Context: an optimization exercise on an open-source flow, tuned for small area. The choices shown serve that exercise and are no tape-out recipe. At most, simulation tests tie the RTL to the original design; equivalence was not proved. Some runs may be left out. An edit can pass the tests and still lose a function that they never use. The RTL of runs 3 to 7 was laid out without a check of its function.

Fig. 1: run 1, met4 routing
Scale: 1 px per um.
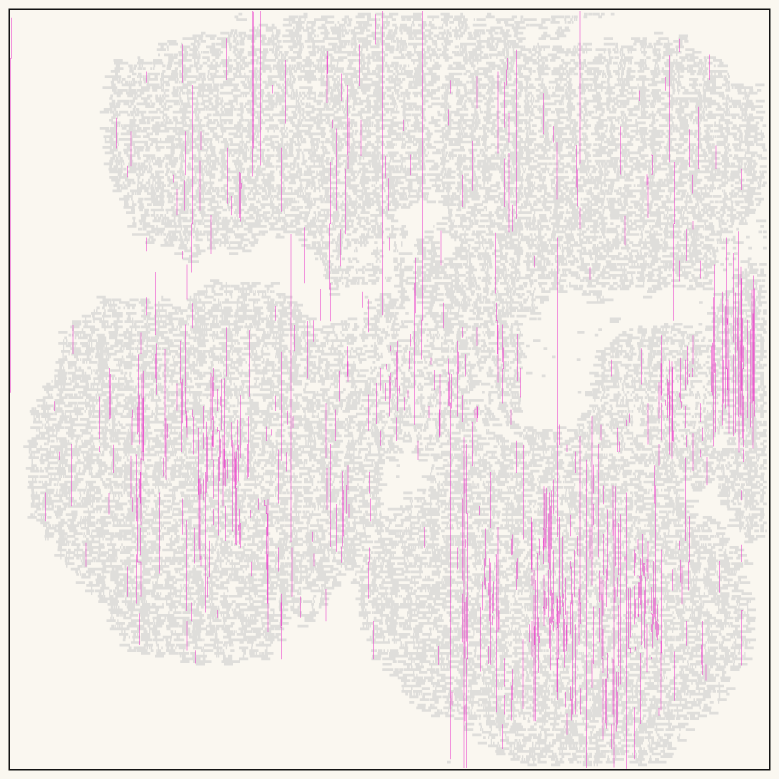
Fig. 2: run 1, signal wires on met1
Scale: 1 px per um.
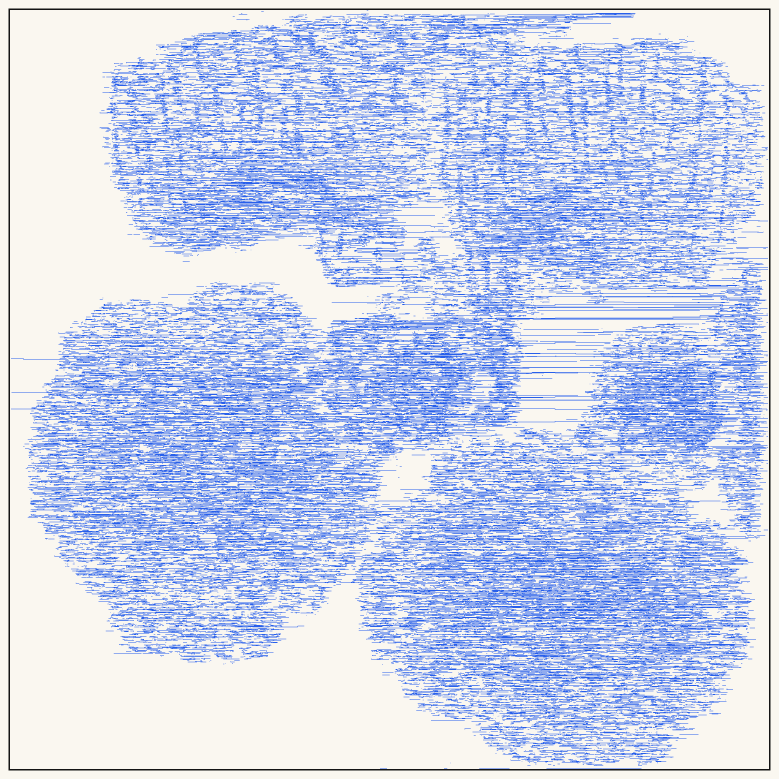
Fig. 3: run 1, the clock tree on the layout
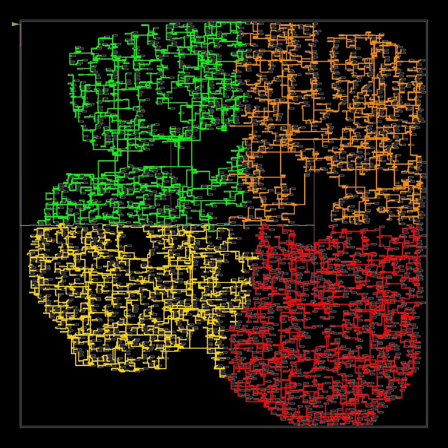
<file path="design/flow/config.mk">
export PLATFORM = sky130hd
export DESIGN_NAME = dsp
export DESIGN_NICKNAME = dsp
export VERILOG_FILES = /design/flow/design.v
export SDC_FILE = /design/flow/constraint.sdc
export NUM_CORES = 4
export LEC_CHECK = 0
export CAP_MARGIN = 20
export CORE_MARGIN = 2
export CORE_UTILIZATION = 40
export SLEW_MARGIN = 20
</file>
<file path="design/flow/constraint.sdc">
create_clock -name core_clock -period 8.0 [get_ports {clk}]
set_input_delay 1.6000 -clock core_clock [delete_from_list [all_inputs] [get_ports {clk}]]
set_output_delay 1.6000 -clock core_clock [all_outputs]
set_load 0.01 [all_outputs]
</file>
<file path="design/flow/design.v">
module prbs(
            clk,
            rst,
            enable,
            valid,
            bit_out
            );
    parameter SEED = 0;
    output bit_out;
    input rst;
    input clk;
    input enable;
    input valid;
    reg [8 : 0] buffer;
    always@(posedge clk or negedge rst) begin
        if(!rst) begin
            buffer <= SEED;
        end
        else begin
            if (enable & valid) begin
                buffer <= {buffer[0]^buffer[4] , buffer[8:1]};
            end
        end
    end
    assign bit_out = buffer[0];
endmodule
module tx(
          clk,
          rst,
          enable,
          tx_in,
          tx_out
          );
    parameter UPSAMPLE = 4;
    parameter NCOEF = 24;
    parameter COEF = {NCOEF*COEF_NBITS{1'b0}};
    parameter COEF_NBITS = 8;
    parameter COEF_FBITS = 7;
    parameter OUT_NBITS = 8;
    parameter OUT_FBITS = 7;
    localparam BUFFER_IN_SIZE = NCOEF;
    localparam OUT_FULL_NBITS = COEF_NBITS + $clog2(BUFFER_IN_SIZE);
    localparam OUT_FULL_FBITS = COEF_FBITS;
    localparam OUT_SHIFT = OUT_NBITS - OUT_FBITS - 1;
    input clk;
    input rst;
    input enable;
    input tx_in;
    output reg[OUT_NBITS-1:0] tx_out;
    reg signed [OUT_FULL_NBITS-1:0] tx_out_full;
    reg signed [OUT_FULL_NBITS-1:0] tx_out_full_A;
    reg signed [OUT_FULL_NBITS-1:0] tx_out_full_B;
    reg [BUFFER_IN_SIZE-1:0] buffer_in;
    reg signed [COEF_NBITS-1:0] coeficients [0:NCOEF-1];
    reg [$clog2(UPSAMPLE)-1:0] conv_shift;
    reg  sat_flag;
    integer i;
    integer i_b;
    always@(posedge clk or negedge rst) 
    begin
        if(!rst) begin
            for (i=0; i<NCOEF; i=i+1) begin
                coeficients[i] <= COEF[COEF_NBITS*NCOEF -1 -i*COEF_NBITS -: COEF_NBITS];
            end
            conv_shift <= 0;
            buffer_in <= {BUFFER_IN_SIZE{1'b0}};
        end
        else begin
            if (enable) begin
                if (conv_shift == UPSAMPLE-1)
                    conv_shift <= 0;
                else
                    conv_shift <= (conv_shift+1'b1);
                buffer_in <= {tx_in, buffer_in[BUFFER_IN_SIZE-1:1]};
            end
            else begin
                conv_shift <= conv_shift;
                buffer_in <= buffer_in;
            end
        end
    end
    always@(posedge clk or negedge rst)
    begin
        if (!rst) begin
            tx_out_full <= {OUT_FULL_NBITS{1'b0}};
        end
        else
            if(enable)
                tx_out_full <= tx_out_full_A + tx_out_full_B;
            else
                tx_out_full <= tx_out_full;
    end
    always@* 
    begin
        tx_out_full_A = {OUT_FULL_NBITS{1'b0}};
        tx_out_full_B = {OUT_FULL_NBITS{1'b0}};
        for (i=0; i<(NCOEF/UPSAMPLE)/2; i=i+1) begin
            if(buffer_in[BUFFER_IN_SIZE-1-(i*UPSAMPLE+conv_shift)])
                tx_out_full_A = tx_out_full_A + coeficients[i*UPSAMPLE+conv_shift];
            else
                tx_out_full_A = tx_out_full_A - coeficients[i*UPSAMPLE+conv_shift];
            i_b = i+(NCOEF/UPSAMPLE)/2;
            if(buffer_in[BUFFER_IN_SIZE-1-(i_b*UPSAMPLE+conv_shift)])
                tx_out_full_B = tx_out_full_B + coeficients[i_b*UPSAMPLE+conv_shift];
            else
                tx_out_full_B = tx_out_full_B - coeficients[i_b*UPSAMPLE+conv_shift];
        end
    end
    always@*
    begin
        sat_flag = 0;
        for (i=OUT_FULL_FBITS+OUT_SHIFT; i<OUT_FULL_NBITS-1; i=i+1)
            if(tx_out_full[i]^tx_out_full[i+1])
                sat_flag = 1;
        if (sat_flag) begin
            if (tx_out_full[OUT_FULL_NBITS-1])
                tx_out = {1'b1, {OUT_NBITS-1{1'b0}}};
            else
                tx_out = {1'b0, {OUT_NBITS-1{1'b1}}};
        end
        else 
            tx_out = tx_out_full[OUT_FULL_FBITS+OUT_SHIFT : OUT_FULL_FBITS - OUT_FBITS];
    end
endmodule
module rx(
          clk,
          rst,
          enable,
          rx_in,
          phase_in,
          rx_out,
          rx_bit_out
          );
    parameter UPSAMPLE = 4;
    parameter NCOEF = 24;
    parameter COEF = {NCOEF*COEF_NBITS{1'b0}};
    parameter COEF_NBITS = 8;
    parameter COEF_FBITS = 7;
    parameter DATA_NBITS = 8;
    parameter OUT_NBITS = 8;
    parameter OUT_FBITS = 7;
    localparam BUFFER_IN_SIZE = NCOEF;
    localparam MULT_NBITS = 2*COEF_NBITS;
    localparam OUT_FULL_NBITS = 2*COEF_NBITS + $clog2(BUFFER_IN_SIZE);
    localparam OUT_FULL_FBITS = 2*COEF_FBITS;
    localparam OUT_SHIFT = OUT_NBITS - OUT_FBITS - 1;
    input clk;
    input rst;
    input enable;
    input signed [DATA_NBITS-1:0] rx_in;
    input [$clog2(UPSAMPLE)-1:0] phase_in;
    output reg signed [OUT_NBITS - 1 : 0] rx_out;
    output reg rx_bit_out;
    reg  sat_flag;
    reg  signed [OUT_FULL_NBITS - 1 : 0] rx_out_full;
    reg signed [OUT_FULL_NBITS-1:0] filter_buffer [NCOEF-1:0];
    reg signed [MULT_NBITS-1:0] multiplication [NCOEF-1:0];
    reg signed [COEF_NBITS-1:0] coeficients [NCOEF-1:0];
    reg [$clog2(UPSAMPLE)-1:0] clk_counter;
    integer i;
    always@(posedge clk or negedge rst) 
    begin
        if(!rst) begin
            for (i=0; i<NCOEF; i=i+1) begin
                coeficients[i] <= COEF[COEF_NBITS*NCOEF -1 -i*COEF_NBITS  -: COEF_NBITS];
            end
            clk_counter <= 0;
            for(i=0; i<NCOEF; i=i+1) begin
                filter_buffer[i] <= {OUT_FULL_NBITS{1'b0}};
            end
            for(i=0; i<NCOEF; i=i+1) begin
             multiplication[i] <= {OUT_FULL_NBITS{1'b0}};
            end
            rx_out_full <= 0;
            rx_bit_out <= 0;
        end
        else begin
            if (enable) begin
                if (clk_counter == UPSAMPLE-1) 
                    clk_counter <= 0;
                else
                    clk_counter <= clk_counter+1;
                for (i=0; i<NCOEF; i=i+1) begin
                    multiplication[i] <= rx_in*coeficients[i];
                end
                filter_buffer[0] <= multiplication[0];
                for(i=1; i<NCOEF; i=i+1) begin
                    filter_buffer[i] <= filter_buffer[i-1]+multiplication[i];
                end
                if (clk_counter == phase_in) begin
                    rx_bit_out <= ~filter_buffer[NCOEF-1][OUT_FULL_NBITS-1];
                end
                rx_out_full <= filter_buffer[NCOEF-1];
            end
            else begin
                clk_counter <= clk_counter;
                for (i=0; i<NCOEF; i=i+1) begin
                    multiplication[i] <= multiplication[i];
                    filter_buffer[i] <= filter_buffer[i];
                end
                rx_bit_out <= rx_bit_out;
                rx_out_full <= rx_out_full;
            end
        end
    end
    always@*
    begin
        sat_flag = 0;
        for (i=OUT_FULL_FBITS+OUT_SHIFT; i<OUT_FULL_NBITS-1; i=i+1)
            if(rx_out_full[i]^rx_out_full[i+1])
                sat_flag = 1;
        if (sat_flag) begin
            if (rx_out_full[OUT_FULL_NBITS-1])
                rx_out = {1'b1, {OUT_NBITS-1{1'b0}}};
            else
                rx_out = {1'b0, {OUT_NBITS-1{1'b1}}};
        end
        else 
            rx_out = rx_out_full[OUT_FULL_FBITS+OUT_SHIFT : OUT_FULL_FBITS - OUT_FBITS];
    end
endmodule
module ber(
           clk,
           rst,
           enable,
           valid,
           sx,
           dx,
           error_flag,
           error_count,
           bit_count
           );
    parameter SEQ_LEN = 1022;
    parameter REG_LEN = 64;
    localparam SHIFT_LEN = $clog2(SEQ_LEN);
    input clk;
    input rst;
    input enable;
    input valid;
    input sx;
    input dx;
    output error_flag;
    output reg [REG_LEN-1:0] error_count;
    output reg [REG_LEN-1:0] bit_count;
    reg [REG_LEN-1:0] min_error_count;
    reg [SHIFT_LEN-1:0] shift;
    reg [SHIFT_LEN-1:0] min_shift;
    reg [SHIFT_LEN-1:0] counter;
    reg [SEQ_LEN-1:0] buffer_in;
    reg adapt_flag;
    assign error_flag = (error_count != 0);
    always@(posedge clk or negedge rst)
    begin
        if (!rst) begin
            error_count <= {REG_LEN{1'b0}};
            bit_count <= {REG_LEN{1'b0}};
            min_error_count <= {REG_LEN{1'b1}};
            shift <= {SHIFT_LEN{1'b0}};
            min_shift <= {SHIFT_LEN{1'b0}};
            counter <= {SHIFT_LEN{1'b0}};
            buffer_in <= {SEQ_LEN{1'b0}};
            adapt_flag <= 1;
        end
        else begin
            if (enable & valid) begin
                buffer_in <= {sx, buffer_in[SEQ_LEN-1:1]};
                if (adapt_flag) begin
                    if (counter < SEQ_LEN) begin
                        error_count <= error_count + (buffer_in[SEQ_LEN-1-shift] ^ dx);
                        counter <= counter + 1;
                    end
                    else begin
                        if (error_count < min_error_count) begin
                            min_error_count <= error_count;
                            min_shift <= shift;
                        end
                        counter <= 0;
                        error_count <= 0;
                        shift <= shift + 1;
                    end
                    if (shift == SEQ_LEN) begin
                        adapt_flag <= 0;
                        error_count <= 0;
                    end
                end
                else begin
                    error_count <= error_count + (buffer_in[SEQ_LEN-1-min_shift] ^ dx);
                    bit_count <= bit_count + 1;
                end
            end
        end
    end
endmodule
module dsp(
           rst,
           clk,
           i_enable_tx,
           i_enable_rx,
           i_enable_ber,
           i_phase,
           o_error_count_r,
           o_error_count_i,
           o_bit_count_r,
           o_bit_count_i,
           o_tx,
           o_rx,
           o_led
           );
    parameter SEED_R = 9'h1AA;
    parameter SEED_I = 9'h1FE;
    localparam REG_COUNT_LEN = 64;
    localparam UPSAMPLE = 4;
    input rst;
    input clk;
    input i_enable_tx;
    input i_enable_rx;
    input i_enable_ber;
    input [1:0] i_phase;
    output [REG_COUNT_LEN - 1 : 0] o_error_count_r;
    output [REG_COUNT_LEN - 1 : 0] o_error_count_i;
    output [REG_COUNT_LEN - 1 : 0] o_bit_count_r;
    output [REG_COUNT_LEN - 1 : 0] o_bit_count_i;
    output [15:0] o_tx;
    output [15:0] o_rx;
    output [3:0] o_led;
    wire error_flag_r;
    wire prbs_out_r;
    wire [7:0] tx_out_r;
    wire [7:0] rx_out_r;
    wire rx_bit_out_r;
    wire error_flag_i;
    wire prbs_out_i;
    wire [7:0] tx_out_i;
    wire [7:0] rx_out_i;
    wire rx_bit_out_i;
    reg [1:0] clk_counter;
    reg enable_prbs;
    reg valid_prbs;
    reg valid_ber;
    reg [1:0] phase;
    reg ber_rst;
    reg enable_tx;
    reg enable_rx;
    assign o_led[0] = enable_tx;
    assign o_led[1] = enable_rx;
    assign o_led[2] = 1'b0; 
    assign o_led[3] = ~(error_flag_r | error_flag_i);
    assign o_tx = {tx_out_r, tx_out_i};
    assign o_rx = {rx_out_r, rx_out_i};  
    localparam COEF = {8'h0, 8'hfe, 8'hff, 8'h0, 8'h2, 8'h0, 8'hfb, 8'hf5,
                        8'hf9, 8'ha, 8'h25, 8'h3e, 8'h48, 8'h3e, 8'h25, 8'ha, 
                        8'hf9, 8'hf5,8'hfb, 8'h0, 8'h2, 8'h0, 8'hff, 8'hfe};
    always @ (posedge clk or negedge rst) begin
        if (!rst) begin
            clk_counter <= 0;
            valid_prbs <= 0;
            valid_ber <= 0;
            phase <= 0;
            ber_rst <= 0;
            enable_tx <= 0;
            enable_rx <= 0;
        end
        else begin
            clk_counter <= clk_counter+1;
            if (clk_counter == 0) begin
                valid_prbs <= 1;
                valid_ber <= 1;
            end
            else begin
                valid_prbs <= 0;
                valid_ber <= 0;
            end
            phase <= i_phase;
            enable_tx <= i_enable_tx;
            enable_rx <= i_enable_rx;
            if ((i_phase != phase)) begin
                ber_rst <= 0;
            end
            else if ((enable_rx == 0) && (i_enable_rx == 1)) begin
                ber_rst <= 0;
            end
            else begin
                ber_rst <= 1;
            end
         end
    end
    prbs
        #(
        .SEED (SEED_R)
        )
    prbs_r(
        .clk (clk),
        .rst (rst),
        .enable (enable_tx),
        .valid (valid_prbs),
        .bit_out (prbs_out_r)
        );
    tx
        #(
        .COEF(COEF)
        )
    tx_r(
        .clk (clk),
        .rst (rst),
        .enable (enable_tx),
        .tx_in (prbs_out_r),
        .tx_out (tx_out_r)
        );
    rx
        #(
        .COEF(COEF)
        )
    rx_r(
        .clk (clk),
        .rst (rst),
        .enable (enable_rx),
        .rx_in (tx_out_r),
        .phase_in (phase),
        .rx_out (rx_out_r),
        .rx_bit_out (rx_bit_out_r)
        );
    ber
        #(
        .REG_LEN(REG_COUNT_LEN)
        )
    ber_r(
        .clk (clk),
        .rst (ber_rst),
        .enable (i_enable_ber),
        .valid (valid_ber),
        .sx (prbs_out_r),
        .dx (rx_bit_out_r),
        .error_count (o_error_count_r),
        .bit_count (o_bit_count_r),
        .error_flag (error_flag_r)
        );
    prbs
        #(
        .SEED (SEED_I)
        )
    prbs_i(
        .clk (clk),
        .rst (rst),
        .enable (enable_tx),
        .valid (valid_prbs),
        .bit_out (prbs_out_i)
        );
    tx
        #(
        .COEF(COEF)
        )
    tx_i(
        .clk (clk),
        .rst (rst),
        .enable (enable_tx),
        .tx_in (prbs_out_i),
        .tx_out (tx_out_i)
        );
    rx
        #(
        .COEF(COEF)
        )
    rx_i(
        .clk (clk),
        .rst (rst),
        .enable (enable_rx),
        .rx_in (tx_out_i),
        .phase_in (phase),
        .rx_out (rx_out_i),
        .rx_bit_out (rx_bit_out_i)
        );
    ber
        #(
        .REG_LEN(REG_COUNT_LEN)
        )
    ber_i(
        .clk (clk),
        .rst (ber_rst),
        .enable (i_enable_ber),
        .valid (valid_ber),
        .sx (prbs_out_i),
        .dx (rx_bit_out_i),
        .error_count (o_error_count_i),
        .bit_count (o_bit_count_i),
        .error_flag (error_flag_i)
        );
endmodule
</file>
<file path="design/flow/run.sh">
#!/bin/bash
# synth_recipe.tcl (not shown) runs the flow's synth.tcl, then flattens the netlist and writes it again
# the make line also repeats each setting of config.mk as NAME=value (left out here)
make -C /OpenROAD-flow-scripts/flow DESIGN_CONFIG=/design/flow/config.mk WORK_HOME=/design/flow/orfs CLKGATE_MAP_FILE= SYNTH_SCRIPT=/design/flow/synth_recipe.tcl finish
</file>
==> results.py, run 1 <==
metrics = {
    "cts": {
        "ctsHoldBuffers": 0,
        "cts_tree": "yes",
        "postCtsSetupBuffers": 0,
        "numCtsBuffers": 433,
        "clk_latency_ns": 1.07,
        "post_cts_resize_count": 0,
        "clockBufferDepth": 4,
        "cts.clk_slew.worst_paths_ns": 0.06,
    },
    "sta": {
        "tns_ns": 0,
        "fin_skew_ns": 0.120,
        "rsz0062_at_grt": "no",
        "hold_ws_ns": 0.395,
        "slew_violations": 0,
        "finalSetupViolCount": 0,
        "fin_crit_ns": 7.16,
        "worst_pin_slew_ns": 1.35,
        "hold_violations": 0,
        "fmax_ghz": 0.140,
        "maxSlewHeadroom": 0.0977,
        "min_period_over_period": 0.894,
    },
    "die": {
        "die_w_um": 759,
        "dieArea_sq_um": 576000,
        "start_util": 0.401,
        "core_sq_um": 568000,
        "ios": 299,
        "num_rows": 277,
        "die_h_um": 759,
    },
    "placed_design": {
        "place_area_sq_um": 239000,
        "dpl.hpwl_um": 469000,
        "dp_cells": 30600,
        "io_buffers": 297,
        "gp_congestion": 0.925,
    },
    "finish": {
        "layoutNonFillerInstCount": 31400,
        "fin_util": 0.446,
        "area_growth_pct": 11.3,
        "final_common_cell": "nand2_1",
        "nets": 24800,
        "multi_input_area_sq_um": 126000,
        "most-common-layout-cells": "nand2_1 (7160), dfrtp_1 (3577), ha_1 (1170), mux2_2 (945), mux4_2 (927)",
        "num-fill-cells": 53500,
        "ff_latch_area_sq_um": 93600,
        "drive_gt1_frac": 0.137,
        "final_cell_area_sq_um": 254000,
    },
    "yosys": {
        "synth_top_family_by_area": "simple AND/OR/NAND/NOR gates",
        "synth_flop_cell": "dfrtp_1",
        "yosys-top-cells-area": "dfrtp_1 (39%), nand2_1 (12%), mux4_2 (9.2%)",
        "yosysTopAreaCellShare": 0.394,
        "avgSynthCellArea_sq_um": 9.62,
        "synthSimpleGateAreaFrac": 0.179,
        "synth.mux.area_fraction": 0.158,
        "ys_seq_area_frac": 0.410,
        "ys_warn_count": 10,
        "synth_edf_count": 0,
        "synth_compound_area_frac": 0.103,
        "ys_ff_latch": 3732,
        "synth_xor_area_frac": 0.0368,
        "netlist_area_sq_um": 228000,
        "synth_cell_types": 106,
        "synthArstFlopShare": 1.00,
        "synthAdderAreaFrac": 0.0760,
        "synthCells": 23700,
        "synth_top_area_cell": "dfrtp_1",
    },
    "grt": {
        "grt.overflow.total": 0,
        "grt_max_degree": 233,
        "grtUsageMet2": 0.361,
        "grt.total_usage": 0.234,
        "grt_pass1_wl_um": 1070000,
        "antenna_found_initial": 13,
        "met3_usage": 0.0533,
        "first_global_vias": 176000,
        "busiest_layer": "met2",
    },
    "setup_path": {
        "cp_max_fo": 54,
        "path_class": "flip-flop to flip-flop",
        "cp.arrival_ns": 7.98,
        "r2r_slack_ns": 0.84,
        "critPathCaptureType": "flip-flop",
        "worstPathRequired_ns": 8.83,
        "r2r-end": "ber_r.error_count[27]",
        "startpoint_type": "flip-flop",
        "reg2reg_depth": 21,
        "r2r-start": "ber_r.min_shift[1]",
    },
    "routing": {
        "dr_wl_met3_um": 58100,
        "wl_met2_um": 304000,
        "postRouteAntennaNets": 0,
        "route.detailed.drc": 0,
        "top_layer_used": "met5",
        "vias_per_cell": 5.70,
        "wirelength_met1_um": 300000,
        "first_pass_iters": 8,
        "drt_iter0_drc": 16800,
        "wire_per_inst_um": 22.0,
    },
    "worst_hold_path": {
        "whs_path_depth": 2,
        "holdPathEnd": "ber_i.buffer_in[33]",
        "min_path_type": "flip-flop to flip-flop",
        "hold_start": "ber_i.buffer_in[34]",
    },
    "status": {
        "status": "finished clean",
    },
    "run": {
        "cap_violations": 0,
    },
}
About Fig. 1:
The longest straight run is 356 um. The wires run mostly vertical.
drt total wl: 688000 um
vias: 179000

About Fig. 2:
The layer carries 300 mm of wire. The wires run mostly horizontal. 23253 nets have wire on it. The longest straight run is 177 um.
met1 Use GR: 0.325

About Fig. 3:
H-tree levels: 5
Root Driver: clkbuf_16
Clock Sinks: 3732
num sequential: 3732

-- run 1: cells in the mapped netlist, types with 132 or more instances --
cell type,instances
nand2_1,7161
dfrtp_1,3589
ha_1,1174
clkbuf_1,967
mux2_2,945
mux4_2,927
a21oi_1,865
nor2_1,780
xnor2_1,715
inv_1,710
o21ai_0,709
mux2i_1,453
nand3_1,429
nor3_1,298
a21o_1,296
xor2_1,231
nand4_1,170
buf_2,156
a211oi_1,155
a31oi_1,147
o31ai_1,146
dfstp_2,143
and3_1,142
nor2b_1,137
fa_1,132
-- run 1: critical path, stage by stage, from the launching register on --
cell	delay, ns
dfrtp_4	0.52
ha_4	1.06
nand2b_1	0.80
o221ai_1	0.25
o22ai_1	0.23
a211oi_1	0.07
a21oi_1	0.27
nand2_1	0.09
a21oi_1	0.30
o21ai_0	0.36
nor4_2	0.79
buf_4	0.27
xnor2_1	0.12
ha_1	0.21
and3_1	0.25
nand3_1	0.16
nor4_1	0.40
and2_1	0.28
mux2i_1	0.21
nor2_1	0.05
a21oi_1	0.14
o31ai_1	0.09
-- run 1: how the worst max path moves through the flow --
stage                                 end                from  cells past startpoint
floorplan              ber_i.bit_count[0]             ber_rst                      0
global placement    ber_i.error_count[41]  ber_i.min_shift[0]                     20
detailed placement  ber_i.error_count[41]  ber_i.min_shift[0]                     20
CTS                 ber_i.error_count[41]  ber_i.min_shift[0]                     20
global route        ber_i.error_count[41]  ber_i.min_shift[0]                     20
finish              ber_r.error_count[27]  ber_r.min_shift[1]                     21
-- run 1: metrics by stage --
| step | worst slack, ns |
|---|---|
| 6_report | 0.844 |
| 5_1_grt | 0.439 |
| 4_1_cts | 0.923 |
| 3_5_place_dp | 0.977 |
| 3_3_place_gp | 1.02 |
| 2_1_floorplan | -15.62 |
-- run 1: cell type report --
type | instances | area share
timing repair buffer | 671 | 0.0261
tap | 7533 | 0.0371
antenna | 6 | 0.0000592
inverter | 718 | 0.0107
sequential | 3732 | 0.369
clock inverter | 159 | 0.00896
multi-input combinational | 17900 | 0.498
clock buffer | 632 | 0.0499
-- run 1: registers in the layout, summed over array words and instances, names as in the netlist, 92 cells and up --
name and count:
ber_i.buffer_in 1022, ber_r.buffer_in 1022, rx_i.filter_buffer 460, rx_r.filter_buffer 460
rx_i.multiplication 92, rx_r.multiplication 92
Fig. 4: run 1, supply network
Scale: 0.5 px per um. Pins as bars on the die edge.
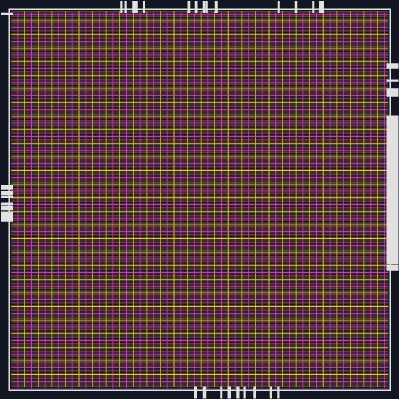

--- run 2 (changed files replaced; the others as in run 1) ---
==> design/flow/design.v <==
module prbs(
            clk,
            rst,
            enable,
            valid,
            bit_out
            );
    parameter SEED = 9'h0;
    output bit_out;
    input rst;
    input clk;
    input enable;
    input valid;
    reg [8:0] buffer;
    always @(posedge clk or negedge rst) begin
        if (!rst)
            buffer <= SEED;
        else if (enable & valid)
            buffer <= {buffer[0] ^ buffer[4], buffer[8:1]};
    end
    assign bit_out = buffer[0];
endmodule
module tx(
          clk,
          rst,
          enable,
          tx_in,
          tx_out
          );
    input clk;
    input rst;
    input enable;
    input tx_in;
    output [7:0] tx_out;
    reg [1:0] cs;        
    reg       pb;        
    reg [5:0] w;         
    reg       started;   
    always @(posedge clk or negedge rst) begin
        if (!rst) begin
            cs <= 2'd0;
            pb <= 1'b0;
            w <= 6'd0;
            started <= 1'b0;
        end
        else if (enable) begin
            cs <= cs + 2'd1;
            started <= 1'b1;
            if (cs == 2'd3)
                pb <= tx_in;
            if (cs == 2'd0)
                w <= {w[4:0], pb};
        end
    end
    wire [1:0] c = cs - 2'd1;
    function signed [7:0] tap;
        input [2:0] i;
        input [1:0] ph;
        reg [4:0] k;
        begin
            k = {i[2:0], 2'b00} + ph;
            case (k)
                5'd0:  tap = 8'sd0;    5'd1:  tap = -8'sd2;   5'd2:  tap = -8'sd1;   5'd3:  tap = 8'sd0;
                5'd4:  tap = 8'sd2;    5'd5:  tap = 8'sd0;    5'd6:  tap = -8'sd5;   5'd7:  tap = -8'sd11;
                5'd8:  tap = -8'sd7;   5'd9:  tap = 8'sd10;   5'd10: tap = 8'sd37;   5'd11: tap = 8'sd62;
                5'd12: tap = 8'sd72;   5'd13: tap = 8'sd62;   5'd14: tap = 8'sd37;   5'd15: tap = 8'sd10;
                5'd16: tap = -8'sd7;   5'd17: tap = -8'sd11;  5'd18: tap = -8'sd5;   5'd19: tap = 8'sd0;
                5'd20: tap = 8'sd2;    5'd21: tap = 8'sd0;    5'd22: tap = -8'sd1;   default: tap = -8'sd2;
            endcase
        end
    endfunction
    reg signed [7:0] sum;
    integer i;
    always @* begin
        sum = 8'sd0;
        for (i = 0; i < 6; i = i + 1)
            if (w[i])
                sum = sum + tap(i, c);
            else
                sum = sum - tap(i, c);
    end
    assign tx_out = started ? sum : 8'd0;
endmodule
module rx(
          clk,
          rst,
          enable,
          rx_in,
          phase_in,
          rx_out,
          rx_bit_out
          );
    input clk;
    input rst;
    input enable;
    input signed [7:0] rx_in;
    input [1:0] phase_in;
    output reg [7:0] rx_out;
    output reg rx_bit_out;
    reg [8*24-1:0] xl;
    reg [1:0] clk_counter;
    wire signed [15:0] xs [0:23];
    genvar g;
    generate
        for (g = 0; g < 24; g = g + 1) begin : g_x
            assign xs[g] = {{8{xl[8*g+7]}}, xl[8*g +: 8]};
        end
    endgenerate
    wire signed [15:0] s =
          72 * xs[12]
        + 62 * (xs[11] + xs[13])
        + 37 * (xs[10] + xs[14])
        + 10 * (xs[9]  + xs[15])
        -  7 * (xs[8]  + xs[16])
        - 11 * (xs[7]  + xs[17])
        -  5 * (xs[6]  + xs[18])
        +  2 * (xs[4]  + xs[20])
        -      (xs[2]  + xs[22])
        -  2 * (xs[1]  + xs[23]);
    wire sat = (s[15:14] != {2{s[15]}});
    wire [7:0] sat_out = sat ? (s[15] ? 8'h80 : 8'h7f) : s[14:7];
    always @(posedge clk or negedge rst) begin
        if (!rst) begin
            xl <= {8*24{1'b0}};
            clk_counter <= 2'd0;
            rx_out <= 8'd0;
            rx_bit_out <= 1'b0;
        end
        else if (enable) begin
            xl <= {xl[8*23-1:0], rx_in};
            clk_counter <= clk_counter + 2'd1;
            rx_out <= sat_out;
            if (clk_counter == phase_in)
                rx_bit_out <= ~s[15];
        end
    end
endmodule
module ber(
           clk,
           rst,
           enable,
           valid,
           cc,
           sx_r,
           dx_r,
           sx_i,
           dx_i,
           error_count_r,
           error_count_i,
           bit_count
           );
    parameter SEQ_LEN = 1022;
    localparam AW = $clog2(SEQ_LEN);
    localparam NR = (1 << AW) / 4;
    input clk;
    input rst;
    input enable;
    input valid;
    input [1:0] cc;         
    input sx_r;
    input dx_r;
    input sx_i;
    input dx_i;
    output [63:0] error_count_r;
    output [63:0] error_count_i;
    output reg [63:0] bit_count;
    reg [AW-1:0] counter;
    reg [AW-1:0] shift;
    reg [AW-1:0] wl;
    reg adapt;
    wire step = enable & valid;
    wire counter_full = (counter == SEQ_LEN);
    wire end_adapt = (shift == SEQ_LEN);
    always @(posedge clk or negedge rst) begin
        if (!rst) begin
            counter <= {AW{1'b0}};
            shift <= {AW{1'b0}};
            wl <= {AW{1'b0}};
            adapt <= 1'b1;
            bit_count <= 64'd0;
        end
        else if (step) begin
            wl <= wl + 1'b1;
            if (adapt) begin
                if (!counter_full)
                    counter <= counter + 1'b1;
                else begin
                    counter <= {AW{1'b0}};
                    shift <= shift + 1'b1;
                end
                if (end_adapt)
                    adapt <= 1'b0;
            end
            else
                bit_count <= bit_count + 64'd1;
        end
    end
    wire [NR-1:0] we;
    wire wpass = ((wl[1:0] + cc) == 2'd0);
    genvar k;
    generate
        for (k = 0; k < NR; k = k + 1) begin : g_we
            assign we[k] = wpass & (wl[AW-1:2] == k);
        end
    endgenerate
    ber_lane #(.SEQ_LEN(SEQ_LEN)) lane_r (
        .clk (clk), .rst (rst), .step (step), .cc (cc), .adapt (adapt),
        .shift (shift), .counter_full (counter_full), .end_adapt (end_adapt),
        .wl (wl), .we (we), .sx (sx_r), .dx (dx_r), .error_count (error_count_r));
    ber_lane #(.SEQ_LEN(SEQ_LEN)) lane_i (
        .clk (clk), .rst (rst), .step (step), .cc (cc), .adapt (adapt),
        .shift (shift), .counter_full (counter_full), .end_adapt (end_adapt),
        .wl (wl), .we (we), .sx (sx_i), .dx (dx_i), .error_count (error_count_i));
endmodule
module ber_lane(
                clk,
                rst,
                step,
                cc,
                adapt,
                shift,
                counter_full,
                end_adapt,
                wl,
                we,
                sx,
                dx,
                error_count
                );
    parameter SEQ_LEN = 1022;
    localparam AW = $clog2(SEQ_LEN);
    localparam NR = (1 << AW) / 4;
    input clk;
    input rst;
    input step;
    input [1:0] cc;
    input adapt;
    input [AW-1:0] shift;
    input counter_full;
    input end_adapt;
    input [AW-1:0] wl;
    input [NR-1:0] we;
    input sx;
    input dx;
    output reg [63:0] error_count;
    reg [4*NR-1:0] q;
    reg wd;
    reg rd;
    reg [AW-1:0] min_error_count;
    reg [AW-1:0] min_shift;
    integer i;
    always @(posedge clk) begin
        for (i = 0; i < NR; i = i + 1)
            q[4*i +: 4] <= {q[4*i +: 3], we[i] ? wd : q[4*i+3]};
    end
    wire [AW-1:0] s = adapt ? shift : min_shift;
    wire [AW-1:0] a = wl - s;
    wire [NR-1:0] q3;
    genvar k;
    generate
        for (k = 0; k < NR; k = k + 1) begin : g_q3
            assign q3[k] = q[4*k+3];
        end
    endgenerate
    wire q3_sel = q3[a[AW-1:2]];
    wire rpass = ((a[1:0] + cc) == 2'd0);
    always @(posedge clk) begin
        if (rpass)
            rd <= q3_sel;
    end
    wire bit_d = (s == {AW{1'b0}}) ? wd : (rpass ? q3_sel : rd);
    wire e = bit_d ^ dx;
    wire [AW-1:0] ec_lo = error_count[AW-1:0];
    wire clr = adapt & (counter_full | end_adapt);
    wire inc = e & ~(adapt & counter_full);
    wire carry = inc & (&ec_lo);
    always @(posedge clk or negedge rst) begin
        if (!rst) begin
            error_count <= 64'd0;
            wd <= 1'b0;
            min_error_count <= {AW{1'b1}};
            min_shift <= {AW{1'b0}};
        end
        else if (step) begin
            wd <= sx;
            error_count[AW-1:0] <= clr ? {AW{1'b0}} : ec_lo + inc;
            error_count[63:AW] <= error_count[63:AW] + carry;
            if (adapt & counter_full & (ec_lo < min_error_count)) begin
                min_error_count <= ec_lo;
                min_shift <= shift;
            end
        end
    end
endmodule
module dsp(
           rst,
           clk,
           i_enable_tx,
           i_enable_rx,
           i_enable_ber,
           i_phase,
           o_error_count_r,
           o_error_count_i,
           o_bit_count_r,
           o_bit_count_i,
           o_tx,
           o_rx,
           o_led
           );
    input rst;
    input clk;
    input i_enable_tx;
    input i_enable_rx;
    input i_enable_ber;
    input [1:0] i_phase;
    output [63:0] o_error_count_r;
    output [63:0] o_error_count_i;
    output [63:0] o_bit_count_r;
    output [63:0] o_bit_count_i;
    output [15:0] o_tx;
    output [15:0] o_rx;
    output [3:0] o_led;
    wire prbs_out_r;
    wire [7:0] tx_out_r;
    wire [7:0] rx_out_r;
    wire rx_bit_out_r;
    wire prbs_out_i;
    wire [7:0] tx_out_i;
    wire [7:0] rx_out_i;
    wire rx_bit_out_i;
    wire [63:0] bit_count;
    reg [1:0] clk_counter;
    reg [1:0] phase;
    reg ber_rst;
    reg enable_tx;
    reg enable_rx;
    wire valid = (clk_counter == 2'd1);
    assign o_led[0] = enable_tx;
    assign o_led[1] = enable_rx;
    assign o_led[2] = 1'b0;
    assign o_led[3] = ~((|o_error_count_r) | (|o_error_count_i));
    assign o_tx = {tx_out_r, tx_out_i};
    assign o_rx = {rx_out_r, rx_out_i};
    assign o_bit_count_r = bit_count;
    assign o_bit_count_i = bit_count;
    always @(posedge clk or negedge rst) begin
        if (!rst) begin
            clk_counter <= 2'd0;
            phase <= 2'd0;
            ber_rst <= 1'b0;
            enable_tx <= 1'b0;
            enable_rx <= 1'b0;
        end
        else begin
            clk_counter <= clk_counter + 2'd1;
            phase <= i_phase;
            enable_tx <= i_enable_tx;
            enable_rx <= i_enable_rx;
            ber_rst <= !((i_phase != phase) || (!enable_rx && i_enable_rx));
        end
    end
    prbs #(.SEED (9'h1AA)) prbs_r (
        .clk (clk), .rst (rst), .enable (enable_tx), .valid (valid),
        .bit_out (prbs_out_r));
    prbs #(.SEED (9'h1FE)) prbs_i (
        .clk (clk), .rst (rst), .enable (enable_tx), .valid (valid),
        .bit_out (prbs_out_i));
    tx tx_r (
        .clk (clk), .rst (rst), .enable (enable_tx), .tx_in (prbs_out_r),
        .tx_out (tx_out_r));
    tx tx_i (
        .clk (clk), .rst (rst), .enable (enable_tx), .tx_in (prbs_out_i),
        .tx_out (tx_out_i));
    rx rx_r (
        .clk (clk), .rst (rst), .enable (enable_rx), .rx_in (tx_out_r),
        .phase_in (phase), .rx_out (rx_out_r), .rx_bit_out (rx_bit_out_r));
    rx rx_i (
        .clk (clk), .rst (rst), .enable (enable_rx), .rx_in (tx_out_i),
        .phase_in (phase), .rx_out (rx_out_i), .rx_bit_out (rx_bit_out_i));
    ber ber0 (
        .clk (clk), .rst (ber_rst), .enable (i_enable_ber), .valid (valid),
        .cc (clk_counter),
        .sx_r (prbs_out_r), .dx_r (rx_bit_out_r),
        .sx_i (prbs_out_i), .dx_i (rx_bit_out_i),
        .error_count_r (o_error_count_r), .error_count_i (o_error_count_i),
        .bit_count (bit_count));
endmodule
Fig. 5: run 2, supply network
Scale: 1 px per um. Pins as bars on the die edge.
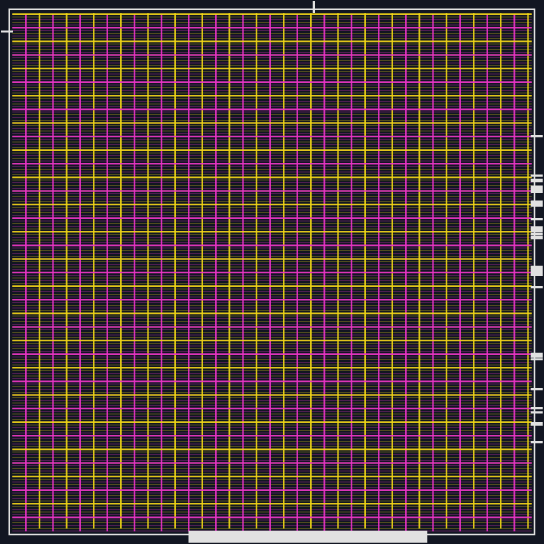
Key: yellow = VDD; magenta = VSS
191 met1 rails follow the rows. 38 straps on met5.

Fig. 6: run 2, the clock tree on the layout
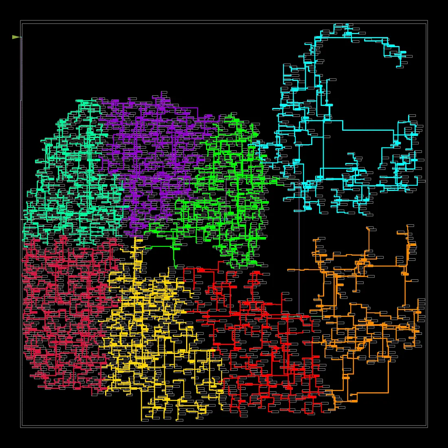
CTS Buf Count: 289
Clock Sinks: 2765

==> run 2 against run 1 <==
Against the previous run:
- the layout now fails its checks (negative setup slack)
- register-to-register slack worse by 3.3 ns
- synthesized cell count is 65% lower
- clock skew is 0.022 ns lower
- cell area is 49% lower
- worst hold slack worse by 0.10 ns
- via count is 65% lower
==> results.py, run 2 <==
metrics = {
    "yosys": {
        "synth_edf_count": 0,
        "yosysTopAreaCellShare": 0.380,
        "ys_seq_area_frac": 0.546,
        "synth_cell_types": 82,
        "synth_common_cells": "dfxtp_1 (2050), mux2_2 (970), inv_1 (741)",
        "yosys-top-cells-area": "dfxtp_1 (38%), dfrtp_1 (16%), mux2_2 (10%)",
        "synth_flop_cell": "dfxtp_1",
        "ys_ff_latch": 2765,
        "netlist_area_sq_um": 108000,
        "avgSynthCellArea_sq_um": 13.0,
        "synth_top_area_cell": "dfxtp_1",
        "yosysMostFrequentCell": "dfxtp_1",
        "ys_warn_count": 7,
        "synthArstFlopShare": 0.259,
        "synthCells": 8321,
    },
    "die": {
        "core_sq_um": 268000,
        "die_h_um": 524,
        "ios": 299,
        "die_w_um": 524,
        "num_rows": 190,
        "dieArea_sq_um": 274000,
        "start_util": 0.402,
    },
    "placed_design": {
        "dpl.hpwl_um": 172000,
        "io_buffers": 297,
        "gp_congestion": 0.882,
        "place_area_sq_um": 120000,
        "dp_cells": 12600,
        "pre_cts_ws_ns": -2.83,
    },
    "grt": {
        "antenna_found_initial": 4,
        "first_global_vias": 66600,
        "grt_max_degree": 164,
        "grt.overflow.total": 0,
        "grt_pass1_wl_um": 388000,
    },
    "setup_path": {
        "r2r-end": "rx_r.rx_bit_out",
        "cp.arrival_ns": 11.17,
        "startpoint": "rx_r.xl[104]",
        "critPathCaptureType": "flip-flop",
        "crit_path_end": "rx_r.rx_bit_out",
        "r2r_slack_ns": -2.48,
        "slowest_delay_ns": 0.54,
        "critPathSlowestCell": "fa_1",
        "path_class": "flip-flop to flip-flop",
        "r2r-start": "rx_r.xl[104]",
        "reg2reg_depth": 42,
        "cp_max_fo": 4,
        "crit_top_cell": "fa_1",
        "worstPathRequired_ns": 8.69,
        "startpoint_type": "flip-flop",
    },
    "sta": {
        "min_period_over_period": 1.31,
        "hold_ws_ns": 0.293,
        "tns_ns": -36.51,
        "worst_pin_slew_ns": 1.12,
        "finalWorstSetupSlack_ns": -2.48,
        "finalSetupViolCount": 18,
        "rsz0062_at_grt": "yes",
        "maxSlewHeadroom": 0.253,
        "fin_skew_ns": 0.0985,
        "slew_violations": 0,
        "hold_violations": 0,
        "fin_crit_ns": 10.48,
        "fmax_ghz": 0.0954,
    },
    "finish": {
        "top_regs": "ber0.lane_i.q (1024), ber0.lane_r.q (1024)",
        "fin_util": 0.486,
        "final_common_cell": "dfxtp_1",
        "ff_latch_area_sq_um": 59000,
        "most-common-layout-cells": "dfxtp_1 (2050), mux2_2 (968), inv_1 (724), buf_4 (724), dfrtp_1 (676)",
        "nets": 10400,
        "layoutNonFillerInstCount": 13100,
        "area_growth_pct": 20.9,
        "drive_gt1_frac": 0.264,
        "final_cell_area_sq_um": 131000,
        "multi_input_area_sq_um": 45900,
        "num-fill-cells": 23400,
    },
    "routing": {
        "route.detailed.drc": 0,
        "vias_per_cell": 4.74,
        "finalWirelength_um": 245000,
        "drt_iter0_drc": 2771,
        "route.vias.total": 62200,
        "postRouteAntennaNets": 0,
        "first_pass_iters": 5,
    },
    "status": {
        "checkFailReasons": "negative setup slack",
        "status": "failed layout checks",
    },
    "run": {
        "cap_violations": 0,
    },
    "cts": {
        "root_buffer": "clkbuf_16",
        "clockBufferDepth": 4,
        "clk_latency_ns": 0.87,
        "ctsHoldBuffers": 0,
        "cts.clk_slew.worst_paths_ns": 0.06,
        "cts_tree": "yes",
        "htree_levels": 5,
    },
    "worst_hold_path": {
        "min_path_type": "flip-flop to flip-flop",
    },
}
Fig. 7: run 2, routing view
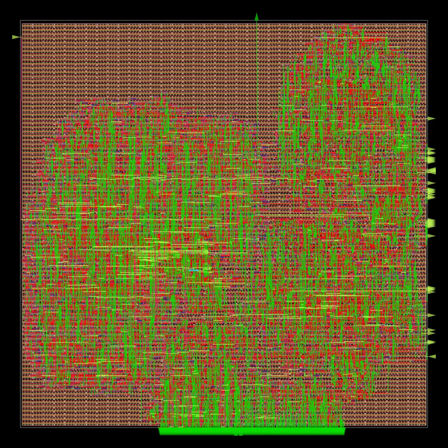
WL met3: 8160 um
Tot GR Track Use: 0.180
drt wl/cell: 18.6 um

-- run 2: timing repair --
item	4_1_cts	5_1_grt
pin swaps	64	58
setup endpoints to repair	21	27
resized for setup	79	63
buffers inserted	15	7
gates cloned	0	0
-- run 2: cell type report --
| class | instances | share of cell area |
|---|---|---|
| Sequential cell | 2765 | 0.452 |
| Multi-Input combinational cell | 4524 | 0.351 |
| Inverter | 742 | 0.0214 |
| Tap cell | 3552 | 0.0340 |
| Antenna cell | 2 | 0.0000383 |
| Timing Repair Buffer | 1042 | 0.0672 |
| Clock buffer | 413 | 0.0645 |
| Clock inverter | 96 | 0.00959 |
-- run 2: how the worst min path moves through the flow --
stage,endpoint,cells after the start,start
6_report,ber0.lane_i.q[839],0,ber0.lane_i.q[838]
3_5_place_dp,ber0.lane_i.q[1015],0,ber0.lane_i.q[1014]
4_1_cts,ber0.lane_i.q[839],0,ber0.lane_i.q[838]
3_3_place_gp,ber0.lane_r.q[550],0,ber0.lane_r.q[549]
5_1_grt,ber0.lane_i.q[917],0,ber0.lane_i.q[916]
2_1_floorplan,ber0.lane_i.q[1001],0,ber0.lane_i.q[1000]
-- run 2: cells by family (layout without fill, tap and decap cells) --
| kind of cell | count (synthesis) | in the layout | share of synthesized area |
|---|---|---|---|
| simple gates | 1174 | 1174 | 0.0506 |
| xor+xnor | 544 | 544 | 0.0456 |
| fa+ha+maj | 1000 | 1000 | 0.144 |
| other cells | 1 | 3 | 0.0000347 |
| compound gates | 580 | 580 | 0.0343 |
| mux | 1225 | 1225 | 0.140 |
| buf+inv | 1032 | 2293 | 0.0390 |
| flops | 2765 | 2765 | 0.546 |
-- run 2: metal layers --
| layer | routed length, um | GRT usage | up-vias |
|---|---|---|---|
| met5 | 10 | 0 | - |
| li1 | - | - | 29900 |
| met1 | 115000 | 0.247 | 31200 |
| met2 | 116000 | 0.299 | 864 |
| met4 | 5510 | 0.0457 | 2 |
| met3 | 8160 | 0.0225 | 322 |
-- run 2: critical path, delay by kind of cell, from the launching register on --
kind / cells / cell delay, ns
adders and majority gates: 14 / 5.77
xor gates and xnor gates: 10 / 1.91
AOI/OAI and AO/OA: 10 / 1.51
buffers and inverters: 6 / 0.40
DFF: 1 / 0.38
muxes: 1 / 0.28
and+or+nand+nor: 1 / 0.10
Fig. 8: run 2, met4 routing
Scale: 1 px per um.
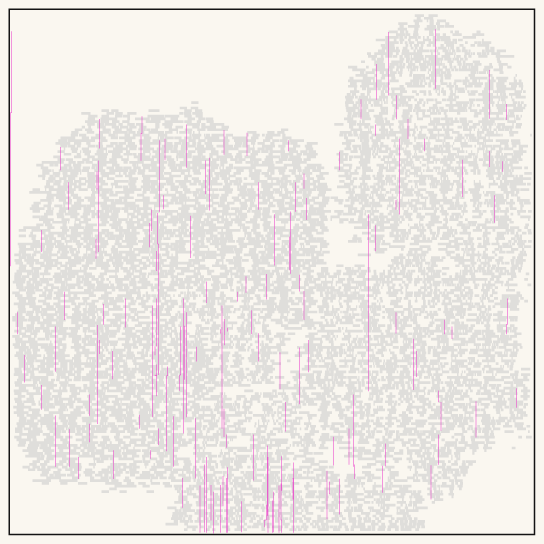

## Run 3: large edit since run 2, in outline
design/flow/design.v: 387 -> 964 lines; modules unchanged: 0
  prbs: edited, 22 -> 26 lines
  tx: edited, 61 -> 44 lines
  tx_fo: new, 28 lines
  tx_fe0: new, 29 lines
  tx_fe2: new, 38 lines
  rx: edited, 54 -> 414 lines
  rx_fa: new, 6 lines
  rx_ha: new, 6 lines
  ber: edited, 77 -> 103 lines
  ber_lane: edited, 80 -> 111 lines
  ber_inc: new, 28 lines
  ber_sel: new, 23 lines
  ber_mux4: new, 6 lines
  dsp: edited, 93 -> 102 lines
==> module rx_fa as of run 3 <==
module rx_fa(a, b, c, s, co);
    input a, b, c;
    output s, co;
    assign s = a ^ b ^ c;
    assign co = (a & b) | (a & c) | (b & c);
endmodule
==> module ber_inc as of run 3 <==
module ber_inc(q, inc, d);
    parameter W = 64;
    localparam NB = (W + 7) / 8;
    input [W-1:0] q;
    input inc;
    output [W-1:0] d;
    wire [8*NB-1:0] qx = {{8*NB-W{1'b0}}, q};
    wire [8*NB-1:0] dx;
    wire [NB-1:0] all1;      
    wire [NB:0] below;       
    wire [8*NB:0] c;
    assign below[0] = 1'b1;
    genvar b, i;
    generate
        for (b = 0; b < NB; b = b + 1) begin : g_blk
            assign all1[b] = &qx[8*b +: 8];
            assign below[b+1] = below[b] & all1[b];
            assign c[8*b] = inc & below[b];
            for (i = 0; i < 8; i = i + 1) begin : g_bit
                assign dx[8*b+i] = qx[8*b+i] ^ c[8*b+i];
                if (i < 7) begin : g_c
                    assign c[8*b+i+1] = c[8*b+i] & qx[8*b+i];
                end
            end
        end
    endgenerate
    assign d = dx[W-1:0];
endmodule
==> module tx as of run 3 <==
module tx(
          clk,
          rst,
          enable,
          cs,
          started,
          tx_in,
          tx_out
          );
    input clk;
    input rst;
    input enable;
    input [1:0] cs;
    input started;
    input tx_in;
    output [7:0] tx_out;
    reg       pb;        
    reg [5:0] w;         
    always @(posedge clk or negedge rst) begin
        if (!rst) begin
            pb <= 1'b0;
            w <= 6'd0;
        end
        else if (enable) begin
            if (cs == 2'd3)
                pb <= tx_in;
            if (cs == 2'd0)
                w <= {w[4:0], pb};
        end
    end
    wire [1:0] c = cs - 2'd1;
    wire [1:0] s24 = w[2] + w[4];
    wire [1:0] s15 = w[1] + w[5];
    wire [1:0] s23 = w[2] + w[3];
    wire [1:0] s14 = w[1] + w[4];
    wire [1:0] s05 = w[0] + w[5];
    wire [6:0] g0, g2, go;
    tx_fe0 u_f0 (.w3 (w[3]), .s24 (s24), .s15 (s15), .f (g0));
    tx_fe2 u_f2 (.s23 (s23), .s14 (s14), .s05 (s05), .f (g2));
    tx_fo u_fo (.a (c[1] ? w[2] : w[3]), .b (c[1] ? w[3] : w[2]),
                .d (c[1] ? w[1] : w[4]), .e (c[1] ? w[5] : w[0]), .f (go));
    wire [7:0] sum = {c[0] ? go : (c[1] ? g2 : g0), c[0]};
    assign tx_out = started ? sum : 8'd0;
endmodule
==> module tx_fe2 as of run 3 <==
module tx_fe2(s23, s14, s05, f);
    input [1:0] s23;
    input [1:0] s14;
    input [1:0] s05;
    output reg [6:0] f;
    always @* begin
        case ({s23, s14, s05})
            6'd0: f = 7'h61;
            6'd1: f = 7'h60;
            6'd2: f = 7'h5f;
            6'd4: f = 7'h5c;
            6'd5: f = 7'h5b;
            6'd6: f = 7'h5a;
            6'd8: f = 7'h57;
            6'd9: f = 7'h56;
            6'd10: f = 7'h55;
            6'd16: f = 7'h06;
            6'd17: f = 7'h05;
            6'd18: f = 7'h04;
            6'd20: f = 7'h01;
            6'd21: f = 7'h00;
            6'd22: f = 7'h7f;
            6'd24: f = 7'h7c;
            6'd25: f = 7'h7b;
            6'd26: f = 7'h7a;
            6'd32: f = 7'h2b;
            6'd33: f = 7'h2a;
            6'd34: f = 7'h29;
            6'd36: f = 7'h26;
            6'd37: f = 7'h25;
            6'd38: f = 7'h24;
            6'd40: f = 7'h21;
            6'd41: f = 7'h20;
            6'd42: f = 7'h1f;
            default: f = 7'h00;
        endcase
    end
endmodule
==> module ber as of run 3 <==
module ber(
           clk,
           rst,
           enable,
           valid,
           t,
           sx_r,
           dx_r,
           sx_i,
           dx_i,
           error_count_r,
           error_count_i,
           bit_count
           );
    parameter SEQ_LEN = 1022;
    parameter R = 32;                   
    localparam AW = $clog2(SEQ_LEN);    
    localparam RB = $clog2(R);          
    localparam CB = RB - 2;             
    localparam NC = 1 << CB;
    localparam NG = 1 << (AW - CB - RB);
    localparam NR = NG * NC;            
    input clk;
    input rst;
    input enable;
    input valid;
    input [RB-1:0] t;       
    input sx_r;
    input dx_r;
    input sx_i;
    input dx_i;
    output [63:0] error_count_r;
    output [63:0] error_count_i;
    output [63:0] bit_count;
    reg [AW-1:0] counter;
    reg [AW-1:0] shift;
    reg [AW-1:0] wl;
    reg adapt;
    wire step = enable & valid;
    localparam integer NAD = SEQ_LEN * (SEQ_LEN + 1) + 1;
    localparam [AW-1:0] WL0 = (1 << AW) - (NAD % (1 << AW));
    reg [63-AW:0] bc_hi;
    wire [63-AW:0] bc_hi_inc;
    ber_inc #(.W (64 - AW)) inc_bc (.q (bc_hi), .inc (step & ~adapt & (&wl)), .d (bc_hi_inc));
    assign bit_count = {bc_hi, adapt ? {AW{1'b0}} : wl};
    wire counter_full = (counter == SEQ_LEN);
    wire end_adapt = (shift == SEQ_LEN);
    wire adapt_next = adapt & ~end_adapt;
    wire [AW-1:0] shift_next = shift + (adapt & counter_full);
    wire [AW-1:0] wl_next = wl + 1'b1;
    always @(posedge clk or negedge rst) begin
        if (!rst)
            bc_hi <= {64-AW{1'b0}};
        else
            bc_hi <= bc_hi_inc;
    end
    always @(posedge clk or negedge rst) begin
        if (!rst) begin
            counter <= {AW{1'b0}};
            shift <= {AW{1'b0}};
            wl <= WL0;
            adapt <= 1'b1;
        end
        else if (step) begin
            wl <= wl_next;
            if (adapt) begin
                if (!counter_full)
                    counter <= counter + 1'b1;
                else begin
                    counter <= {AW{1'b0}};
                    shift <= shift + 1'b1;
                end
                if (end_adapt)
                    adapt <= 1'b0;
            end
        end
    end
    wire [AW-CB-1:0] blk0 = wl[AW-1:CB];
    wire [AW-CB-1:0] blk1 = wl[AW-1:CB] - 1'b1;
    wire pass0 = (blk0[RB-1:0] == ~t);
    wire pass1 = (blk1[RB-1:0] == ~t);
    wire [NR-1:0] we;
    genvar gg, cc_;
    generate
        for (gg = 0; gg < NG; gg = gg + 1) begin : g_we_g
            for (cc_ = 0; cc_ < NC; cc_ = cc_ + 1) begin : g_we_c
                wire older = (cc_ > wl[CB-1:0]);
                assign we[gg*NC + cc_] = older ? (pass1 & (blk1[AW-CB-1:RB] == gg))
                                               : (pass0 & (blk0[AW-CB-1:RB] == gg));
            end
        end
    endgenerate
    ber_lane #(.SEQ_LEN(SEQ_LEN), .R(R)) lane_r (
        .clk (clk), .rst (rst), .step (step), .t (t), .adapt (adapt),
        .shift (shift), .counter_full (counter_full), .end_adapt (end_adapt),
        .wl_next (wl_next), .adapt_next (adapt_next), .shift_next (shift_next),
        .wl (wl), .we (we), .sx (sx_r), .dx (dx_r), .error_count (error_count_r));
    ber_lane #(.SEQ_LEN(SEQ_LEN), .R(R)) lane_i (
        .clk (clk), .rst (rst), .step (step), .t (t), .adapt (adapt),
        .shift (shift), .counter_full (counter_full), .end_adapt (end_adapt),
        .wl_next (wl_next), .adapt_next (adapt_next), .shift_next (shift_next),
        .wl (wl), .we (we), .sx (sx_i), .dx (dx_i), .error_count (error_count_i));
endmodule
==> module ber_lane as of run 3 <==
module ber_lane(
                clk,
                rst,
                step,
                t,
                adapt,
                shift,
                counter_full,
                end_adapt,
                wl_next,
                adapt_next,
                shift_next,
                wl,
                we,
                sx,
                dx,
                error_count
                );
    parameter SEQ_LEN = 1022;
    parameter R = 32;
    localparam AW = $clog2(SEQ_LEN);
    localparam RB = $clog2(R);
    localparam CB = RB - 2;
    localparam NC = 1 << CB;
    localparam NG = 1 << (AW - CB - RB);
    localparam NR = NG * NC;
    input clk;
    input rst;
    input step;
    input [RB-1:0] t;
    input adapt;
    input [AW-1:0] shift;
    input counter_full;
    input end_adapt;
    input [AW-1:0] wl_next;
    input adapt_next;
    input [AW-1:0] shift_next;
    input [AW-1:0] wl;
    input [NR-1:0] we;
    input sx;
    input dx;
    output reg [63:0] error_count;
    reg [R*NR-1:0] q;
    reg [NC-1:0] wd;
    reg rd;
    reg [AW-1:0] min_error_count;
    reg [AW-1:0] min_shift;
    integer i;
    always @(posedge clk) begin
        for (i = 0; i < NR; i = i + 1)
            q[R*i +: R] <= {q[R*i +: R-1], we[i] ? wd[i % NC] : q[R*i+R-1]};
    end
    wire [AW-1:0] s = adapt ? shift : min_shift;
    wire [AW-1:0] s_next = adapt_next ? shift_next : min_shift;
    reg [AW-1:0] a;
    always @(posedge clk) begin
        if (step)
            a <= wl_next - s_next;
    end
    wire [CB-1:0] ac = a[CB-1:0];
    wire [RB-1:0] am = a[CB+RB-1:CB];
    wire [AW-CB-RB-1:0] ag = a[AW-1:CB+RB];
    wire [RB-1:0] pos = am + t;                
    wire rpass = (pos[1:0] == 2'b11);          
    localparam NP = R / 4;
    wire [NR*NP-1:0] rq;
    genvar k, j;
    generate
        for (k = 0; k < NR; k = k + 1) begin : g_rq
            for (j = 0; j < NP; j = j + 1) begin : g_rqj
                assign rq[k*NP + j] = q[R*k + 4*j + 3];
            end
        end
    endgenerate
    wire rq_sel;
    ber_sel #(.N (NR*NP)) sel_rq (.d (rq), .s ({ag, ac, pos[RB-1:2]}), .y (rq_sel));
    always @(posedge clk) begin
        if (rpass)
            rd <= rq_sel;
    end
    wire bit_d = (s < NC) ? wd[wl[CB-1:0] - s[CB-1:0]] : (rpass ? rq_sel : rd);
    wire e = bit_d ^ dx;
    wire [AW-1:0] ec_lo = error_count[AW-1:0];
    wire clr = step & adapt & (counter_full | end_adapt);
    wire inc = step & e & ~(adapt & counter_full);
    wire [63:0] ec_inc;
    ber_inc #(.W (64)) inc_ec (.q (error_count), .inc (inc), .d (ec_inc));
    always @(posedge clk or negedge rst) begin
        if (!rst)
            error_count <= 64'd0;
        else begin
            error_count[AW-1:0] <= clr ? {AW{1'b0}} : ec_inc[AW-1:0];
            error_count[63:AW] <= ec_inc[63:AW];
        end
    end
    wire [AW-1:0] wn = wl + 1'b1;
    always @(posedge clk or negedge rst) begin
        if (!rst) begin
            wd <= {NC{1'b0}};
            min_error_count <= {AW{1'b1}};
            min_shift <= {AW{1'b0}};
        end
        else if (step) begin
            wd[wn[CB-1:0]] <= sx;
            if (adapt & counter_full & (ec_lo < min_error_count)) begin
                min_error_count <= ec_lo;
                min_shift <= shift;
            end
        end
    end
endmodule
==> module ber_mux4 as of run 3 <==
module ber_mux4(d, s, y);
    input [3:0] d;
    input [1:0] s;
    output y;
    assign y = s[1] ? (s[0] ? d[3] : d[2]) : (s[0] ? d[1] : d[0]);
endmodule
==> module dsp as of run 3 <==
module dsp(
           rst,
           clk,
           i_enable_tx,
           i_enable_rx,
           i_enable_ber,
           i_phase,
           o_error_count_r,
           o_error_count_i,
           o_bit_count_r,
           o_bit_count_i,
           o_tx,
           o_rx,
           o_led
           );
    input rst;
    input clk;
    input i_enable_tx;
    input i_enable_rx;
    input i_enable_ber;
    input [1:0] i_phase;
    output [63:0] o_error_count_r;
    output [63:0] o_error_count_i;
    output [63:0] o_bit_count_r;
    output [63:0] o_bit_count_i;
    output [15:0] o_tx;
    output [15:0] o_rx;
    output [3:0] o_led;
    wire prbs_out_r;
    wire [7:0] tx_out_r;
    wire [7:0] rx_out_r;
    wire rx_bit_out_r;
    wire prbs_out_i;
    wire [7:0] tx_out_i;
    wire [7:0] rx_out_i;
    wire rx_bit_out_i;
    wire [63:0] bit_count;
    reg [4:0] clk_counter;      
    reg [1:0] phase;
    reg ber_rst;
    reg enable_tx;
    reg enable_rx;
    reg [1:0] tx_cs;        
    reg tx_started;         
    reg [1:0] rx_cc;        
    wire valid = (clk_counter[1:0] == 2'd1);
    assign o_led[0] = enable_tx;
    assign o_led[1] = enable_rx;
    assign o_led[2] = 1'b0;
    assign o_led[3] = ~((|o_error_count_r) | (|o_error_count_i));
    assign o_tx = {tx_out_r, tx_out_i};
    assign o_rx = {rx_out_r, rx_out_i};
    assign o_bit_count_r = bit_count;
    assign o_bit_count_i = bit_count;
    always @(posedge clk or negedge rst) begin
        if (!rst) begin
            clk_counter <= 5'd0;
            phase <= 2'd0;
            ber_rst <= 1'b0;
            enable_tx <= 1'b0;
            enable_rx <= 1'b0;
            tx_cs <= 2'd0;
            tx_started <= 1'b0;
            rx_cc <= 2'd0;
        end
        else begin
            clk_counter <= clk_counter + 5'd1;
            phase <= i_phase;
            enable_tx <= i_enable_tx;
            enable_rx <= i_enable_rx;
            ber_rst <= !((i_phase != phase) || (!enable_rx && i_enable_rx));
            if (enable_tx) begin
                tx_cs <= tx_cs + 2'd1;
                tx_started <= 1'b1;
            end
            if (enable_rx)
                rx_cc <= rx_cc + 2'd1;
        end
    end
    prbs #(.SEED (9'h1AA), .MASK_I (9'b111010101)) prbs0 (
        .clk (clk), .rst (rst), .enable (enable_tx), .valid (valid),
        .bit_out_r (prbs_out_r), .bit_out_i (prbs_out_i));
    tx tx_r (
        .clk (clk), .rst (rst), .enable (enable_tx), .cs (tx_cs), .started (tx_started), .tx_in (prbs_out_r),
        .tx_out (tx_out_r));
    tx tx_i (
        .clk (clk), .rst (rst), .enable (enable_tx), .cs (tx_cs), .started (tx_started), .tx_in (prbs_out_i),
        .tx_out (tx_out_i));
    rx rx_r (
        .clk (clk), .rst (rst), .enable (enable_rx), .rx_in (tx_out_r),
        .sample (rx_cc == phase), .rx_out (rx_out_r), .rx_bit_out (rx_bit_out_r));
    rx rx_i (
        .clk (clk), .rst (rst), .enable (enable_rx), .rx_in (tx_out_i),
        .sample (rx_cc == phase), .rx_out (rx_out_i), .rx_bit_out (rx_bit_out_i));
    ber ber0 (
        .clk (clk), .rst (ber_rst), .enable (i_enable_ber), .valid (valid),
        .t (clk_counter),
        .sx_r (prbs_out_r), .dx_r (rx_bit_out_r),
        .sx_i (prbs_out_i), .dx_i (rx_bit_out_i),
        .error_count_r (o_error_count_r), .error_count_i (o_error_count_i),
        .bit_count (bit_count));
endmodule
==> module tx_fe0 as of run 3 <==
module tx_fe0(w3, s24, s15, f);
    input w3;
    input [1:0] s24;
    input [1:0] s15;
    output reg [6:0] f;
    always @* begin
        case ({w3, s24, s15})
            5'd0: f = 7'h61;
            5'd1: f = 7'h63;
            5'd2: f = 7'h65;
            5'd4: f = 7'h5a;
            5'd5: f = 7'h5c;
            5'd6: f = 7'h5e;
            5'd8: f = 7'h53;
            5'd9: f = 7'h55;
            5'd10: f = 7'h57;
            5'd16: f = 7'h29;
            5'd17: f = 7'h2b;
            5'd18: f = 7'h2d;
            5'd20: f = 7'h22;
            5'd21: f = 7'h24;
            5'd22: f = 7'h26;
            5'd24: f = 7'h1b;
            5'd25: f = 7'h1d;
            5'd26: f = 7'h1f;
            default: f = 7'h00;
        endcase
    end
endmodule
==> module prbs as of run 3 <==
module prbs(
            clk,
            rst,
            enable,
            valid,
            bit_out_r,
            bit_out_i
            );
    parameter SEED = 9'h1AA;
    parameter [8:0] MASK_I = 9'b111010101;
    output bit_out_r;
    output bit_out_i;
    input rst;
    input clk;
    input enable;
    input valid;
    reg [8:0] buffer;
    always @(posedge clk or negedge rst) begin
        if (!rst)
            buffer <= SEED;
        else if (enable & valid)
            buffer <= {buffer[0] ^ buffer[4], buffer[8:1]};
    end
    assign bit_out_r = buffer[0];
    assign bit_out_i = ^(buffer & MASK_I);
endmodule
==> module rx_ha as of run 3 <==
module rx_ha(a, b, s, co);
    input a, b;
    output s, co;
    assign s = a ^ b;
    assign co = a & b;
endmodule
==> module tx_fo as of run 3 <==
module tx_fo(a, b, d, e, f);
    input a;
    input b;
    input d;
    input e;
    output reg [6:0] f;
    always @* begin
        case ({a, b, d, e})
            4'd0: f = 7'h62;
            4'd1: f = 7'h60;
            4'd2: f = 7'h57;
            4'd3: f = 7'h55;
            4'd4: f = 7'h6c;
            4'd5: f = 7'h6a;
            4'd6: f = 7'h61;
            4'd7: f = 7'h5f;
            4'd8: f = 7'h20;
            4'd9: f = 7'h1e;
            4'd10: f = 7'h15;
            4'd11: f = 7'h13;
            4'd12: f = 7'h2a;
            4'd13: f = 7'h28;
            4'd14: f = 7'h1f;
            4'd15: f = 7'h1d;
            default: f = 7'h00;
        endcase
    end
endmodule
==> module ber_sel as of run 3 <==
module ber_sel(d, s, y);
    parameter N = 256;
    localparam SB = $clog2(N);
    input [N-1:0] d;
    input [SB-1:0] s;
    output y;
    generate
        if (N == 4) begin : g_leaf4
            ber_mux4 m (.d (d), .s (s), .y (y));
        end
        else if (N == 2) begin : g_leaf2
            assign y = s[0] ? d[1] : d[0];
        end
        else begin : g_node
            wire [3:0] part;
            genvar i;
            for (i = 0; i < 4; i = i + 1) begin : g_part
                ber_sel #(.N (N / 4)) sub (.d (d[i*(N/4) +: N/4]), .s (s[SB-3:0]), .y (part[i]));
            end
            ber_mux4 m (.d (part), .s (s[SB-1:SB-2]), .y (y));
        end
    endgenerate
endmodule
--- a/design/flow/config.mk
+++ b/design/flow/config.mk
@@ -8,4 +8,8 @@
 export CAP_MARGIN = 20
 export CORE_MARGIN = 2
-export CORE_UTILIZATION = 40
+export CORE_UTILIZATION = 55
+export CTS_BUF_LIST = sky130_fd_sc_hd__clkbuf_8
+export CTS_CLUSTER_DIAMETER = 40
+export CTS_CLUSTER_SIZE = 16
 export SLEW_MARGIN = 20
+export SYNTH_HIERARCHICAL = 1
Fig. 9: run 3, met4 routing
Scale: 1.5 px per um.
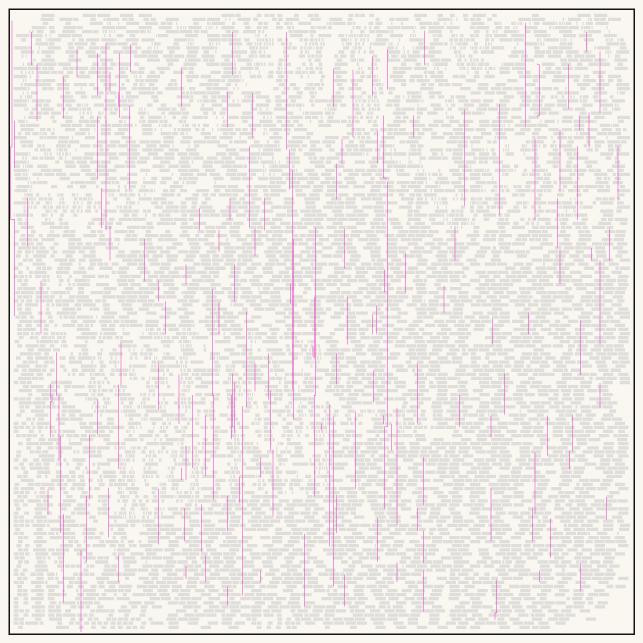
The layer holds 3.1% of the routed length. The layer carries 5650 um of wire. The longest straight run is 163 um. The wires run mostly vertical.
vias: 48000
drt total wl: 181000 um

Fig. 10: run 3, routing view
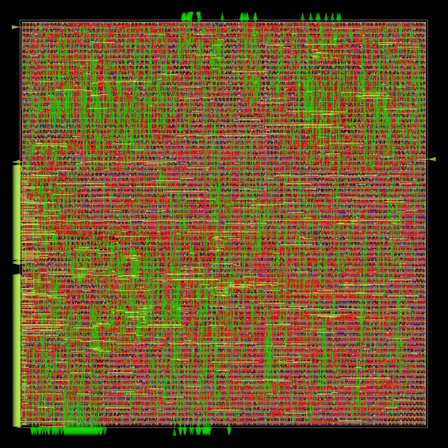
Tot GR Track Use: 0.213
uppermost layer routed: met4
drt wl/cell: 19.6 um

==> run 3 against run 2 <==
Against the previous run:
- the run now finishes clean
- flip-flop and latch count is 14 higher
- die area shrank 37%
- clock skew about the same
==> results.py, run 3 <==
metrics = {
    "sta": {
        "maxSlewHeadroom": 0.299,
        "slew_violations": 0,
        "hold_ws_ns": 0.219,
        "fin_skew_ns": 0.0985,
        "fmax_ghz": 0.132,
        "worst_pin_slew_ns": 1.05,
        "finalWorstSetupSlack_ns": 0.440,
        "fin_crit_ns": 7.56,
        "hold_violations": 0,
    },
    "cts": {
        "post_cts_resize_count": 0,
        "postCtsSetupBuffers": 0,
        "cts_tree": "yes",
        "root_buffer": "clkbuf_8",
        "numCtsBuffers": 336,
        "clk_latency_ns": 1.04,
        "clockBufferDepth": 4,
        "htree_levels": 5,
        "cts.clk_slew.worst_paths_ns": 0.09,
    },
    "setup_path": {
        "crit_path_end": "rx_i.rx_out[0]",
        "critPathCaptureType": "flip-flop",
        "cp_max_fo": 3,
        "r2r-end": "rx_i.rx_out[0]",
        "worstPathRequired_ns": 8.92,
    },
    "yosys": {
        "synthArstFlopShare": 0.255,
        "synth_top_area_cell": "dfxtp_1",
        "yosys-top-cells-area": "dfxtp_1 (44%), dfrtp_1 (18%), fa_1 (7.9%)",
        "synth.mux.area_fraction": 0.0972,
        "ys_warn_count": 15,
        "synthCells": 6283,
        "ys_seq_area_frac": 0.638,
        "synth_cell_types": 99,
        "synth_edf_count": 20,
        "yosysTopAreaCellShare": 0.440,
        "synth_top_family_by_area": "adder cells",
        "synth_common_cells": "dfxtp_1 (2050), dfrtp_1 (674), mux2_2 (398)",
        "synth_flop_cell": "dfxtp_1",
        "netlist_area_sq_um": 93200,
        "synthSimpleGateAreaFrac": 0.0518,
    },
    "die": {
        "die_h_um": 416,
        "core_sq_um": 169000,
        "start_util": 0.552,
    },
    "status": {
        "status": "finished clean",
    },
    "placed_design": {
        "dpl.hpwl_um": 126000,
        "io_buffers": 297,
        "dp_cells": 8635,
        "gp_congestion": 0.866,
        "pre_cts_ws_ns": 0.413,
        "place_area_sq_um": 98300,
    },
    "finish": {
        "most-common-layout-cells": "dfxtp_1 (2050), dfrtp_1 (672), mux2_2 (398), ha_1 (377), fa_1 (366)",
        "final_common_cell": "dfxtp_1",
        "fin_util": 0.626,
        "multi_input_area_sq_um": 31800,
        "top_regs": "ber0.lane_i.q (1024), ber0.lane_r.q (1024)",
        "ff_latch_area_sq_um": 59400,
        "layoutNonFillerInstCount": 9221,
        "area_growth_pct": 13.5,
    },
    "run": {
        "cap_violations": 0,
    },
    "routing": {
        "route.detailed.drc": 0,
        "drt_iter0_drc": 2605,
        "first_pass_iters": 7,
        "vias_per_cell": 5.21,
        "wirelength_met1_um": 86600,
        "wl_met2_um": 80300,
    },
    "grt": {
        "grt_pass1_wl_um": 287000,
        "grt.overflow.total": 0,
    },
}
Fig. 11: run 3, drive-strength map
Scale: 1.5 px per um.
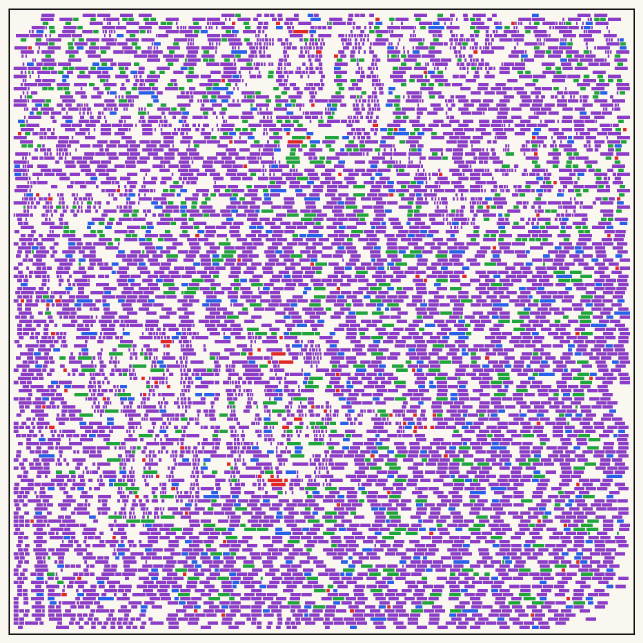
Key: blue = drive 6 and up [cells 487, share 7.0%]; red = drive 3 to 4 [cells 119, share 1.7%]; green = drive 2 [cells 695, share 9.9%]; purple = drive 1 or less [cells 5698, share 81%]

## run 3: changes by cell type in the layout (fill, tap and decap cells not counted), moves of 58 or more
cell       previous run  this run
clkbuf_16           296         0
buf_4               724        42
xnor2_1             371       120
ha_1                577       377
nand2_1             477       227
mux2_2              968       398
clkbuf_1             59         0
o21bai_1             76        10
o21ai_0              87       161
mux2i_1             119        61
clkbuf_8             58       365
a21oi_1             161        88
inv_1               724       226
nor2_1              206       131
## run 3: Yosys stat by module, one instance, submodules excluded, excerpt
| module | copies in the design | cells | cell area (sq um) | flops+latches |
|---|---|---|---|---|
| tx_fe2 | 2 | 64 | 474 | 0 |
| dsp | 1 | 150 | 1330 | 15 |
| rx_fa | 348 | 1 | 20.0 | 0 |
| tx_fe0 | 2 | 21 | 150 | 0 |
| ber_mux4 | 170 | 1 | 22.5 | 0 |
| rx | 2 | 821 | 9740 | 201 |
## run 3: worst max-delay path, stage by stage, from the launching register on
cell and delay [ns]:
dfrtp_1 0.39, ha_1 0.26, fa_1 0.47, a21o_1 0.17, a21oi_1 0.32, o21bai_1 0.10
a21oi_1 0.23, xnor2_1 0.32, fa_1 0.52, fa_1 0.42, fa_1 0.47, fa_1 0.56
fa_1 0.44, fa_1 0.42, fa_1 0.40, fa_1 0.39, ha_1 0.35, nand3_2 0.12
o21ai_0 0.18, o2111ai_1 0.21, xor2_1 0.19, o211ai_1 0.29, o221a_2 0.25
## run 3: cells by family (layout without fill, tap and decap cells)
group           Yosys count  after routing
other cells               3             17
compound gates          539            539
xor+xnor                228            228
simple gates            917            917
flops                  2779           2779
fa+ha+maj               743            743
mux                     637            637
buf+inv                 437           1143
## run 3: metal layers
layer	track usage	vias to the layer above
li1	-	22600
met1	0.311	24000
met2	0.320	992
met3	0.0436	373
met4	0.0743	0
met5	0	-
## run 3: final cells by class
class,instances,share of cell area
multi-input combinational,3077,0.301
sequential,2779,0.562
clock buffer,365,0.0475
clock inverter,217,0.0229
tap,2218,0.0262
timing repair buffer,349,0.0330
antenna,4,0.0000947
inverter,212,0.00753
Fig. 12: run 3, signal wires on met1
Scale: 1 px per um.
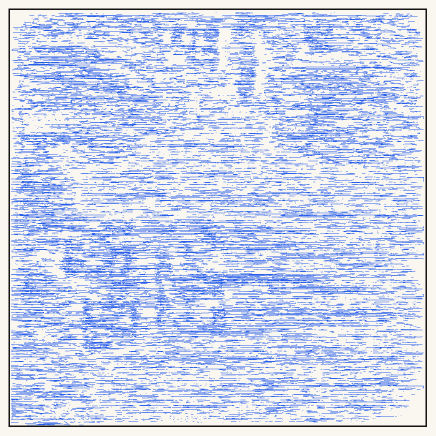

==> run 3 -> run 4 <==
==> design/flow/flow/run.sh (new file) <==
#!/bin/bash
# Layout: the standard ORFS flow (standard.sh), with two changes to how
# the layout is built: the clock tree uses sink clusters of up to 24
# flip-flops and no dummy loads, and the port buffers are the smallest
# buffer cell.  Every tool's output stays in orfs/logs; make's own output
# goes to flow_make.log in this folder.
set -euo pipefail
export CTS_ARGS="-sink_clustering_enable -repair_clock_nets -sink_clustering_size 24 -sink_clustering_max_diameter 50 -buf_list {sky130_fd_sc_hd__clkbuf_16 sky130_fd_sc_hd__clkbuf_8} -dont_use_dummy_load"
export BUFFER_PORTS_ARGS="-buffer_cell sky130_fd_sc_hd__buf_1"
bash standard.sh > flow_make.log 2>&1
==> design/flow/standard.sh (new file) <==
#!/bin/bash
# synth_recipe.tcl (not shown) runs the flow's synth.tcl, then flattens the netlist and writes it again
# the make line also repeats each setting of config.mk as NAME=value (left out here)
make -C /OpenROAD-flow-scripts/flow DESIGN_CONFIG=/design/flow/config.mk WORK_HOME=/design/flow/orfs CLKGATE_MAP_FILE= SYNTH_SCRIPT=/design/flow/synth_recipe.tcl "${@:-finish}"
--- a/design/flow/config.mk
+++ b/design/flow/config.mk
@@ -10,5 +10,2 @@
 export CORE_UTILIZATION = 55
-export CTS_BUF_LIST = sky130_fd_sc_hd__clkbuf_8
-export CTS_CLUSTER_DIAMETER = 40
-export CTS_CLUSTER_SIZE = 16
 export SLEW_MARGIN = 20
removed: design/flow/run.sh
Fig. 13: run 4, signal wires on met1
Scale: 1 px per um.
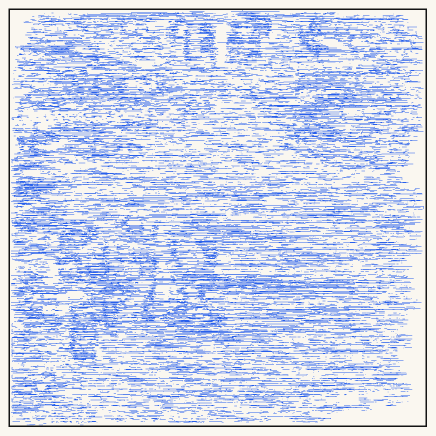
The longest straight run is 87.4 um. The layer holds 49% of the routed length. The layer carries 85.8 mm of wire.

Fig. 14: run 4, drive-strength map
Scale: 1.5 px per um.
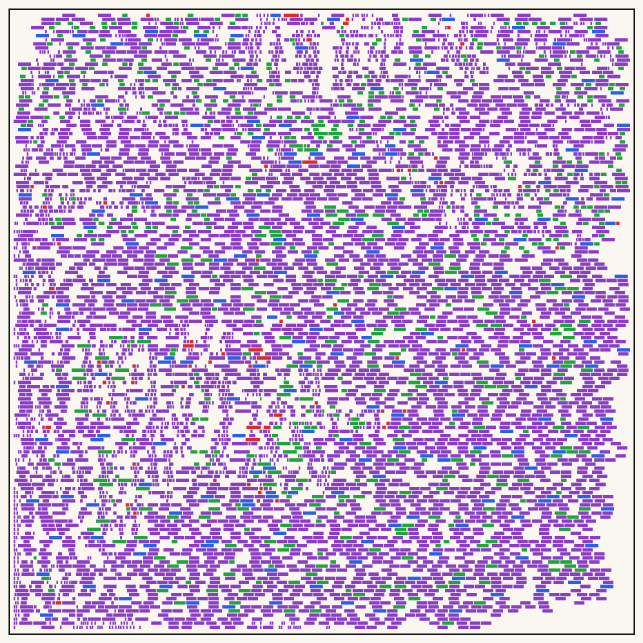
Key: green = drive 2 [cells 673, share 10%]; red = drive 3 to 4 [cells 62, share 0.94%]; purple = drive 1 or less [cells 5676, share 86%]; blue = drive 6 and up [cells 203, share 3.1%]
Plain + repair buffers: 352
post-route setup slack: 0.472 ns
fin area: 101000 sq um
Area Growth Syn to Fin: 8.72%

==> run 4 against run 3 <==
Against the previous run:
- still clean
- routed wire length shrank 3.0%
- cell count shrank 4.2%
- utilization shrank 2.6 points
- synthesized cell count is the same
- highest routed layer unchanged
==> results.py, run 4 <==
metrics = {
    "yosys": {
        "ys_seq_area_frac": 0.638,
        "avgSynthCellArea_sq_um": 14.8,
        "synth_flop_cell": "dfxtp_1",
        "netlist_area_sq_um": 93200,
        "synth_edf_count": 20,
        "yosysMostFrequentCell": "dfxtp_1",
        "synthCells": 6283,
        "synth_top_area_cell": "dfxtp_1",
        "yosys-top-cells-area": "dfxtp_1 (44%), dfrtp_1 (18%), fa_1 (7.9%)",
        "yosysTopAreaCellShare": 0.440,
        "synth_cell_types": 99,
        "ys_warn_count": 15,
        "ys_ff_latch": 2779,
        "synthArstFlopShare": 0.255,
        "synth_common_cells": "dfxtp_1 (2050), dfrtp_1 (674), mux2_2 (398)",
    },
    "finish": {
        "num-fill-cells": 13300,
        "most-common-layout-cells": "dfxtp_1 (2050), dfrtp_1 (672), mux2_2 (398), ha_1 (377), fa_1 (366)",
        "fin_util": 0.600,
        "top_regs": "ber0.lane_i.q (1024), ber0.lane_r.q (1024)",
        "drive_gt1_frac": 0.142,
        "final_common_cell": "dfxtp_1",
        "nets": 7366,
        "antenna-diode-count": 0,
    },
    "die": {
        "die_w_um": 416,
        "ios": 299,
        "start_util": 0.552,
        "core_sq_um": 169000,
        "num_rows": 151,
        "die_h_um": 416,
        "dieArea_sq_um": 173000,
    },
    "sta": {
        "fmax_ghz": 0.133,
        "fin_skew_ns": 0.0940,
        "hold_violations": 0,
        "maxSlewHeadroom": 0.296,
        "finalSetupViolCount": 0,
        "worst_pin_slew_ns": 1.05,
        "min_period_over_period": 0.941,
        "tns_ns": 0,
        "fin_crit_ns": 7.53,
        "rsz0062_at_grt": "no",
        "slew_violations": 0,
    },
    "cts": {
        "cts.sinks": 2779,
        "cts.clk_slew.worst_paths_ns": 0.09,
        "numCtsBuffers": 194,
        "clk_latency_ns": 0.83,
        "root_buffer": "clkbuf_16",
        "ctsHoldBuffers": 0,
        "post_cts_resize_count": 0,
        "cts_tree": "yes",
        "postCtsSetupBuffers": 0,
        "htree_levels": 4,
        "clockBufferDepth": 3,
    },
    "setup_path": {
        "startpoint_type": "flip-flop",
        "worstPathRequired_ns": 8.68,
        "r2r_slack_ns": 0.47,
        "cp.arrival_ns": 8.21,
        "slowest_delay_ns": 0.57,
        "startpoint": "rx_r.xl[80]",
        "critPathSlowestCell": "fa_1",
        "cp_max_fo": 4,
        "crit_top_cell": "fa_1",
        "critPathCaptureType": "flip-flop",
        "path_cells": "ha_1 -> fa_1 -> a21o_1 -> a21oi_1 -> o21bai_1 -> a21oi_1 -> xnor2_1 -> fa_1 -> fa_1 -> fa_1 -> fa_1 -> fa_1 -> fa_1 -> fa_1 -> fa_1 -> ha_1 -> nand4_1 -> a21o_1 -> and2_4 -> a211o_1 -> a211o_1 -> a31oi_1",
        "reg2reg_depth": 22,
        "r2r-start": "rx_r.xl[80]",
        "path_class": "flip-flop to flip-flop",
    },
    "routing": {
        "drt_iter0_drc": 2937,
        "postRouteAntennaNets": 0,
        "vias_per_cell": 5.29,
        "finalWirelength_um": 176000,
        "route.vias.total": 46800,
        "route.detailed.drc": 0,
        "first_pass_iters": 5,
        "wire_per_inst_um": 19.9,
    },
    "placed_design": {
        "dpl.hpwl_um": 125000,
        "io_buffers": 297,
        "gp_congestion": 0.872,
    },
    "worst_hold_path": {
        "min_path_type": "flip-flop to async pin",
    },
    "run": {
        "cap_violations": 0,
    },
    "grt": {
        "first_global_vias": 47900,
        "antenna_found_initial": 5,
        "grt.total_usage": 0.208,
        "grt_max_degree": 167,
        "grt.overflow.total": 0,
        "grt_pass1_wl_um": 280000,
    },
    "status": {
        "status": "finished clean",
    },
}
Fig. 15: run 4, met4 routing
Scale: 1.5 px per um.
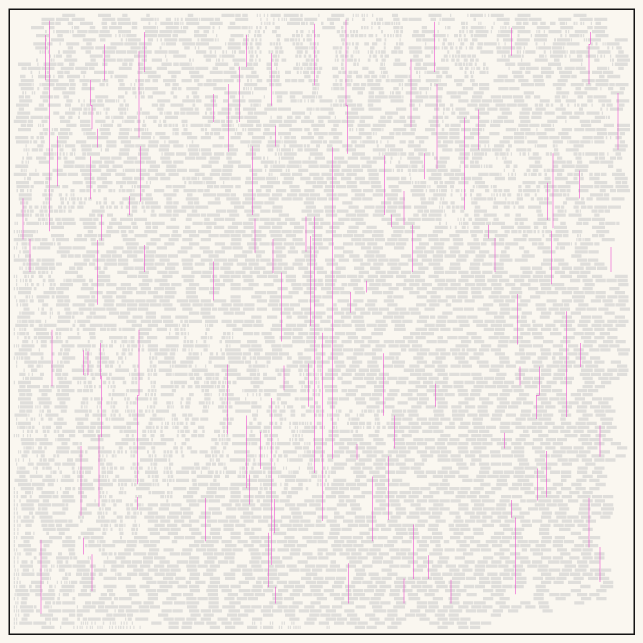
The layer holds 2.1% of the routed length. The wires run mostly vertical. 38 nets have wire on it. The layer carries 3700 um of wire. The longest straight run is 207 um.

run 4: through the flow:
step	hold WS (ns)	instances	setup WS (ns)	area [sq um]
floorplan	0.310	6293	0.225	93300
global route	0.235	8832	0.0441	101000
global placement	0.280	8636	0.551	96400
detailed placement	0.283	8637	0.464	96400
CTS	0.231	8831	0.428	101000
finish	0.209	8832	0.472	101000
run 4: Yosys stat by module, one instance, submodules excluded, a selection:
module | area (sq um) | cells inside
tx_fe2 | 474 | 64
ber_mux4 | 22.5 | 1
tx_fe0 | 150 | 21
rx_fa | 20.0 | 1
dsp | 1330 | 150
tx | 573 | 53
ber | 3950 | 354
tx_fo | 221 | 30
rx | 9740 | 821
run 4: critical path, delay by kind of cell (launching register included):
family	cells	cell delay, ns
AO/OA/AOI/OAI	8	1.68
adder cells (fa/ha/maj)	11	4.70
AND/OR/NAND/NOR	2	0.30
flip-flops	1	0.39
XOR/XNOR	1	0.34
run 4: final timing paths:
path | to
hold / removal | ber0.lane_i.wd[2]
hold reg to reg | ber0.lane_i.wd[2]
max in group asynchronous | rx_i.xl[78]
min in group core_clock | ber0.lane_i.q[739]
setup reg to reg | rx_r.rx_out[6]
setup / recovery | rx_r.rx_out[6]
run 4: final cells by class:
type	count	area (sq um)	area share
multi-input cells	3077	31800	0.314
clock buffers	194	4850	0.0479
inverters	212	796	0.00785
repair buffers	352	1640	0.0162
flip-flops and latches	2779	59400	0.587
well taps	2218	2780	0.0274
run 4: logic make-up (layout without fill, tap and decap cells):
family	count (synthesis)	after routing	share of synthesized area
AOI/OAI and AO/OA	539	539	0.0392
xor gates and xnor gates	228	228	0.0218
adders and majority gates	743	743	0.129
buffers and inverters	437	758	0.0228
DFF	2779	2779	0.638
muxes	637	637	0.0972
other	3	13	0.000121
and+or+nand+nor	917	917	0.0518
run 4: layer usage:
metal / share of wire / GRT usage
met3: 0.038 / 0.0332
met2: 0.45 / 0.319
met1: 0.49 / 0.310
met4: 0.021 / 0.0493
met5: 0 / 0
Fig. 16: run 4, the clock tree on the layout
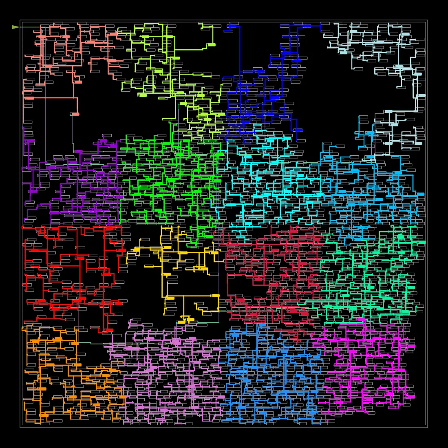

==> run 4 -> run 5 <==
==> design/flow/flow/run.sh (replaced) <==
#!/bin/bash
# Layout: the standard ORFS flow (standard.sh), with two changes to how
# the layout is built: the clock tree uses sink clusters of up to 30
# flip-flops and no dummy loads, and the port buffers are the smallest
# buffer cell.  Every tool's output stays in orfs/logs; make's own output
# goes to flow_make.log in this folder.
set -euo pipefail
export CTS_ARGS="-sink_clustering_enable -repair_clock_nets -sink_clustering_size 30 -sink_clustering_max_diameter 50 -buf_list {sky130_fd_sc_hd__clkbuf_16 sky130_fd_sc_hd__clkbuf_8} -dont_use_dummy_load"
export BUFFER_PORTS_ARGS="-buffer_cell sky130_fd_sc_hd__buf_1"
bash standard.sh > flow_make.log 2>&1
Fig. 17: run 5, the clock tree on the layout
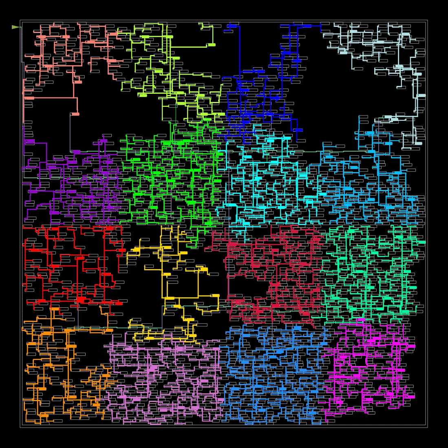
H-tree levels: 4
Clock Sinks: 2779
CTS Buf Count: 189
num sequential: 2779

Fig. 18: run 5, supply network
Scale: 1 px per um. Pins as bars on the die edge.
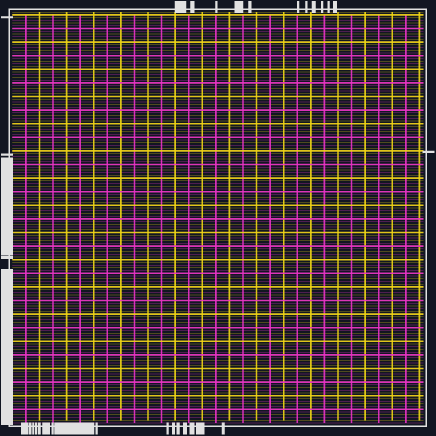
Key: magenta = VSS; yellow = VDD
30 straps on met5. 30 straps on met4. 299 signal pins sit on the boundary. 152 met1 rails follow the rows.

Fig. 19: run 5, signal wires on met1
Scale: 1 px per um.
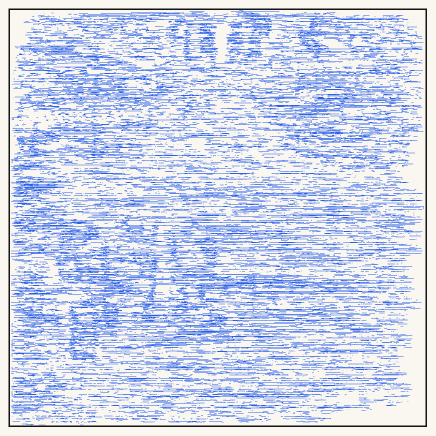
The wires run mostly horizontal. The layer holds 49% of the routed length.
drt total wl: 175000 um
vias: 46600

==> run 5 against run 4 <==
Against the previous run:
- synthesized area unchanged
- clock skew up 0.0070 ns
- synthesized cell count unchanged
- die area unchanged
- worst hold slack worse by 0.029 ns
- non-clock buffer count down 1
- flip-flop and latch count unchanged
- routed wire length about the same
- cell area down 0.13%
- fmax about the same
- count of clock-buffer cells in the layout down 5
- critical path depth unchanged
==> results.py, run 5 <==
metrics = {
    "finish": {
        "area_growth_pct": 8.58,
        "top_regs": "ber0.lane_i.q (1024), ber0.lane_r.q (1024)",
        "most-common-layout-cells": "dfxtp_1 (2050), dfrtp_1 (672), mux2_2 (398), ha_1 (377), fa_1 (366)",
        "layoutNonFillerInstCount": 8826,
        "antenna-diode-count": 0,
        "drive_gt1_frac": 0.141,
        "final_common_cell": "dfxtp_1",
        "nets": 7360,
        "fin_util": 0.599,
        "final_cell_area_sq_um": 101000,
    },
    "yosys": {
        "yosysTopAreaCellShare": 0.440,
        "avgSynthCellArea_sq_um": 14.8,
        "yosysMostFrequentCell": "dfxtp_1",
        "synthSimpleGateAreaFrac": 0.0518,
        "synth_top_area_cell": "dfxtp_1",
        "synthAdderAreaFrac": 0.129,
        "synth_edf_count": 20,
        "synth_flop_cell": "dfxtp_1",
        "ys_ff_latch": 2779,
        "ys_seq_area_frac": 0.638,
        "yosys-top-cells-area": "dfxtp_1 (44%), dfrtp_1 (18%), fa_1 (7.9%)",
        "synth_cell_types": 99,
        "synth_compound_area_frac": 0.0392,
        "synth_xor_area_frac": 0.0218,
        "synthArstFlopShare": 0.255,
        "synthCells": 6283,
        "synth.mux.area_fraction": 0.0972,
        "ys_warn_count": 15,
        "synth_top_family_by_area": "adder cells",
        "synth_common_cells": "dfxtp_1 (2050), dfrtp_1 (674), mux2_2 (398)",
        "netlist_area_sq_um": 93200,
    },
    "die": {
        "core_sq_um": 169000,
        "ios": 299,
        "dieArea_sq_um": 173000,
        "num_rows": 151,
        "die_h_um": 416,
        "die_w_um": 416,
        "start_util": 0.552,
    },
    "setup_path": {
        "r2r_slack_ns": 0.47,
        "worst-path-buf-inv": 0,
        "path_cells": "ha_1 -> fa_1 -> a21o_1 -> a21oi_1 -> o21bai_1 -> a21oi_1 -> xnor2_1 -> fa_1 -> fa_1 -> fa_1 -> fa_1 -> fa_1 -> fa_1 -> fa_1 -> fa_1 -> ha_1 -> nand3_2 -> o21ai_0 -> o2111ai_1 -> xor2_1 -> o211ai_1 -> o221a_2",
        "path_class": "flip-flop to flip-flop",
        "slowest_delay_ns": 0.56,
        "crit_top_cell": "fa_1",
        "critPathCaptureType": "flip-flop",
        "startpoint_type": "flip-flop",
        "worstPathRequired_ns": 8.65,
        "critPathSlowestCell": "fa_1",
        "cp_max_fo": 3,
        "cp.arrival_ns": 8.19,
        "crit_family": "adder cells",
    },
    "sta": {
        "tns_ns": 0,
        "finalSetupViolCount": 0,
        "fmax_ghz": 0.133,
        "worst_pin_slew_ns": 1.11,
        "hold_ws_ns": 0.180,
        "fin_skew_ns": 0.101,
        "rsz0062_at_grt": "no",
        "finalWorstSetupSlack_ns": 0.467,
        "slew_violations": 0,
        "min_period_over_period": 0.942,
        "fin_crit_ns": 7.53,
        "maxSlewHeadroom": 0.259,
        "hold_violations": 0,
    },
    "routing": {
        "first_pass_iters": 5,
        "drt_iter0_drc": 2890,
        "vias_per_cell": 5.28,
        "route.detailed.drc": 0,
        "postRouteAntennaNets": 0,
        "wire_per_inst_um": 19.9,
    },
    "placed_design": {
        "place_area_sq_um": 96400,
        "gp_congestion": 0.872,
        "pre_cts_ws_ns": 0.464,
        "io_buffers": 297,
        "dpl.hpwl_um": 125000,
        "dp_cells": 8637,
    },
    "cts": {
        "clockBufferDepth": 3,
        "postCtsSetupBuffers": 0,
        "cts.clk_slew.worst_paths_ns": 0.10,
        "post_cts_resize_count": 0,
        "cts_tree": "yes",
        "ctsHoldBuffers": 0,
        "root_buffer": "clkbuf_16",
        "clk_latency_ns": 0.85,
    },
    "grt": {
        "antenna_found_initial": 5,
        "grt_max_degree": 167,
        "grt_pass1_wl_um": 280000,
        "grt.overflow.total": 0,
        "first_global_vias": 47800,
        "grt.total_usage": 0.207,
    },
    "worst_hold_path": {
        "min_path_type": "flip-flop to async pin",
    },
    "run": {
        "cap_violations": 0,
    },
    "status": {
        "status": "finished clean",
    },
}
run 5: cell count changes in the layout (fill, tap and decap cells not counted):
cell,previous run,this run
clkbuf_16,194,189
buf_4,45,44
run 5: path summary, 6_finish.rpt:
path                                       to               start  depth (start not counted)
setup reg to reg               rx_i.rx_out[5]         rx_i.xl[80]                         22
hold / removal              ber0.lane_i.wd[4]             ber_rst                          0
max in group asynchronous         rx_i.xl[78]                 rst                          3
setup / recovery               rx_i.rx_out[5]         rx_i.xl[80]                         22
hold reg to reg             ber0.lane_i.wd[4]             ber_rst                          0
min in group core_clock    ber0.lane_i.q[739]  ber0.lane_i.q[738]                          0
run 5: area by class of cell:
type / count / area (sq um)
Fill cell: 13300 / 67700
Sequential cell: 2779 / 59400
Multi-Input combinational cell: 3077 / 31800
Clock buffer: 189 / 4730
Tap cell: 2218 / 2780
Timing Repair Buffer: 351 / 1630
Inverter: 212 / 796
run 5: Yosys stat by module (local to each module, per instance), a selection:
module / cells inside / cell area [sq um] / times used
tx: 53 / 573 / 2
ber: 354 / 3950 / 1
tx_fo: 30 / 221 / 2
rx: 821 / 9740 / 2
rx_fa: 1 / 20.0 / 348
tx_fe2: 64 / 474 / 2
ber_mux4: 1 / 22.5 / 170
dsp: 150 / 1330 / 1
tx_fe0: 21 / 150 / 2
run 5: logic make-up after synthesis:
group / after synthesis
DFF: 2779
buffers and inverters: 437
AOI/OAI and AO/OA: 539
adders and majority gates: 743
muxes: 637
and+or+nand+nor: 917
xor gates and xnor gates: 228
other: 3
run 5: routing by layer:
metal | part of all wire | global-route usage
met5 | 0 | 0
met4 | 0.021 | 0.0486
met3 | 0.039 | 0.0334
met2 | 0.45 | 0.320
met1 | 0.49 | 0.309
Fig. 20: run 5, routing view
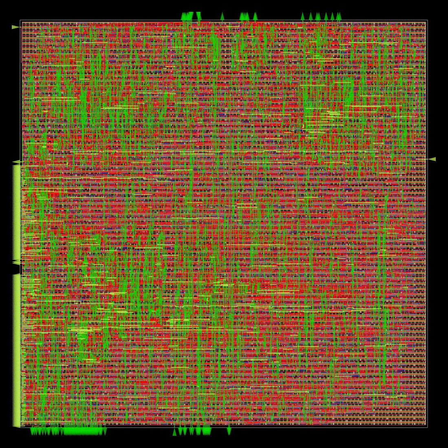

==> run 5 -> run 6 <==
==> design/flow/flow/run.sh (replaced) <==
#!/bin/bash
# Layout: the standard ORFS flow (standard.sh), with two changes to how
# the layout is built: the clock tree uses sink clusters of up to 16
# flip-flops and no dummy loads, and the port buffers are the smallest
# buffer cell.  Every tool's output stays in orfs/logs; make's own output
# goes to flow_make.log in this folder.
set -euo pipefail
export CTS_ARGS="-sink_clustering_enable -repair_clock_nets -sink_clustering_size 16 -sink_clustering_max_diameter 40 -buf_list {sky130_fd_sc_hd__clkbuf_8} -dont_use_dummy_load"
export BUFFER_PORTS_ARGS="-buffer_cell sky130_fd_sc_hd__buf_1"
bash standard.sh > flow_make.log 2>&1
Fig. 21: run 6, routing view
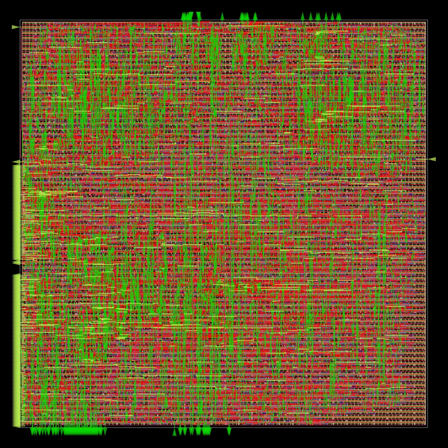
drt total wl: 177000 um
vias: 47300
WL met3: 8130 um

Fig. 22: run 6, the clock tree on the layout
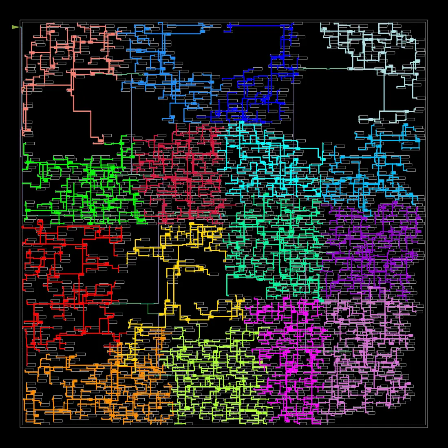
H-tree levels: 5
Root Driver: clkbuf_8
CTS Buf Count: 326

==> run 6 against run 5 <==
Against the previous run:
- worst setup slack better by 0.010 ns
- utilization is 0.14 points lower
- clock skew rose by 0.016 ns
- register-to-register slack hardly changed
- critical endpoint is now rx_r.rx_out[6]
- cell area fell by 0.23%
- synthesized area is the same
- largest cell class unchanged
- flip-flop and latch count unchanged
==> results.py, run 6 <==
metrics = {
    "cts": {
        "post_cts_resize_count": 0,
        "clk_latency_ns": 1.04,
        "ctsHoldBuffers": 0,
        "cts.clk_slew.worst_paths_ns": 0.09,
        "cts_tree": "yes",
        "postCtsSetupBuffers": 0,
        "cts.sinks": 2779,
        "clockBufferDepth": 4,
    },
    "worst_hold_path": {
        "min_path_type": "flip-flop to async pin",
    },
    "routing": {
        "vias_per_cell": 5.28,
        "first_pass_iters": 7,
        "postRouteAntennaNets": 0,
        "route.detailed.drc": 0,
        "drt_iter0_drc": 2709,
        "wire_per_inst_um": 19.8,
    },
    "setup_path": {
        "worst-path-buf-inv": 0,
        "path_class": "flip-flop to flip-flop",
        "worstPathRequired_ns": 8.84,
        "critPathSlowestCell": "fa_1",
        "crit_family": "adder cells",
        "path_cells": "ha_1 -> fa_1 -> a21o_1 -> a21oi_1 -> o21bai_1 -> a21oi_1 -> xnor2_1 -> fa_1 -> fa_1 -> fa_1 -> fa_1 -> fa_1 -> fa_1 -> fa_1 -> fa_1 -> ha_1 -> nand4_1 -> a21o_1 -> and2_4 -> a211o_1 -> a211o_1 -> a31oi_1",
        "slowest_delay_ns": 0.57,
        "crit_top_cell": "fa_1",
        "startpoint_type": "flip-flop",
        "cp.arrival_ns": 8.37,
        "r2r_slack_ns": 0.48,
        "cp_max_fo": 4,
        "critPathCaptureType": "flip-flop",
    },
    "sta": {
        "hold_ws_ns": 0.172,
        "slew_violations": 0,
        "fin_skew_ns": 0.116,
        "fmax_ghz": 0.133,
        "finalSetupViolCount": 0,
        "rsz0062_at_grt": "no",
        "finalWorstSetupSlack_ns": 0.477,
        "fin_crit_ns": 7.52,
        "worst_pin_slew_ns": 1.13,
        "maxSlewHeadroom": 0.247,
        "hold_violations": 0,
        "tns_ns": 0,
        "min_period_over_period": 0.940,
    },
    "yosys": {
        "synth_edf_count": 20,
        "avgSynthCellArea_sq_um": 14.8,
        "yosysMostFrequentCell": "dfxtp_1",
        "ys_ff_latch": 2779,
        "synthCells": 6283,
        "ys_seq_area_frac": 0.638,
        "yosysTopAreaCellShare": 0.440,
        "netlist_area_sq_um": 93200,
        "synthArstFlopShare": 0.255,
        "synth_cell_types": 99,
        "synth_flop_cell": "dfxtp_1",
        "synth_common_cells": "dfxtp_1 (2050), dfrtp_1 (674), mux2_2 (398)",
        "yosys-top-cells-area": "dfxtp_1 (44%), dfrtp_1 (18%), fa_1 (7.9%)",
        "ys_warn_count": 15,
        "synth_top_area_cell": "dfxtp_1",
    },
    "placed_design": {
        "dp_cells": 8637,
        "io_buffers": 297,
        "dpl.hpwl_um": 125000,
        "pre_cts_ws_ns": 0.464,
        "place_area_sq_um": 96400,
        "gp_congestion": 0.872,
    },
    "finish": {
        "drive_gt1_frac": 0.158,
        "layoutNonFillerInstCount": 8966,
        "area_growth_pct": 8.33,
        "final_cell_area_sq_um": 101000,
        "nets": 7497,
        "most-common-layout-cells": "dfxtp_1 (2050), dfrtp_1 (672), mux2_2 (398), ha_1 (377), fa_1 (366)",
        "top_regs": "ber0.lane_i.q (1024), ber0.lane_r.q (1024)",
        "fin_util": 0.598,
        "final_common_cell": "dfxtp_1",
    },
    "die": {
        "ios": 299,
        "core_sq_um": 169000,
        "start_util": 0.552,
        "num_rows": 151,
        "dieArea_sq_um": 173000,
        "die_h_um": 416,
        "die_w_um": 416,
    },
    "grt": {
        "grt_max_degree": 167,
        "grt.overflow.total": 0,
        "first_global_vias": 49100,
        "antenna_found_initial": 5,
        "grt_pass1_wl_um": 282000,
        "grt.total_usage": 0.209,
    },
    "status": {
        "status": "finished clean",
    },
    "run": {
        "cap_violations": 0,
    },
}
Fig. 23: run 6, drive-strength map
Scale: 1.5 px per um.
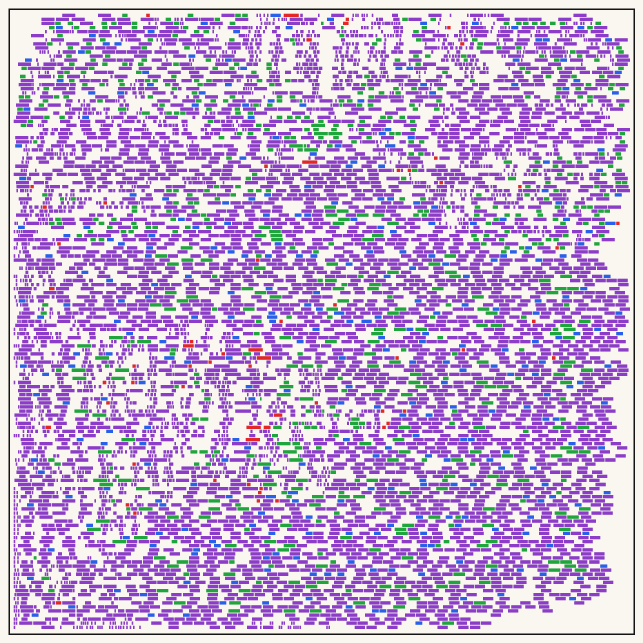
Key: blue = drive 6 and up [cells 335, share 5.0%]; purple = drive 1 or less [cells 5676, share 84%]; red = drive 3 to 4 [cells 61, share 0.90%]; green = drive 2 [cells 673, share 10%]

run 6: cells by family after synthesis:
group | count (synthesis) | share of synthesized area
other | 3 | 0.000121
DFF | 2779 | 0.638
adders and majority gates | 743 | 0.129
xor gates and xnor gates | 228 | 0.0218
buffers and inverters | 437 | 0.0228
and+or+nand+nor | 917 | 0.0518
AOI/OAI and AO/OA | 539 | 0.0392
muxes | 637 | 0.0972
run 6: worst paths after layout:
check | endpoint | cells after the start | from
worst max-delay path | rx_r.rx_out[6] | 22 | rx_r.xl[80]
worst min-delay path | ber0.lane_i.wd[0] | 0 | ber_rst
worst max register to register | rx_r.rx_out[6] | 22 | rx_r.xl[80]
worst min register to register | ber0.lane_i.wd[0] | 0 | ber_rst
max in group asynchronous | rx_i.xl[111] | 3 | rst
min in group core_clock | ber0.lane_i.q[797] | 0 | ber0.lane_i.q[796]
run 6: final cells by class:
class,instances,area (sq um)
repair buffers,351,1630
fillers,13400,68000
diodes,3,7.51
multi-input cells,3077,31800
well taps,2218,2780
inverters,212,796
flip-flops and latches,2779,59400
clock buffers,326,4490
run 6: layer usage:
layer	share of wire	wire (um)	global-route usage
met2	0.45	80000	0.319
met1	0.48	85500	0.308
met4	0.021	3760	0.0580
met3	0.046	8130	0.0409
met5	0	0	0
run 6: per-module statistics from Yosys (local to each module, per instance), a selection:
module	cell area, sq um	flip-flops and latches
tx_fe0	150	0
tx_fe2	474	0
tx	573	7
ber_mux4	22.5	0
ber	3950	85
rx_fa	20.0	0
rx	9740	201
tx_fo	221	0
dsp	1330	15
Fig. 24: run 6, signal wires on met1
Scale: 1 px per um.
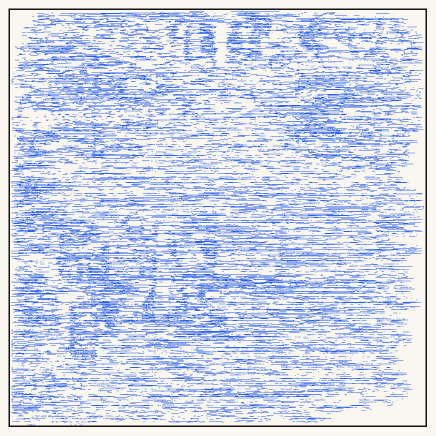

==> run 6 -> run 7 <==
--- a/design/flow/design.v
+++ b/design/flow/design.v
@@ -737,3 +737,5 @@
     reg [R*NR-1:0] q;
-    reg [NC-1:0] wd;
+    reg [NC-1:0] wd_n;      
+    reg wd_c0;
+    wire [NC-1:0] wd;
     reg rd;
@@ -790,14 +792,34 @@
     wire [AW-1:0] wn = wl + 1'b1;
+    localparam integer NAD = SEQ_LEN * (SEQ_LEN + 1) + 1;
+    localparam integer C0 = ((1 << AW) - (NAD % (1 << AW))) % NC;
+    genvar g;
+    generate
+        for (g = 0; g < NC; g = g + 1) begin : g_wd
+            if (g == C0) begin : g_r
+                assign wd[g] = wd_c0;
+            end
+            else begin : g_n
+                assign wd[g] = wd_n[g];
+            end
+        end
+    endgenerate
     always @(posedge clk or negedge rst) begin
         if (!rst) begin
-            wd <= {NC{1'b0}};
+            wd_c0 <= 1'b0;
             min_error_count <= {AW{1'b1}};
-            min_shift <= {AW{1'b0}};
         end
         else if (step) begin
-            wd[wn[CB-1:0]] <= sx;
-            if (adapt & counter_full & (ec_lo < min_error_count)) begin
+            if (wn[CB-1:0] == C0)
+                wd_c0 <= sx;
+            if (adapt & counter_full & (ec_lo < min_error_count))
                 min_error_count <= ec_lo;
+        end
+    end
+    always @(posedge clk) begin
+        if (step) begin
+            for (i = 0; i < NC; i = i + 1)
+                if (i != C0 && wn[CB-1:0] == i)
+                    wd_n[i] <= sx;
+            if (adapt & counter_full & (ec_lo < min_error_count))
                 min_shift <= shift;
-            end
         end
==> design/flow/flow/run.sh (replaced) <==
#!/bin/bash
# Layout: the standard ORFS flow (standard.sh), with two changes to how
# the layout is built: the clock tree uses sink clusters of up to 24
# flip-flops and no dummy loads, and the port buffers are the smallest
# buffer cell.  Every tool's output stays in orfs/logs; make's own output
# goes to flow_make.log in this folder.
set -euo pipefail
export CTS_ARGS="-sink_clustering_enable -repair_clock_nets -sink_clustering_size 24 -sink_clustering_max_diameter 50 -buf_list {sky130_fd_sc_hd__clkbuf_16 sky130_fd_sc_hd__clkbuf_8} -dont_use_dummy_load"
export BUFFER_PORTS_ARGS="-buffer_cell sky130_fd_sc_hd__buf_1"
bash standard.sh > flow_make.log 2>&1
--- a/design/flow/config.mk
+++ b/design/flow/config.mk
@@ -9,3 +9,3 @@
 export CORE_MARGIN = 2
-export CORE_UTILIZATION = 55
+export CORE_UTILIZATION = 68
 export SLEW_MARGIN = 20
Fig. 25: run 7, signal wires on met1
Scale: 1 px per um.
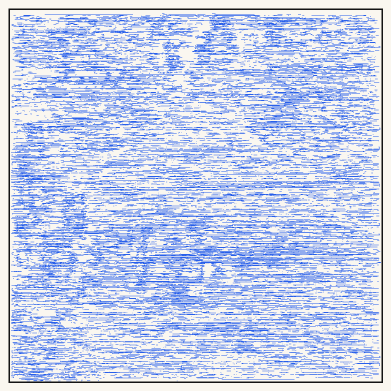
The longest straight run is 138 um. The layer holds 47% of the routed length. The layer carries 79.5 mm of wire. 6714 nets have wire on it.
drt total wl: 170000 um
vias: 45200
met1 Use GR: 0.375

Fig. 26: run 7, routing view
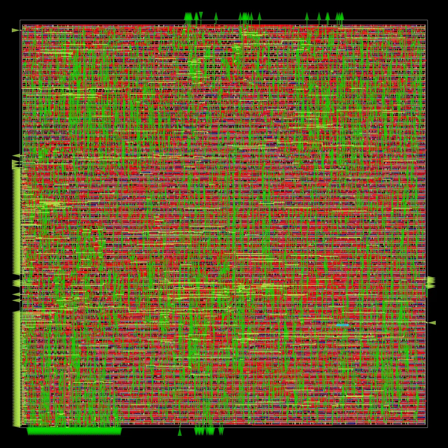
uppermost layer routed: met5
met2 WL: 80300 um
Tot GR Track Use: 0.255
drt wl/cell: 20.9 um
M1 wire length: 79500 um

Fig. 27: run 7, met4 routing
Scale: 2 px per um.
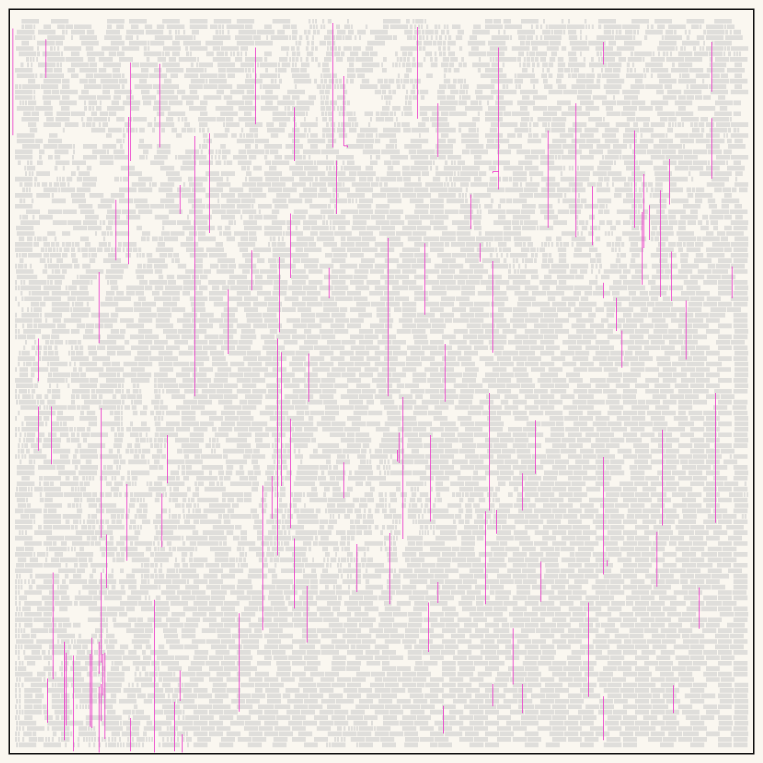
The layer carries 3820 um of wire. The longest straight run is 130 um. The layer holds 2.3% of the routed length. The wires run mostly vertical. 57 nets have wire on it.

==> run 7 against run 6 <==
Against the previous run:
- still clean
- sequential share of layout area is 1.2 points higher
- flip-flop and latch count stayed put
==> results.py, run 7 <==
metrics = {
    "status": {
        "status": "finished clean",
    },
    "sta": {
        "min_period_over_period": 0.966,
        "fmax_ghz": 0.129,
        "hold_violations": 0,
        "maxSlewHeadroom": 0.261,
        "finalSetupViolCount": 0,
        "fin_crit_ns": 7.73,
        "worst_pin_slew_ns": 1.10,
        "slew_violations": 0,
        "fin_skew_ns": 0.0932,
        "tns_ns": 0,
    },
    "routing": {
        "route.detailed.drc": 0,
        "postRouteAntennaNets": 0,
        "vias_per_cell": 5.54,
        "first_pass_iters": 6,
        "drt_iter0_drc": 2769,
    },
    "yosys": {
        "synthSimpleGateAreaFrac": 0.0407,
        "avgSynthCellArea_sq_um": 15.2,
        "ys_ff_latch": 2779,
        "yosysTopAreaCellShare": 0.447,
        "yosysMostFrequentCell": "dfxtp_1",
        "synth_compound_area_frac": 0.0375,
        "synth_cell_types": 97,
        "ys_seq_area_frac": 0.649,
        "synthAdderAreaFrac": 0.130,
        "synth_top_area_cell": "dfxtp_1",
        "synth_top_family_by_area": "adder cells",
        "synthArstFlopShare": 0.243,
        "synth_edf_count": 54,
        "yosys-top-cells-area": "dfxtp_1 (45%), dfrtp_1 (17%), fa_1 (8.0%)",
        "synth_flop_cell": "dfxtp_1",
        "ys_warn_count": 15,
        "synthCells": 6036,
        "synth.mux.area_fraction": 0.0984,
        "synth_xor_area_frac": 0.0214,
        "netlist_area_sq_um": 91800,
        "synth_common_cells": "dfxtp_1 (2050), dfrtp_1 (640), mux2_2 (398)",
    },
    "grt": {
        "grt_pass1_wl_um": 270000,
        "grt.overflow.total": 0,
        "grt_max_degree": 151,
        "antenna_found_initial": 2,
        "first_global_vias": 47200,
    },
    "finish": {
        "top_regs": "ber0.lane_i.q (1024), ber0.lane_r.q (1024)",
        "final_cell_area_sq_um": 99200,
        "drive_gt1_frac": 0.145,
        "area_growth_pct": 8.00,
        "most-common-layout-cells": "dfxtp_1 (2050), dfrtp_1 (638), mux2_2 (398), ha_1 (369), fa_1 (366)",
        "antenna-diode-count": 0,
        "layoutNonFillerInstCount": 8151,
        "nets": 7127,
        "fin_util": 0.741,
        "final_common_cell": "dfxtp_1",
    },
    "cts": {
        "htree_levels": 4,
        "post_cts_resize_count": 0,
        "clk_latency_ns": 0.82,
        "numCtsBuffers": 178,
        "cts_tree": "yes",
        "ctsHoldBuffers": 0,
        "root_buffer": "clkbuf_16",
        "clockBufferDepth": 3,
        "cts.sinks": 2779,
        "cts.clk_slew.worst_paths_ns": 0.08,
        "postCtsSetupBuffers": 0,
    },
    "die": {
        "die_h_um": 371,
        "core_sq_um": 134000,
        "die_w_um": 371,
        "start_util": 0.686,
        "num_rows": 134,
        "ios": 299,
        "dieArea_sq_um": 138000,
    },
    "setup_path": {
        "path_cells": "ha_1 -> fa_1 -> a21o_1 -> a21oi_1 -> o21ai_0 -> a21oi_2 -> xnor2_2 -> fa_1 -> fa_1 -> fa_1 -> fa_1 -> fa_1 -> fa_1 -> fa_1 -> fa_1 -> ha_1 -> and4_1 -> a221o_2 -> a21oi_2 -> xor2_1 -> o2111ai_1 -> a32o_1",
        "slowest_delay_ns": 0.56,
        "path_class": "flip-flop to flip-flop",
        "crit_top_cell": "fa_1",
        "cp_max_fo": 4,
        "startpoint_type": "flip-flop",
        "cp.arrival_ns": 8.37,
        "critPathCaptureType": "flip-flop",
        "worstPathRequired_ns": 8.64,
        "critPathSlowestCell": "fa_1",
    },
    "run": {
        "cap_violations": 0,
    },
    "placed_design": {
        "dpl.hpwl_um": 119000,
        "dp_cells": 7973,
        "io_buffers": 297,
        "place_area_sq_um": 94600,
        "gp_congestion": 0.903,
    },
    "worst_hold_path": {
        "min_path_type": "flip-flop to flip-flop",
    },
}
run 7: changes by cell type in the layout (fill, tap and decap cells not counted), moves of 20 or more:
cell       previous run  this run
clkbuf_16             0       178
dfrtp_1             672       638
edfxtp_1             20        54
clkbuf_8            326         0
o2111ai_1            42        22
xnor2_1             120       100
a221oi_1              0        20
nand3_1             155        69
nand4_1              92        50
run 7: cell type report:
class / count / area (sq um)
Sequential cell: 2779 / 59600
Fill cell: 8501 / 34600
Multi-Input combinational cell: 2844 / 30400
Clock buffer: 178 / 4450
Tap cell: 1768 / 2210
Timing Repair Buffer: 350 / 1670
Inverter: 232 / 871
run 7: path summary, 6_finish.rpt:
kind / from / endpoint / slack (ns) / cells after the start
max in group asynchronous: rst / enable_rx / 5.58 / 2
worst max register to register: rx_r.xl[56] / rx_r.rx_out[6] / 0.27 / 22
worst min-delay path: ber0.lane_i.q[752] / ber0.lane_i.q[753] / 0.28 / 0
worst min register to register: ber0.lane_i.q[752] / ber0.lane_i.q[753] / 0.28 / 0
min in group asynchronous: ber_rst / ber0.lane_i.error_count[22] / 0.36 / 0
worst max-delay path: rx_r.xl[56] / rx_r.rx_out[6] / 0.27 / 22
run 7: critical path: cells and delay by family, from the launching register on:
| family | cells | cell delay (ns) |
|---|---|---|
| AND/OR/NAND/NOR | 1 | 0.21 |
| XOR/XNOR | 2 | 0.38 |
| AO/OA/AOI/OAI | 8 | 1.94 |
| flip-flops | 1 | 0.39 |
| adder cells (fa/ha/maj) | 11 | 4.71 |
run 7: modules after synthesis, one instance, submodules excluded, excerpt:
module,flops+latches,area (sq um)
dsp,15,1330
rx_fa,0,20.0
tx_fe0,0,150
ber_mux4,0,22.5
rx,201,9670
tx_fo,0,221
run 7: layer usage:
layer  global-route usage  part of all wire
met1                0.375              0.47
met2                0.401              0.47
met3               0.0389             0.040
met4               0.0641             0.022
met5                    0          0.000053
run 7: through the flow:
stage	setup slack (ns)	hold slack (ns)
final	0.269	0.276
after global routing	-0.0316	0.268
after CTS	0.137	0.263
after detailed placement	0.161	0.312
after global placement	0.289	0.310
after floorplan	0.220	0.310

-- separate check: timing with driven ports --
Ports are ideal in the flow. The routed layouts listed here were re-timed in OpenROAD.
Step 1 (the two cells are an assumption about what drives the block):
set clk [get_ports {clk}]
set_driving_cell -lib_cell sky130_fd_sc_hd__clkbuf_16 $clk
set_driving_cell -lib_cell sky130_fd_sc_hd__buf_2 [delete_from_list [all_inputs] $clk]
Step 2 moves the port delays by t, midway between the first and last clock arrival at a register: inputs arrive t later, outputs are due t later. That takes back most of the time a late clock gives input paths.
a / b / c = ideal ports / drivers / drivers and shift; a / b = the first two.
| run | shift t [ns] | slack for setup (ns) | worst setup path after step 2 | cell pins on the clock port's net |
|---|---|---|---|---|
| run 1 | 1.136 | 0.844 / 0.844 / 0.844 | register to register | 1 |
| run 2 | 0.907 | -2.480 / -2.480 / -2.480 | register to register | 1 |
| run 3 | 1.067 | 0.440 / 0.440 / 0.440 | register to register | 1 |
| run 4 | 0.866 | 0.472 / 0.472 / 0.472 | register to register | 1 |
| run 5 | 0.872 | 0.467 / 0.467 / 0.467 | register to register | 1 |
| run 6 | 1.054 | 0.477 / 0.477 / 0.477 | register to register | 1 |
| run 7 | 0.847 | 0.269 / 0.269 / 0.269 | register to register | 1 |
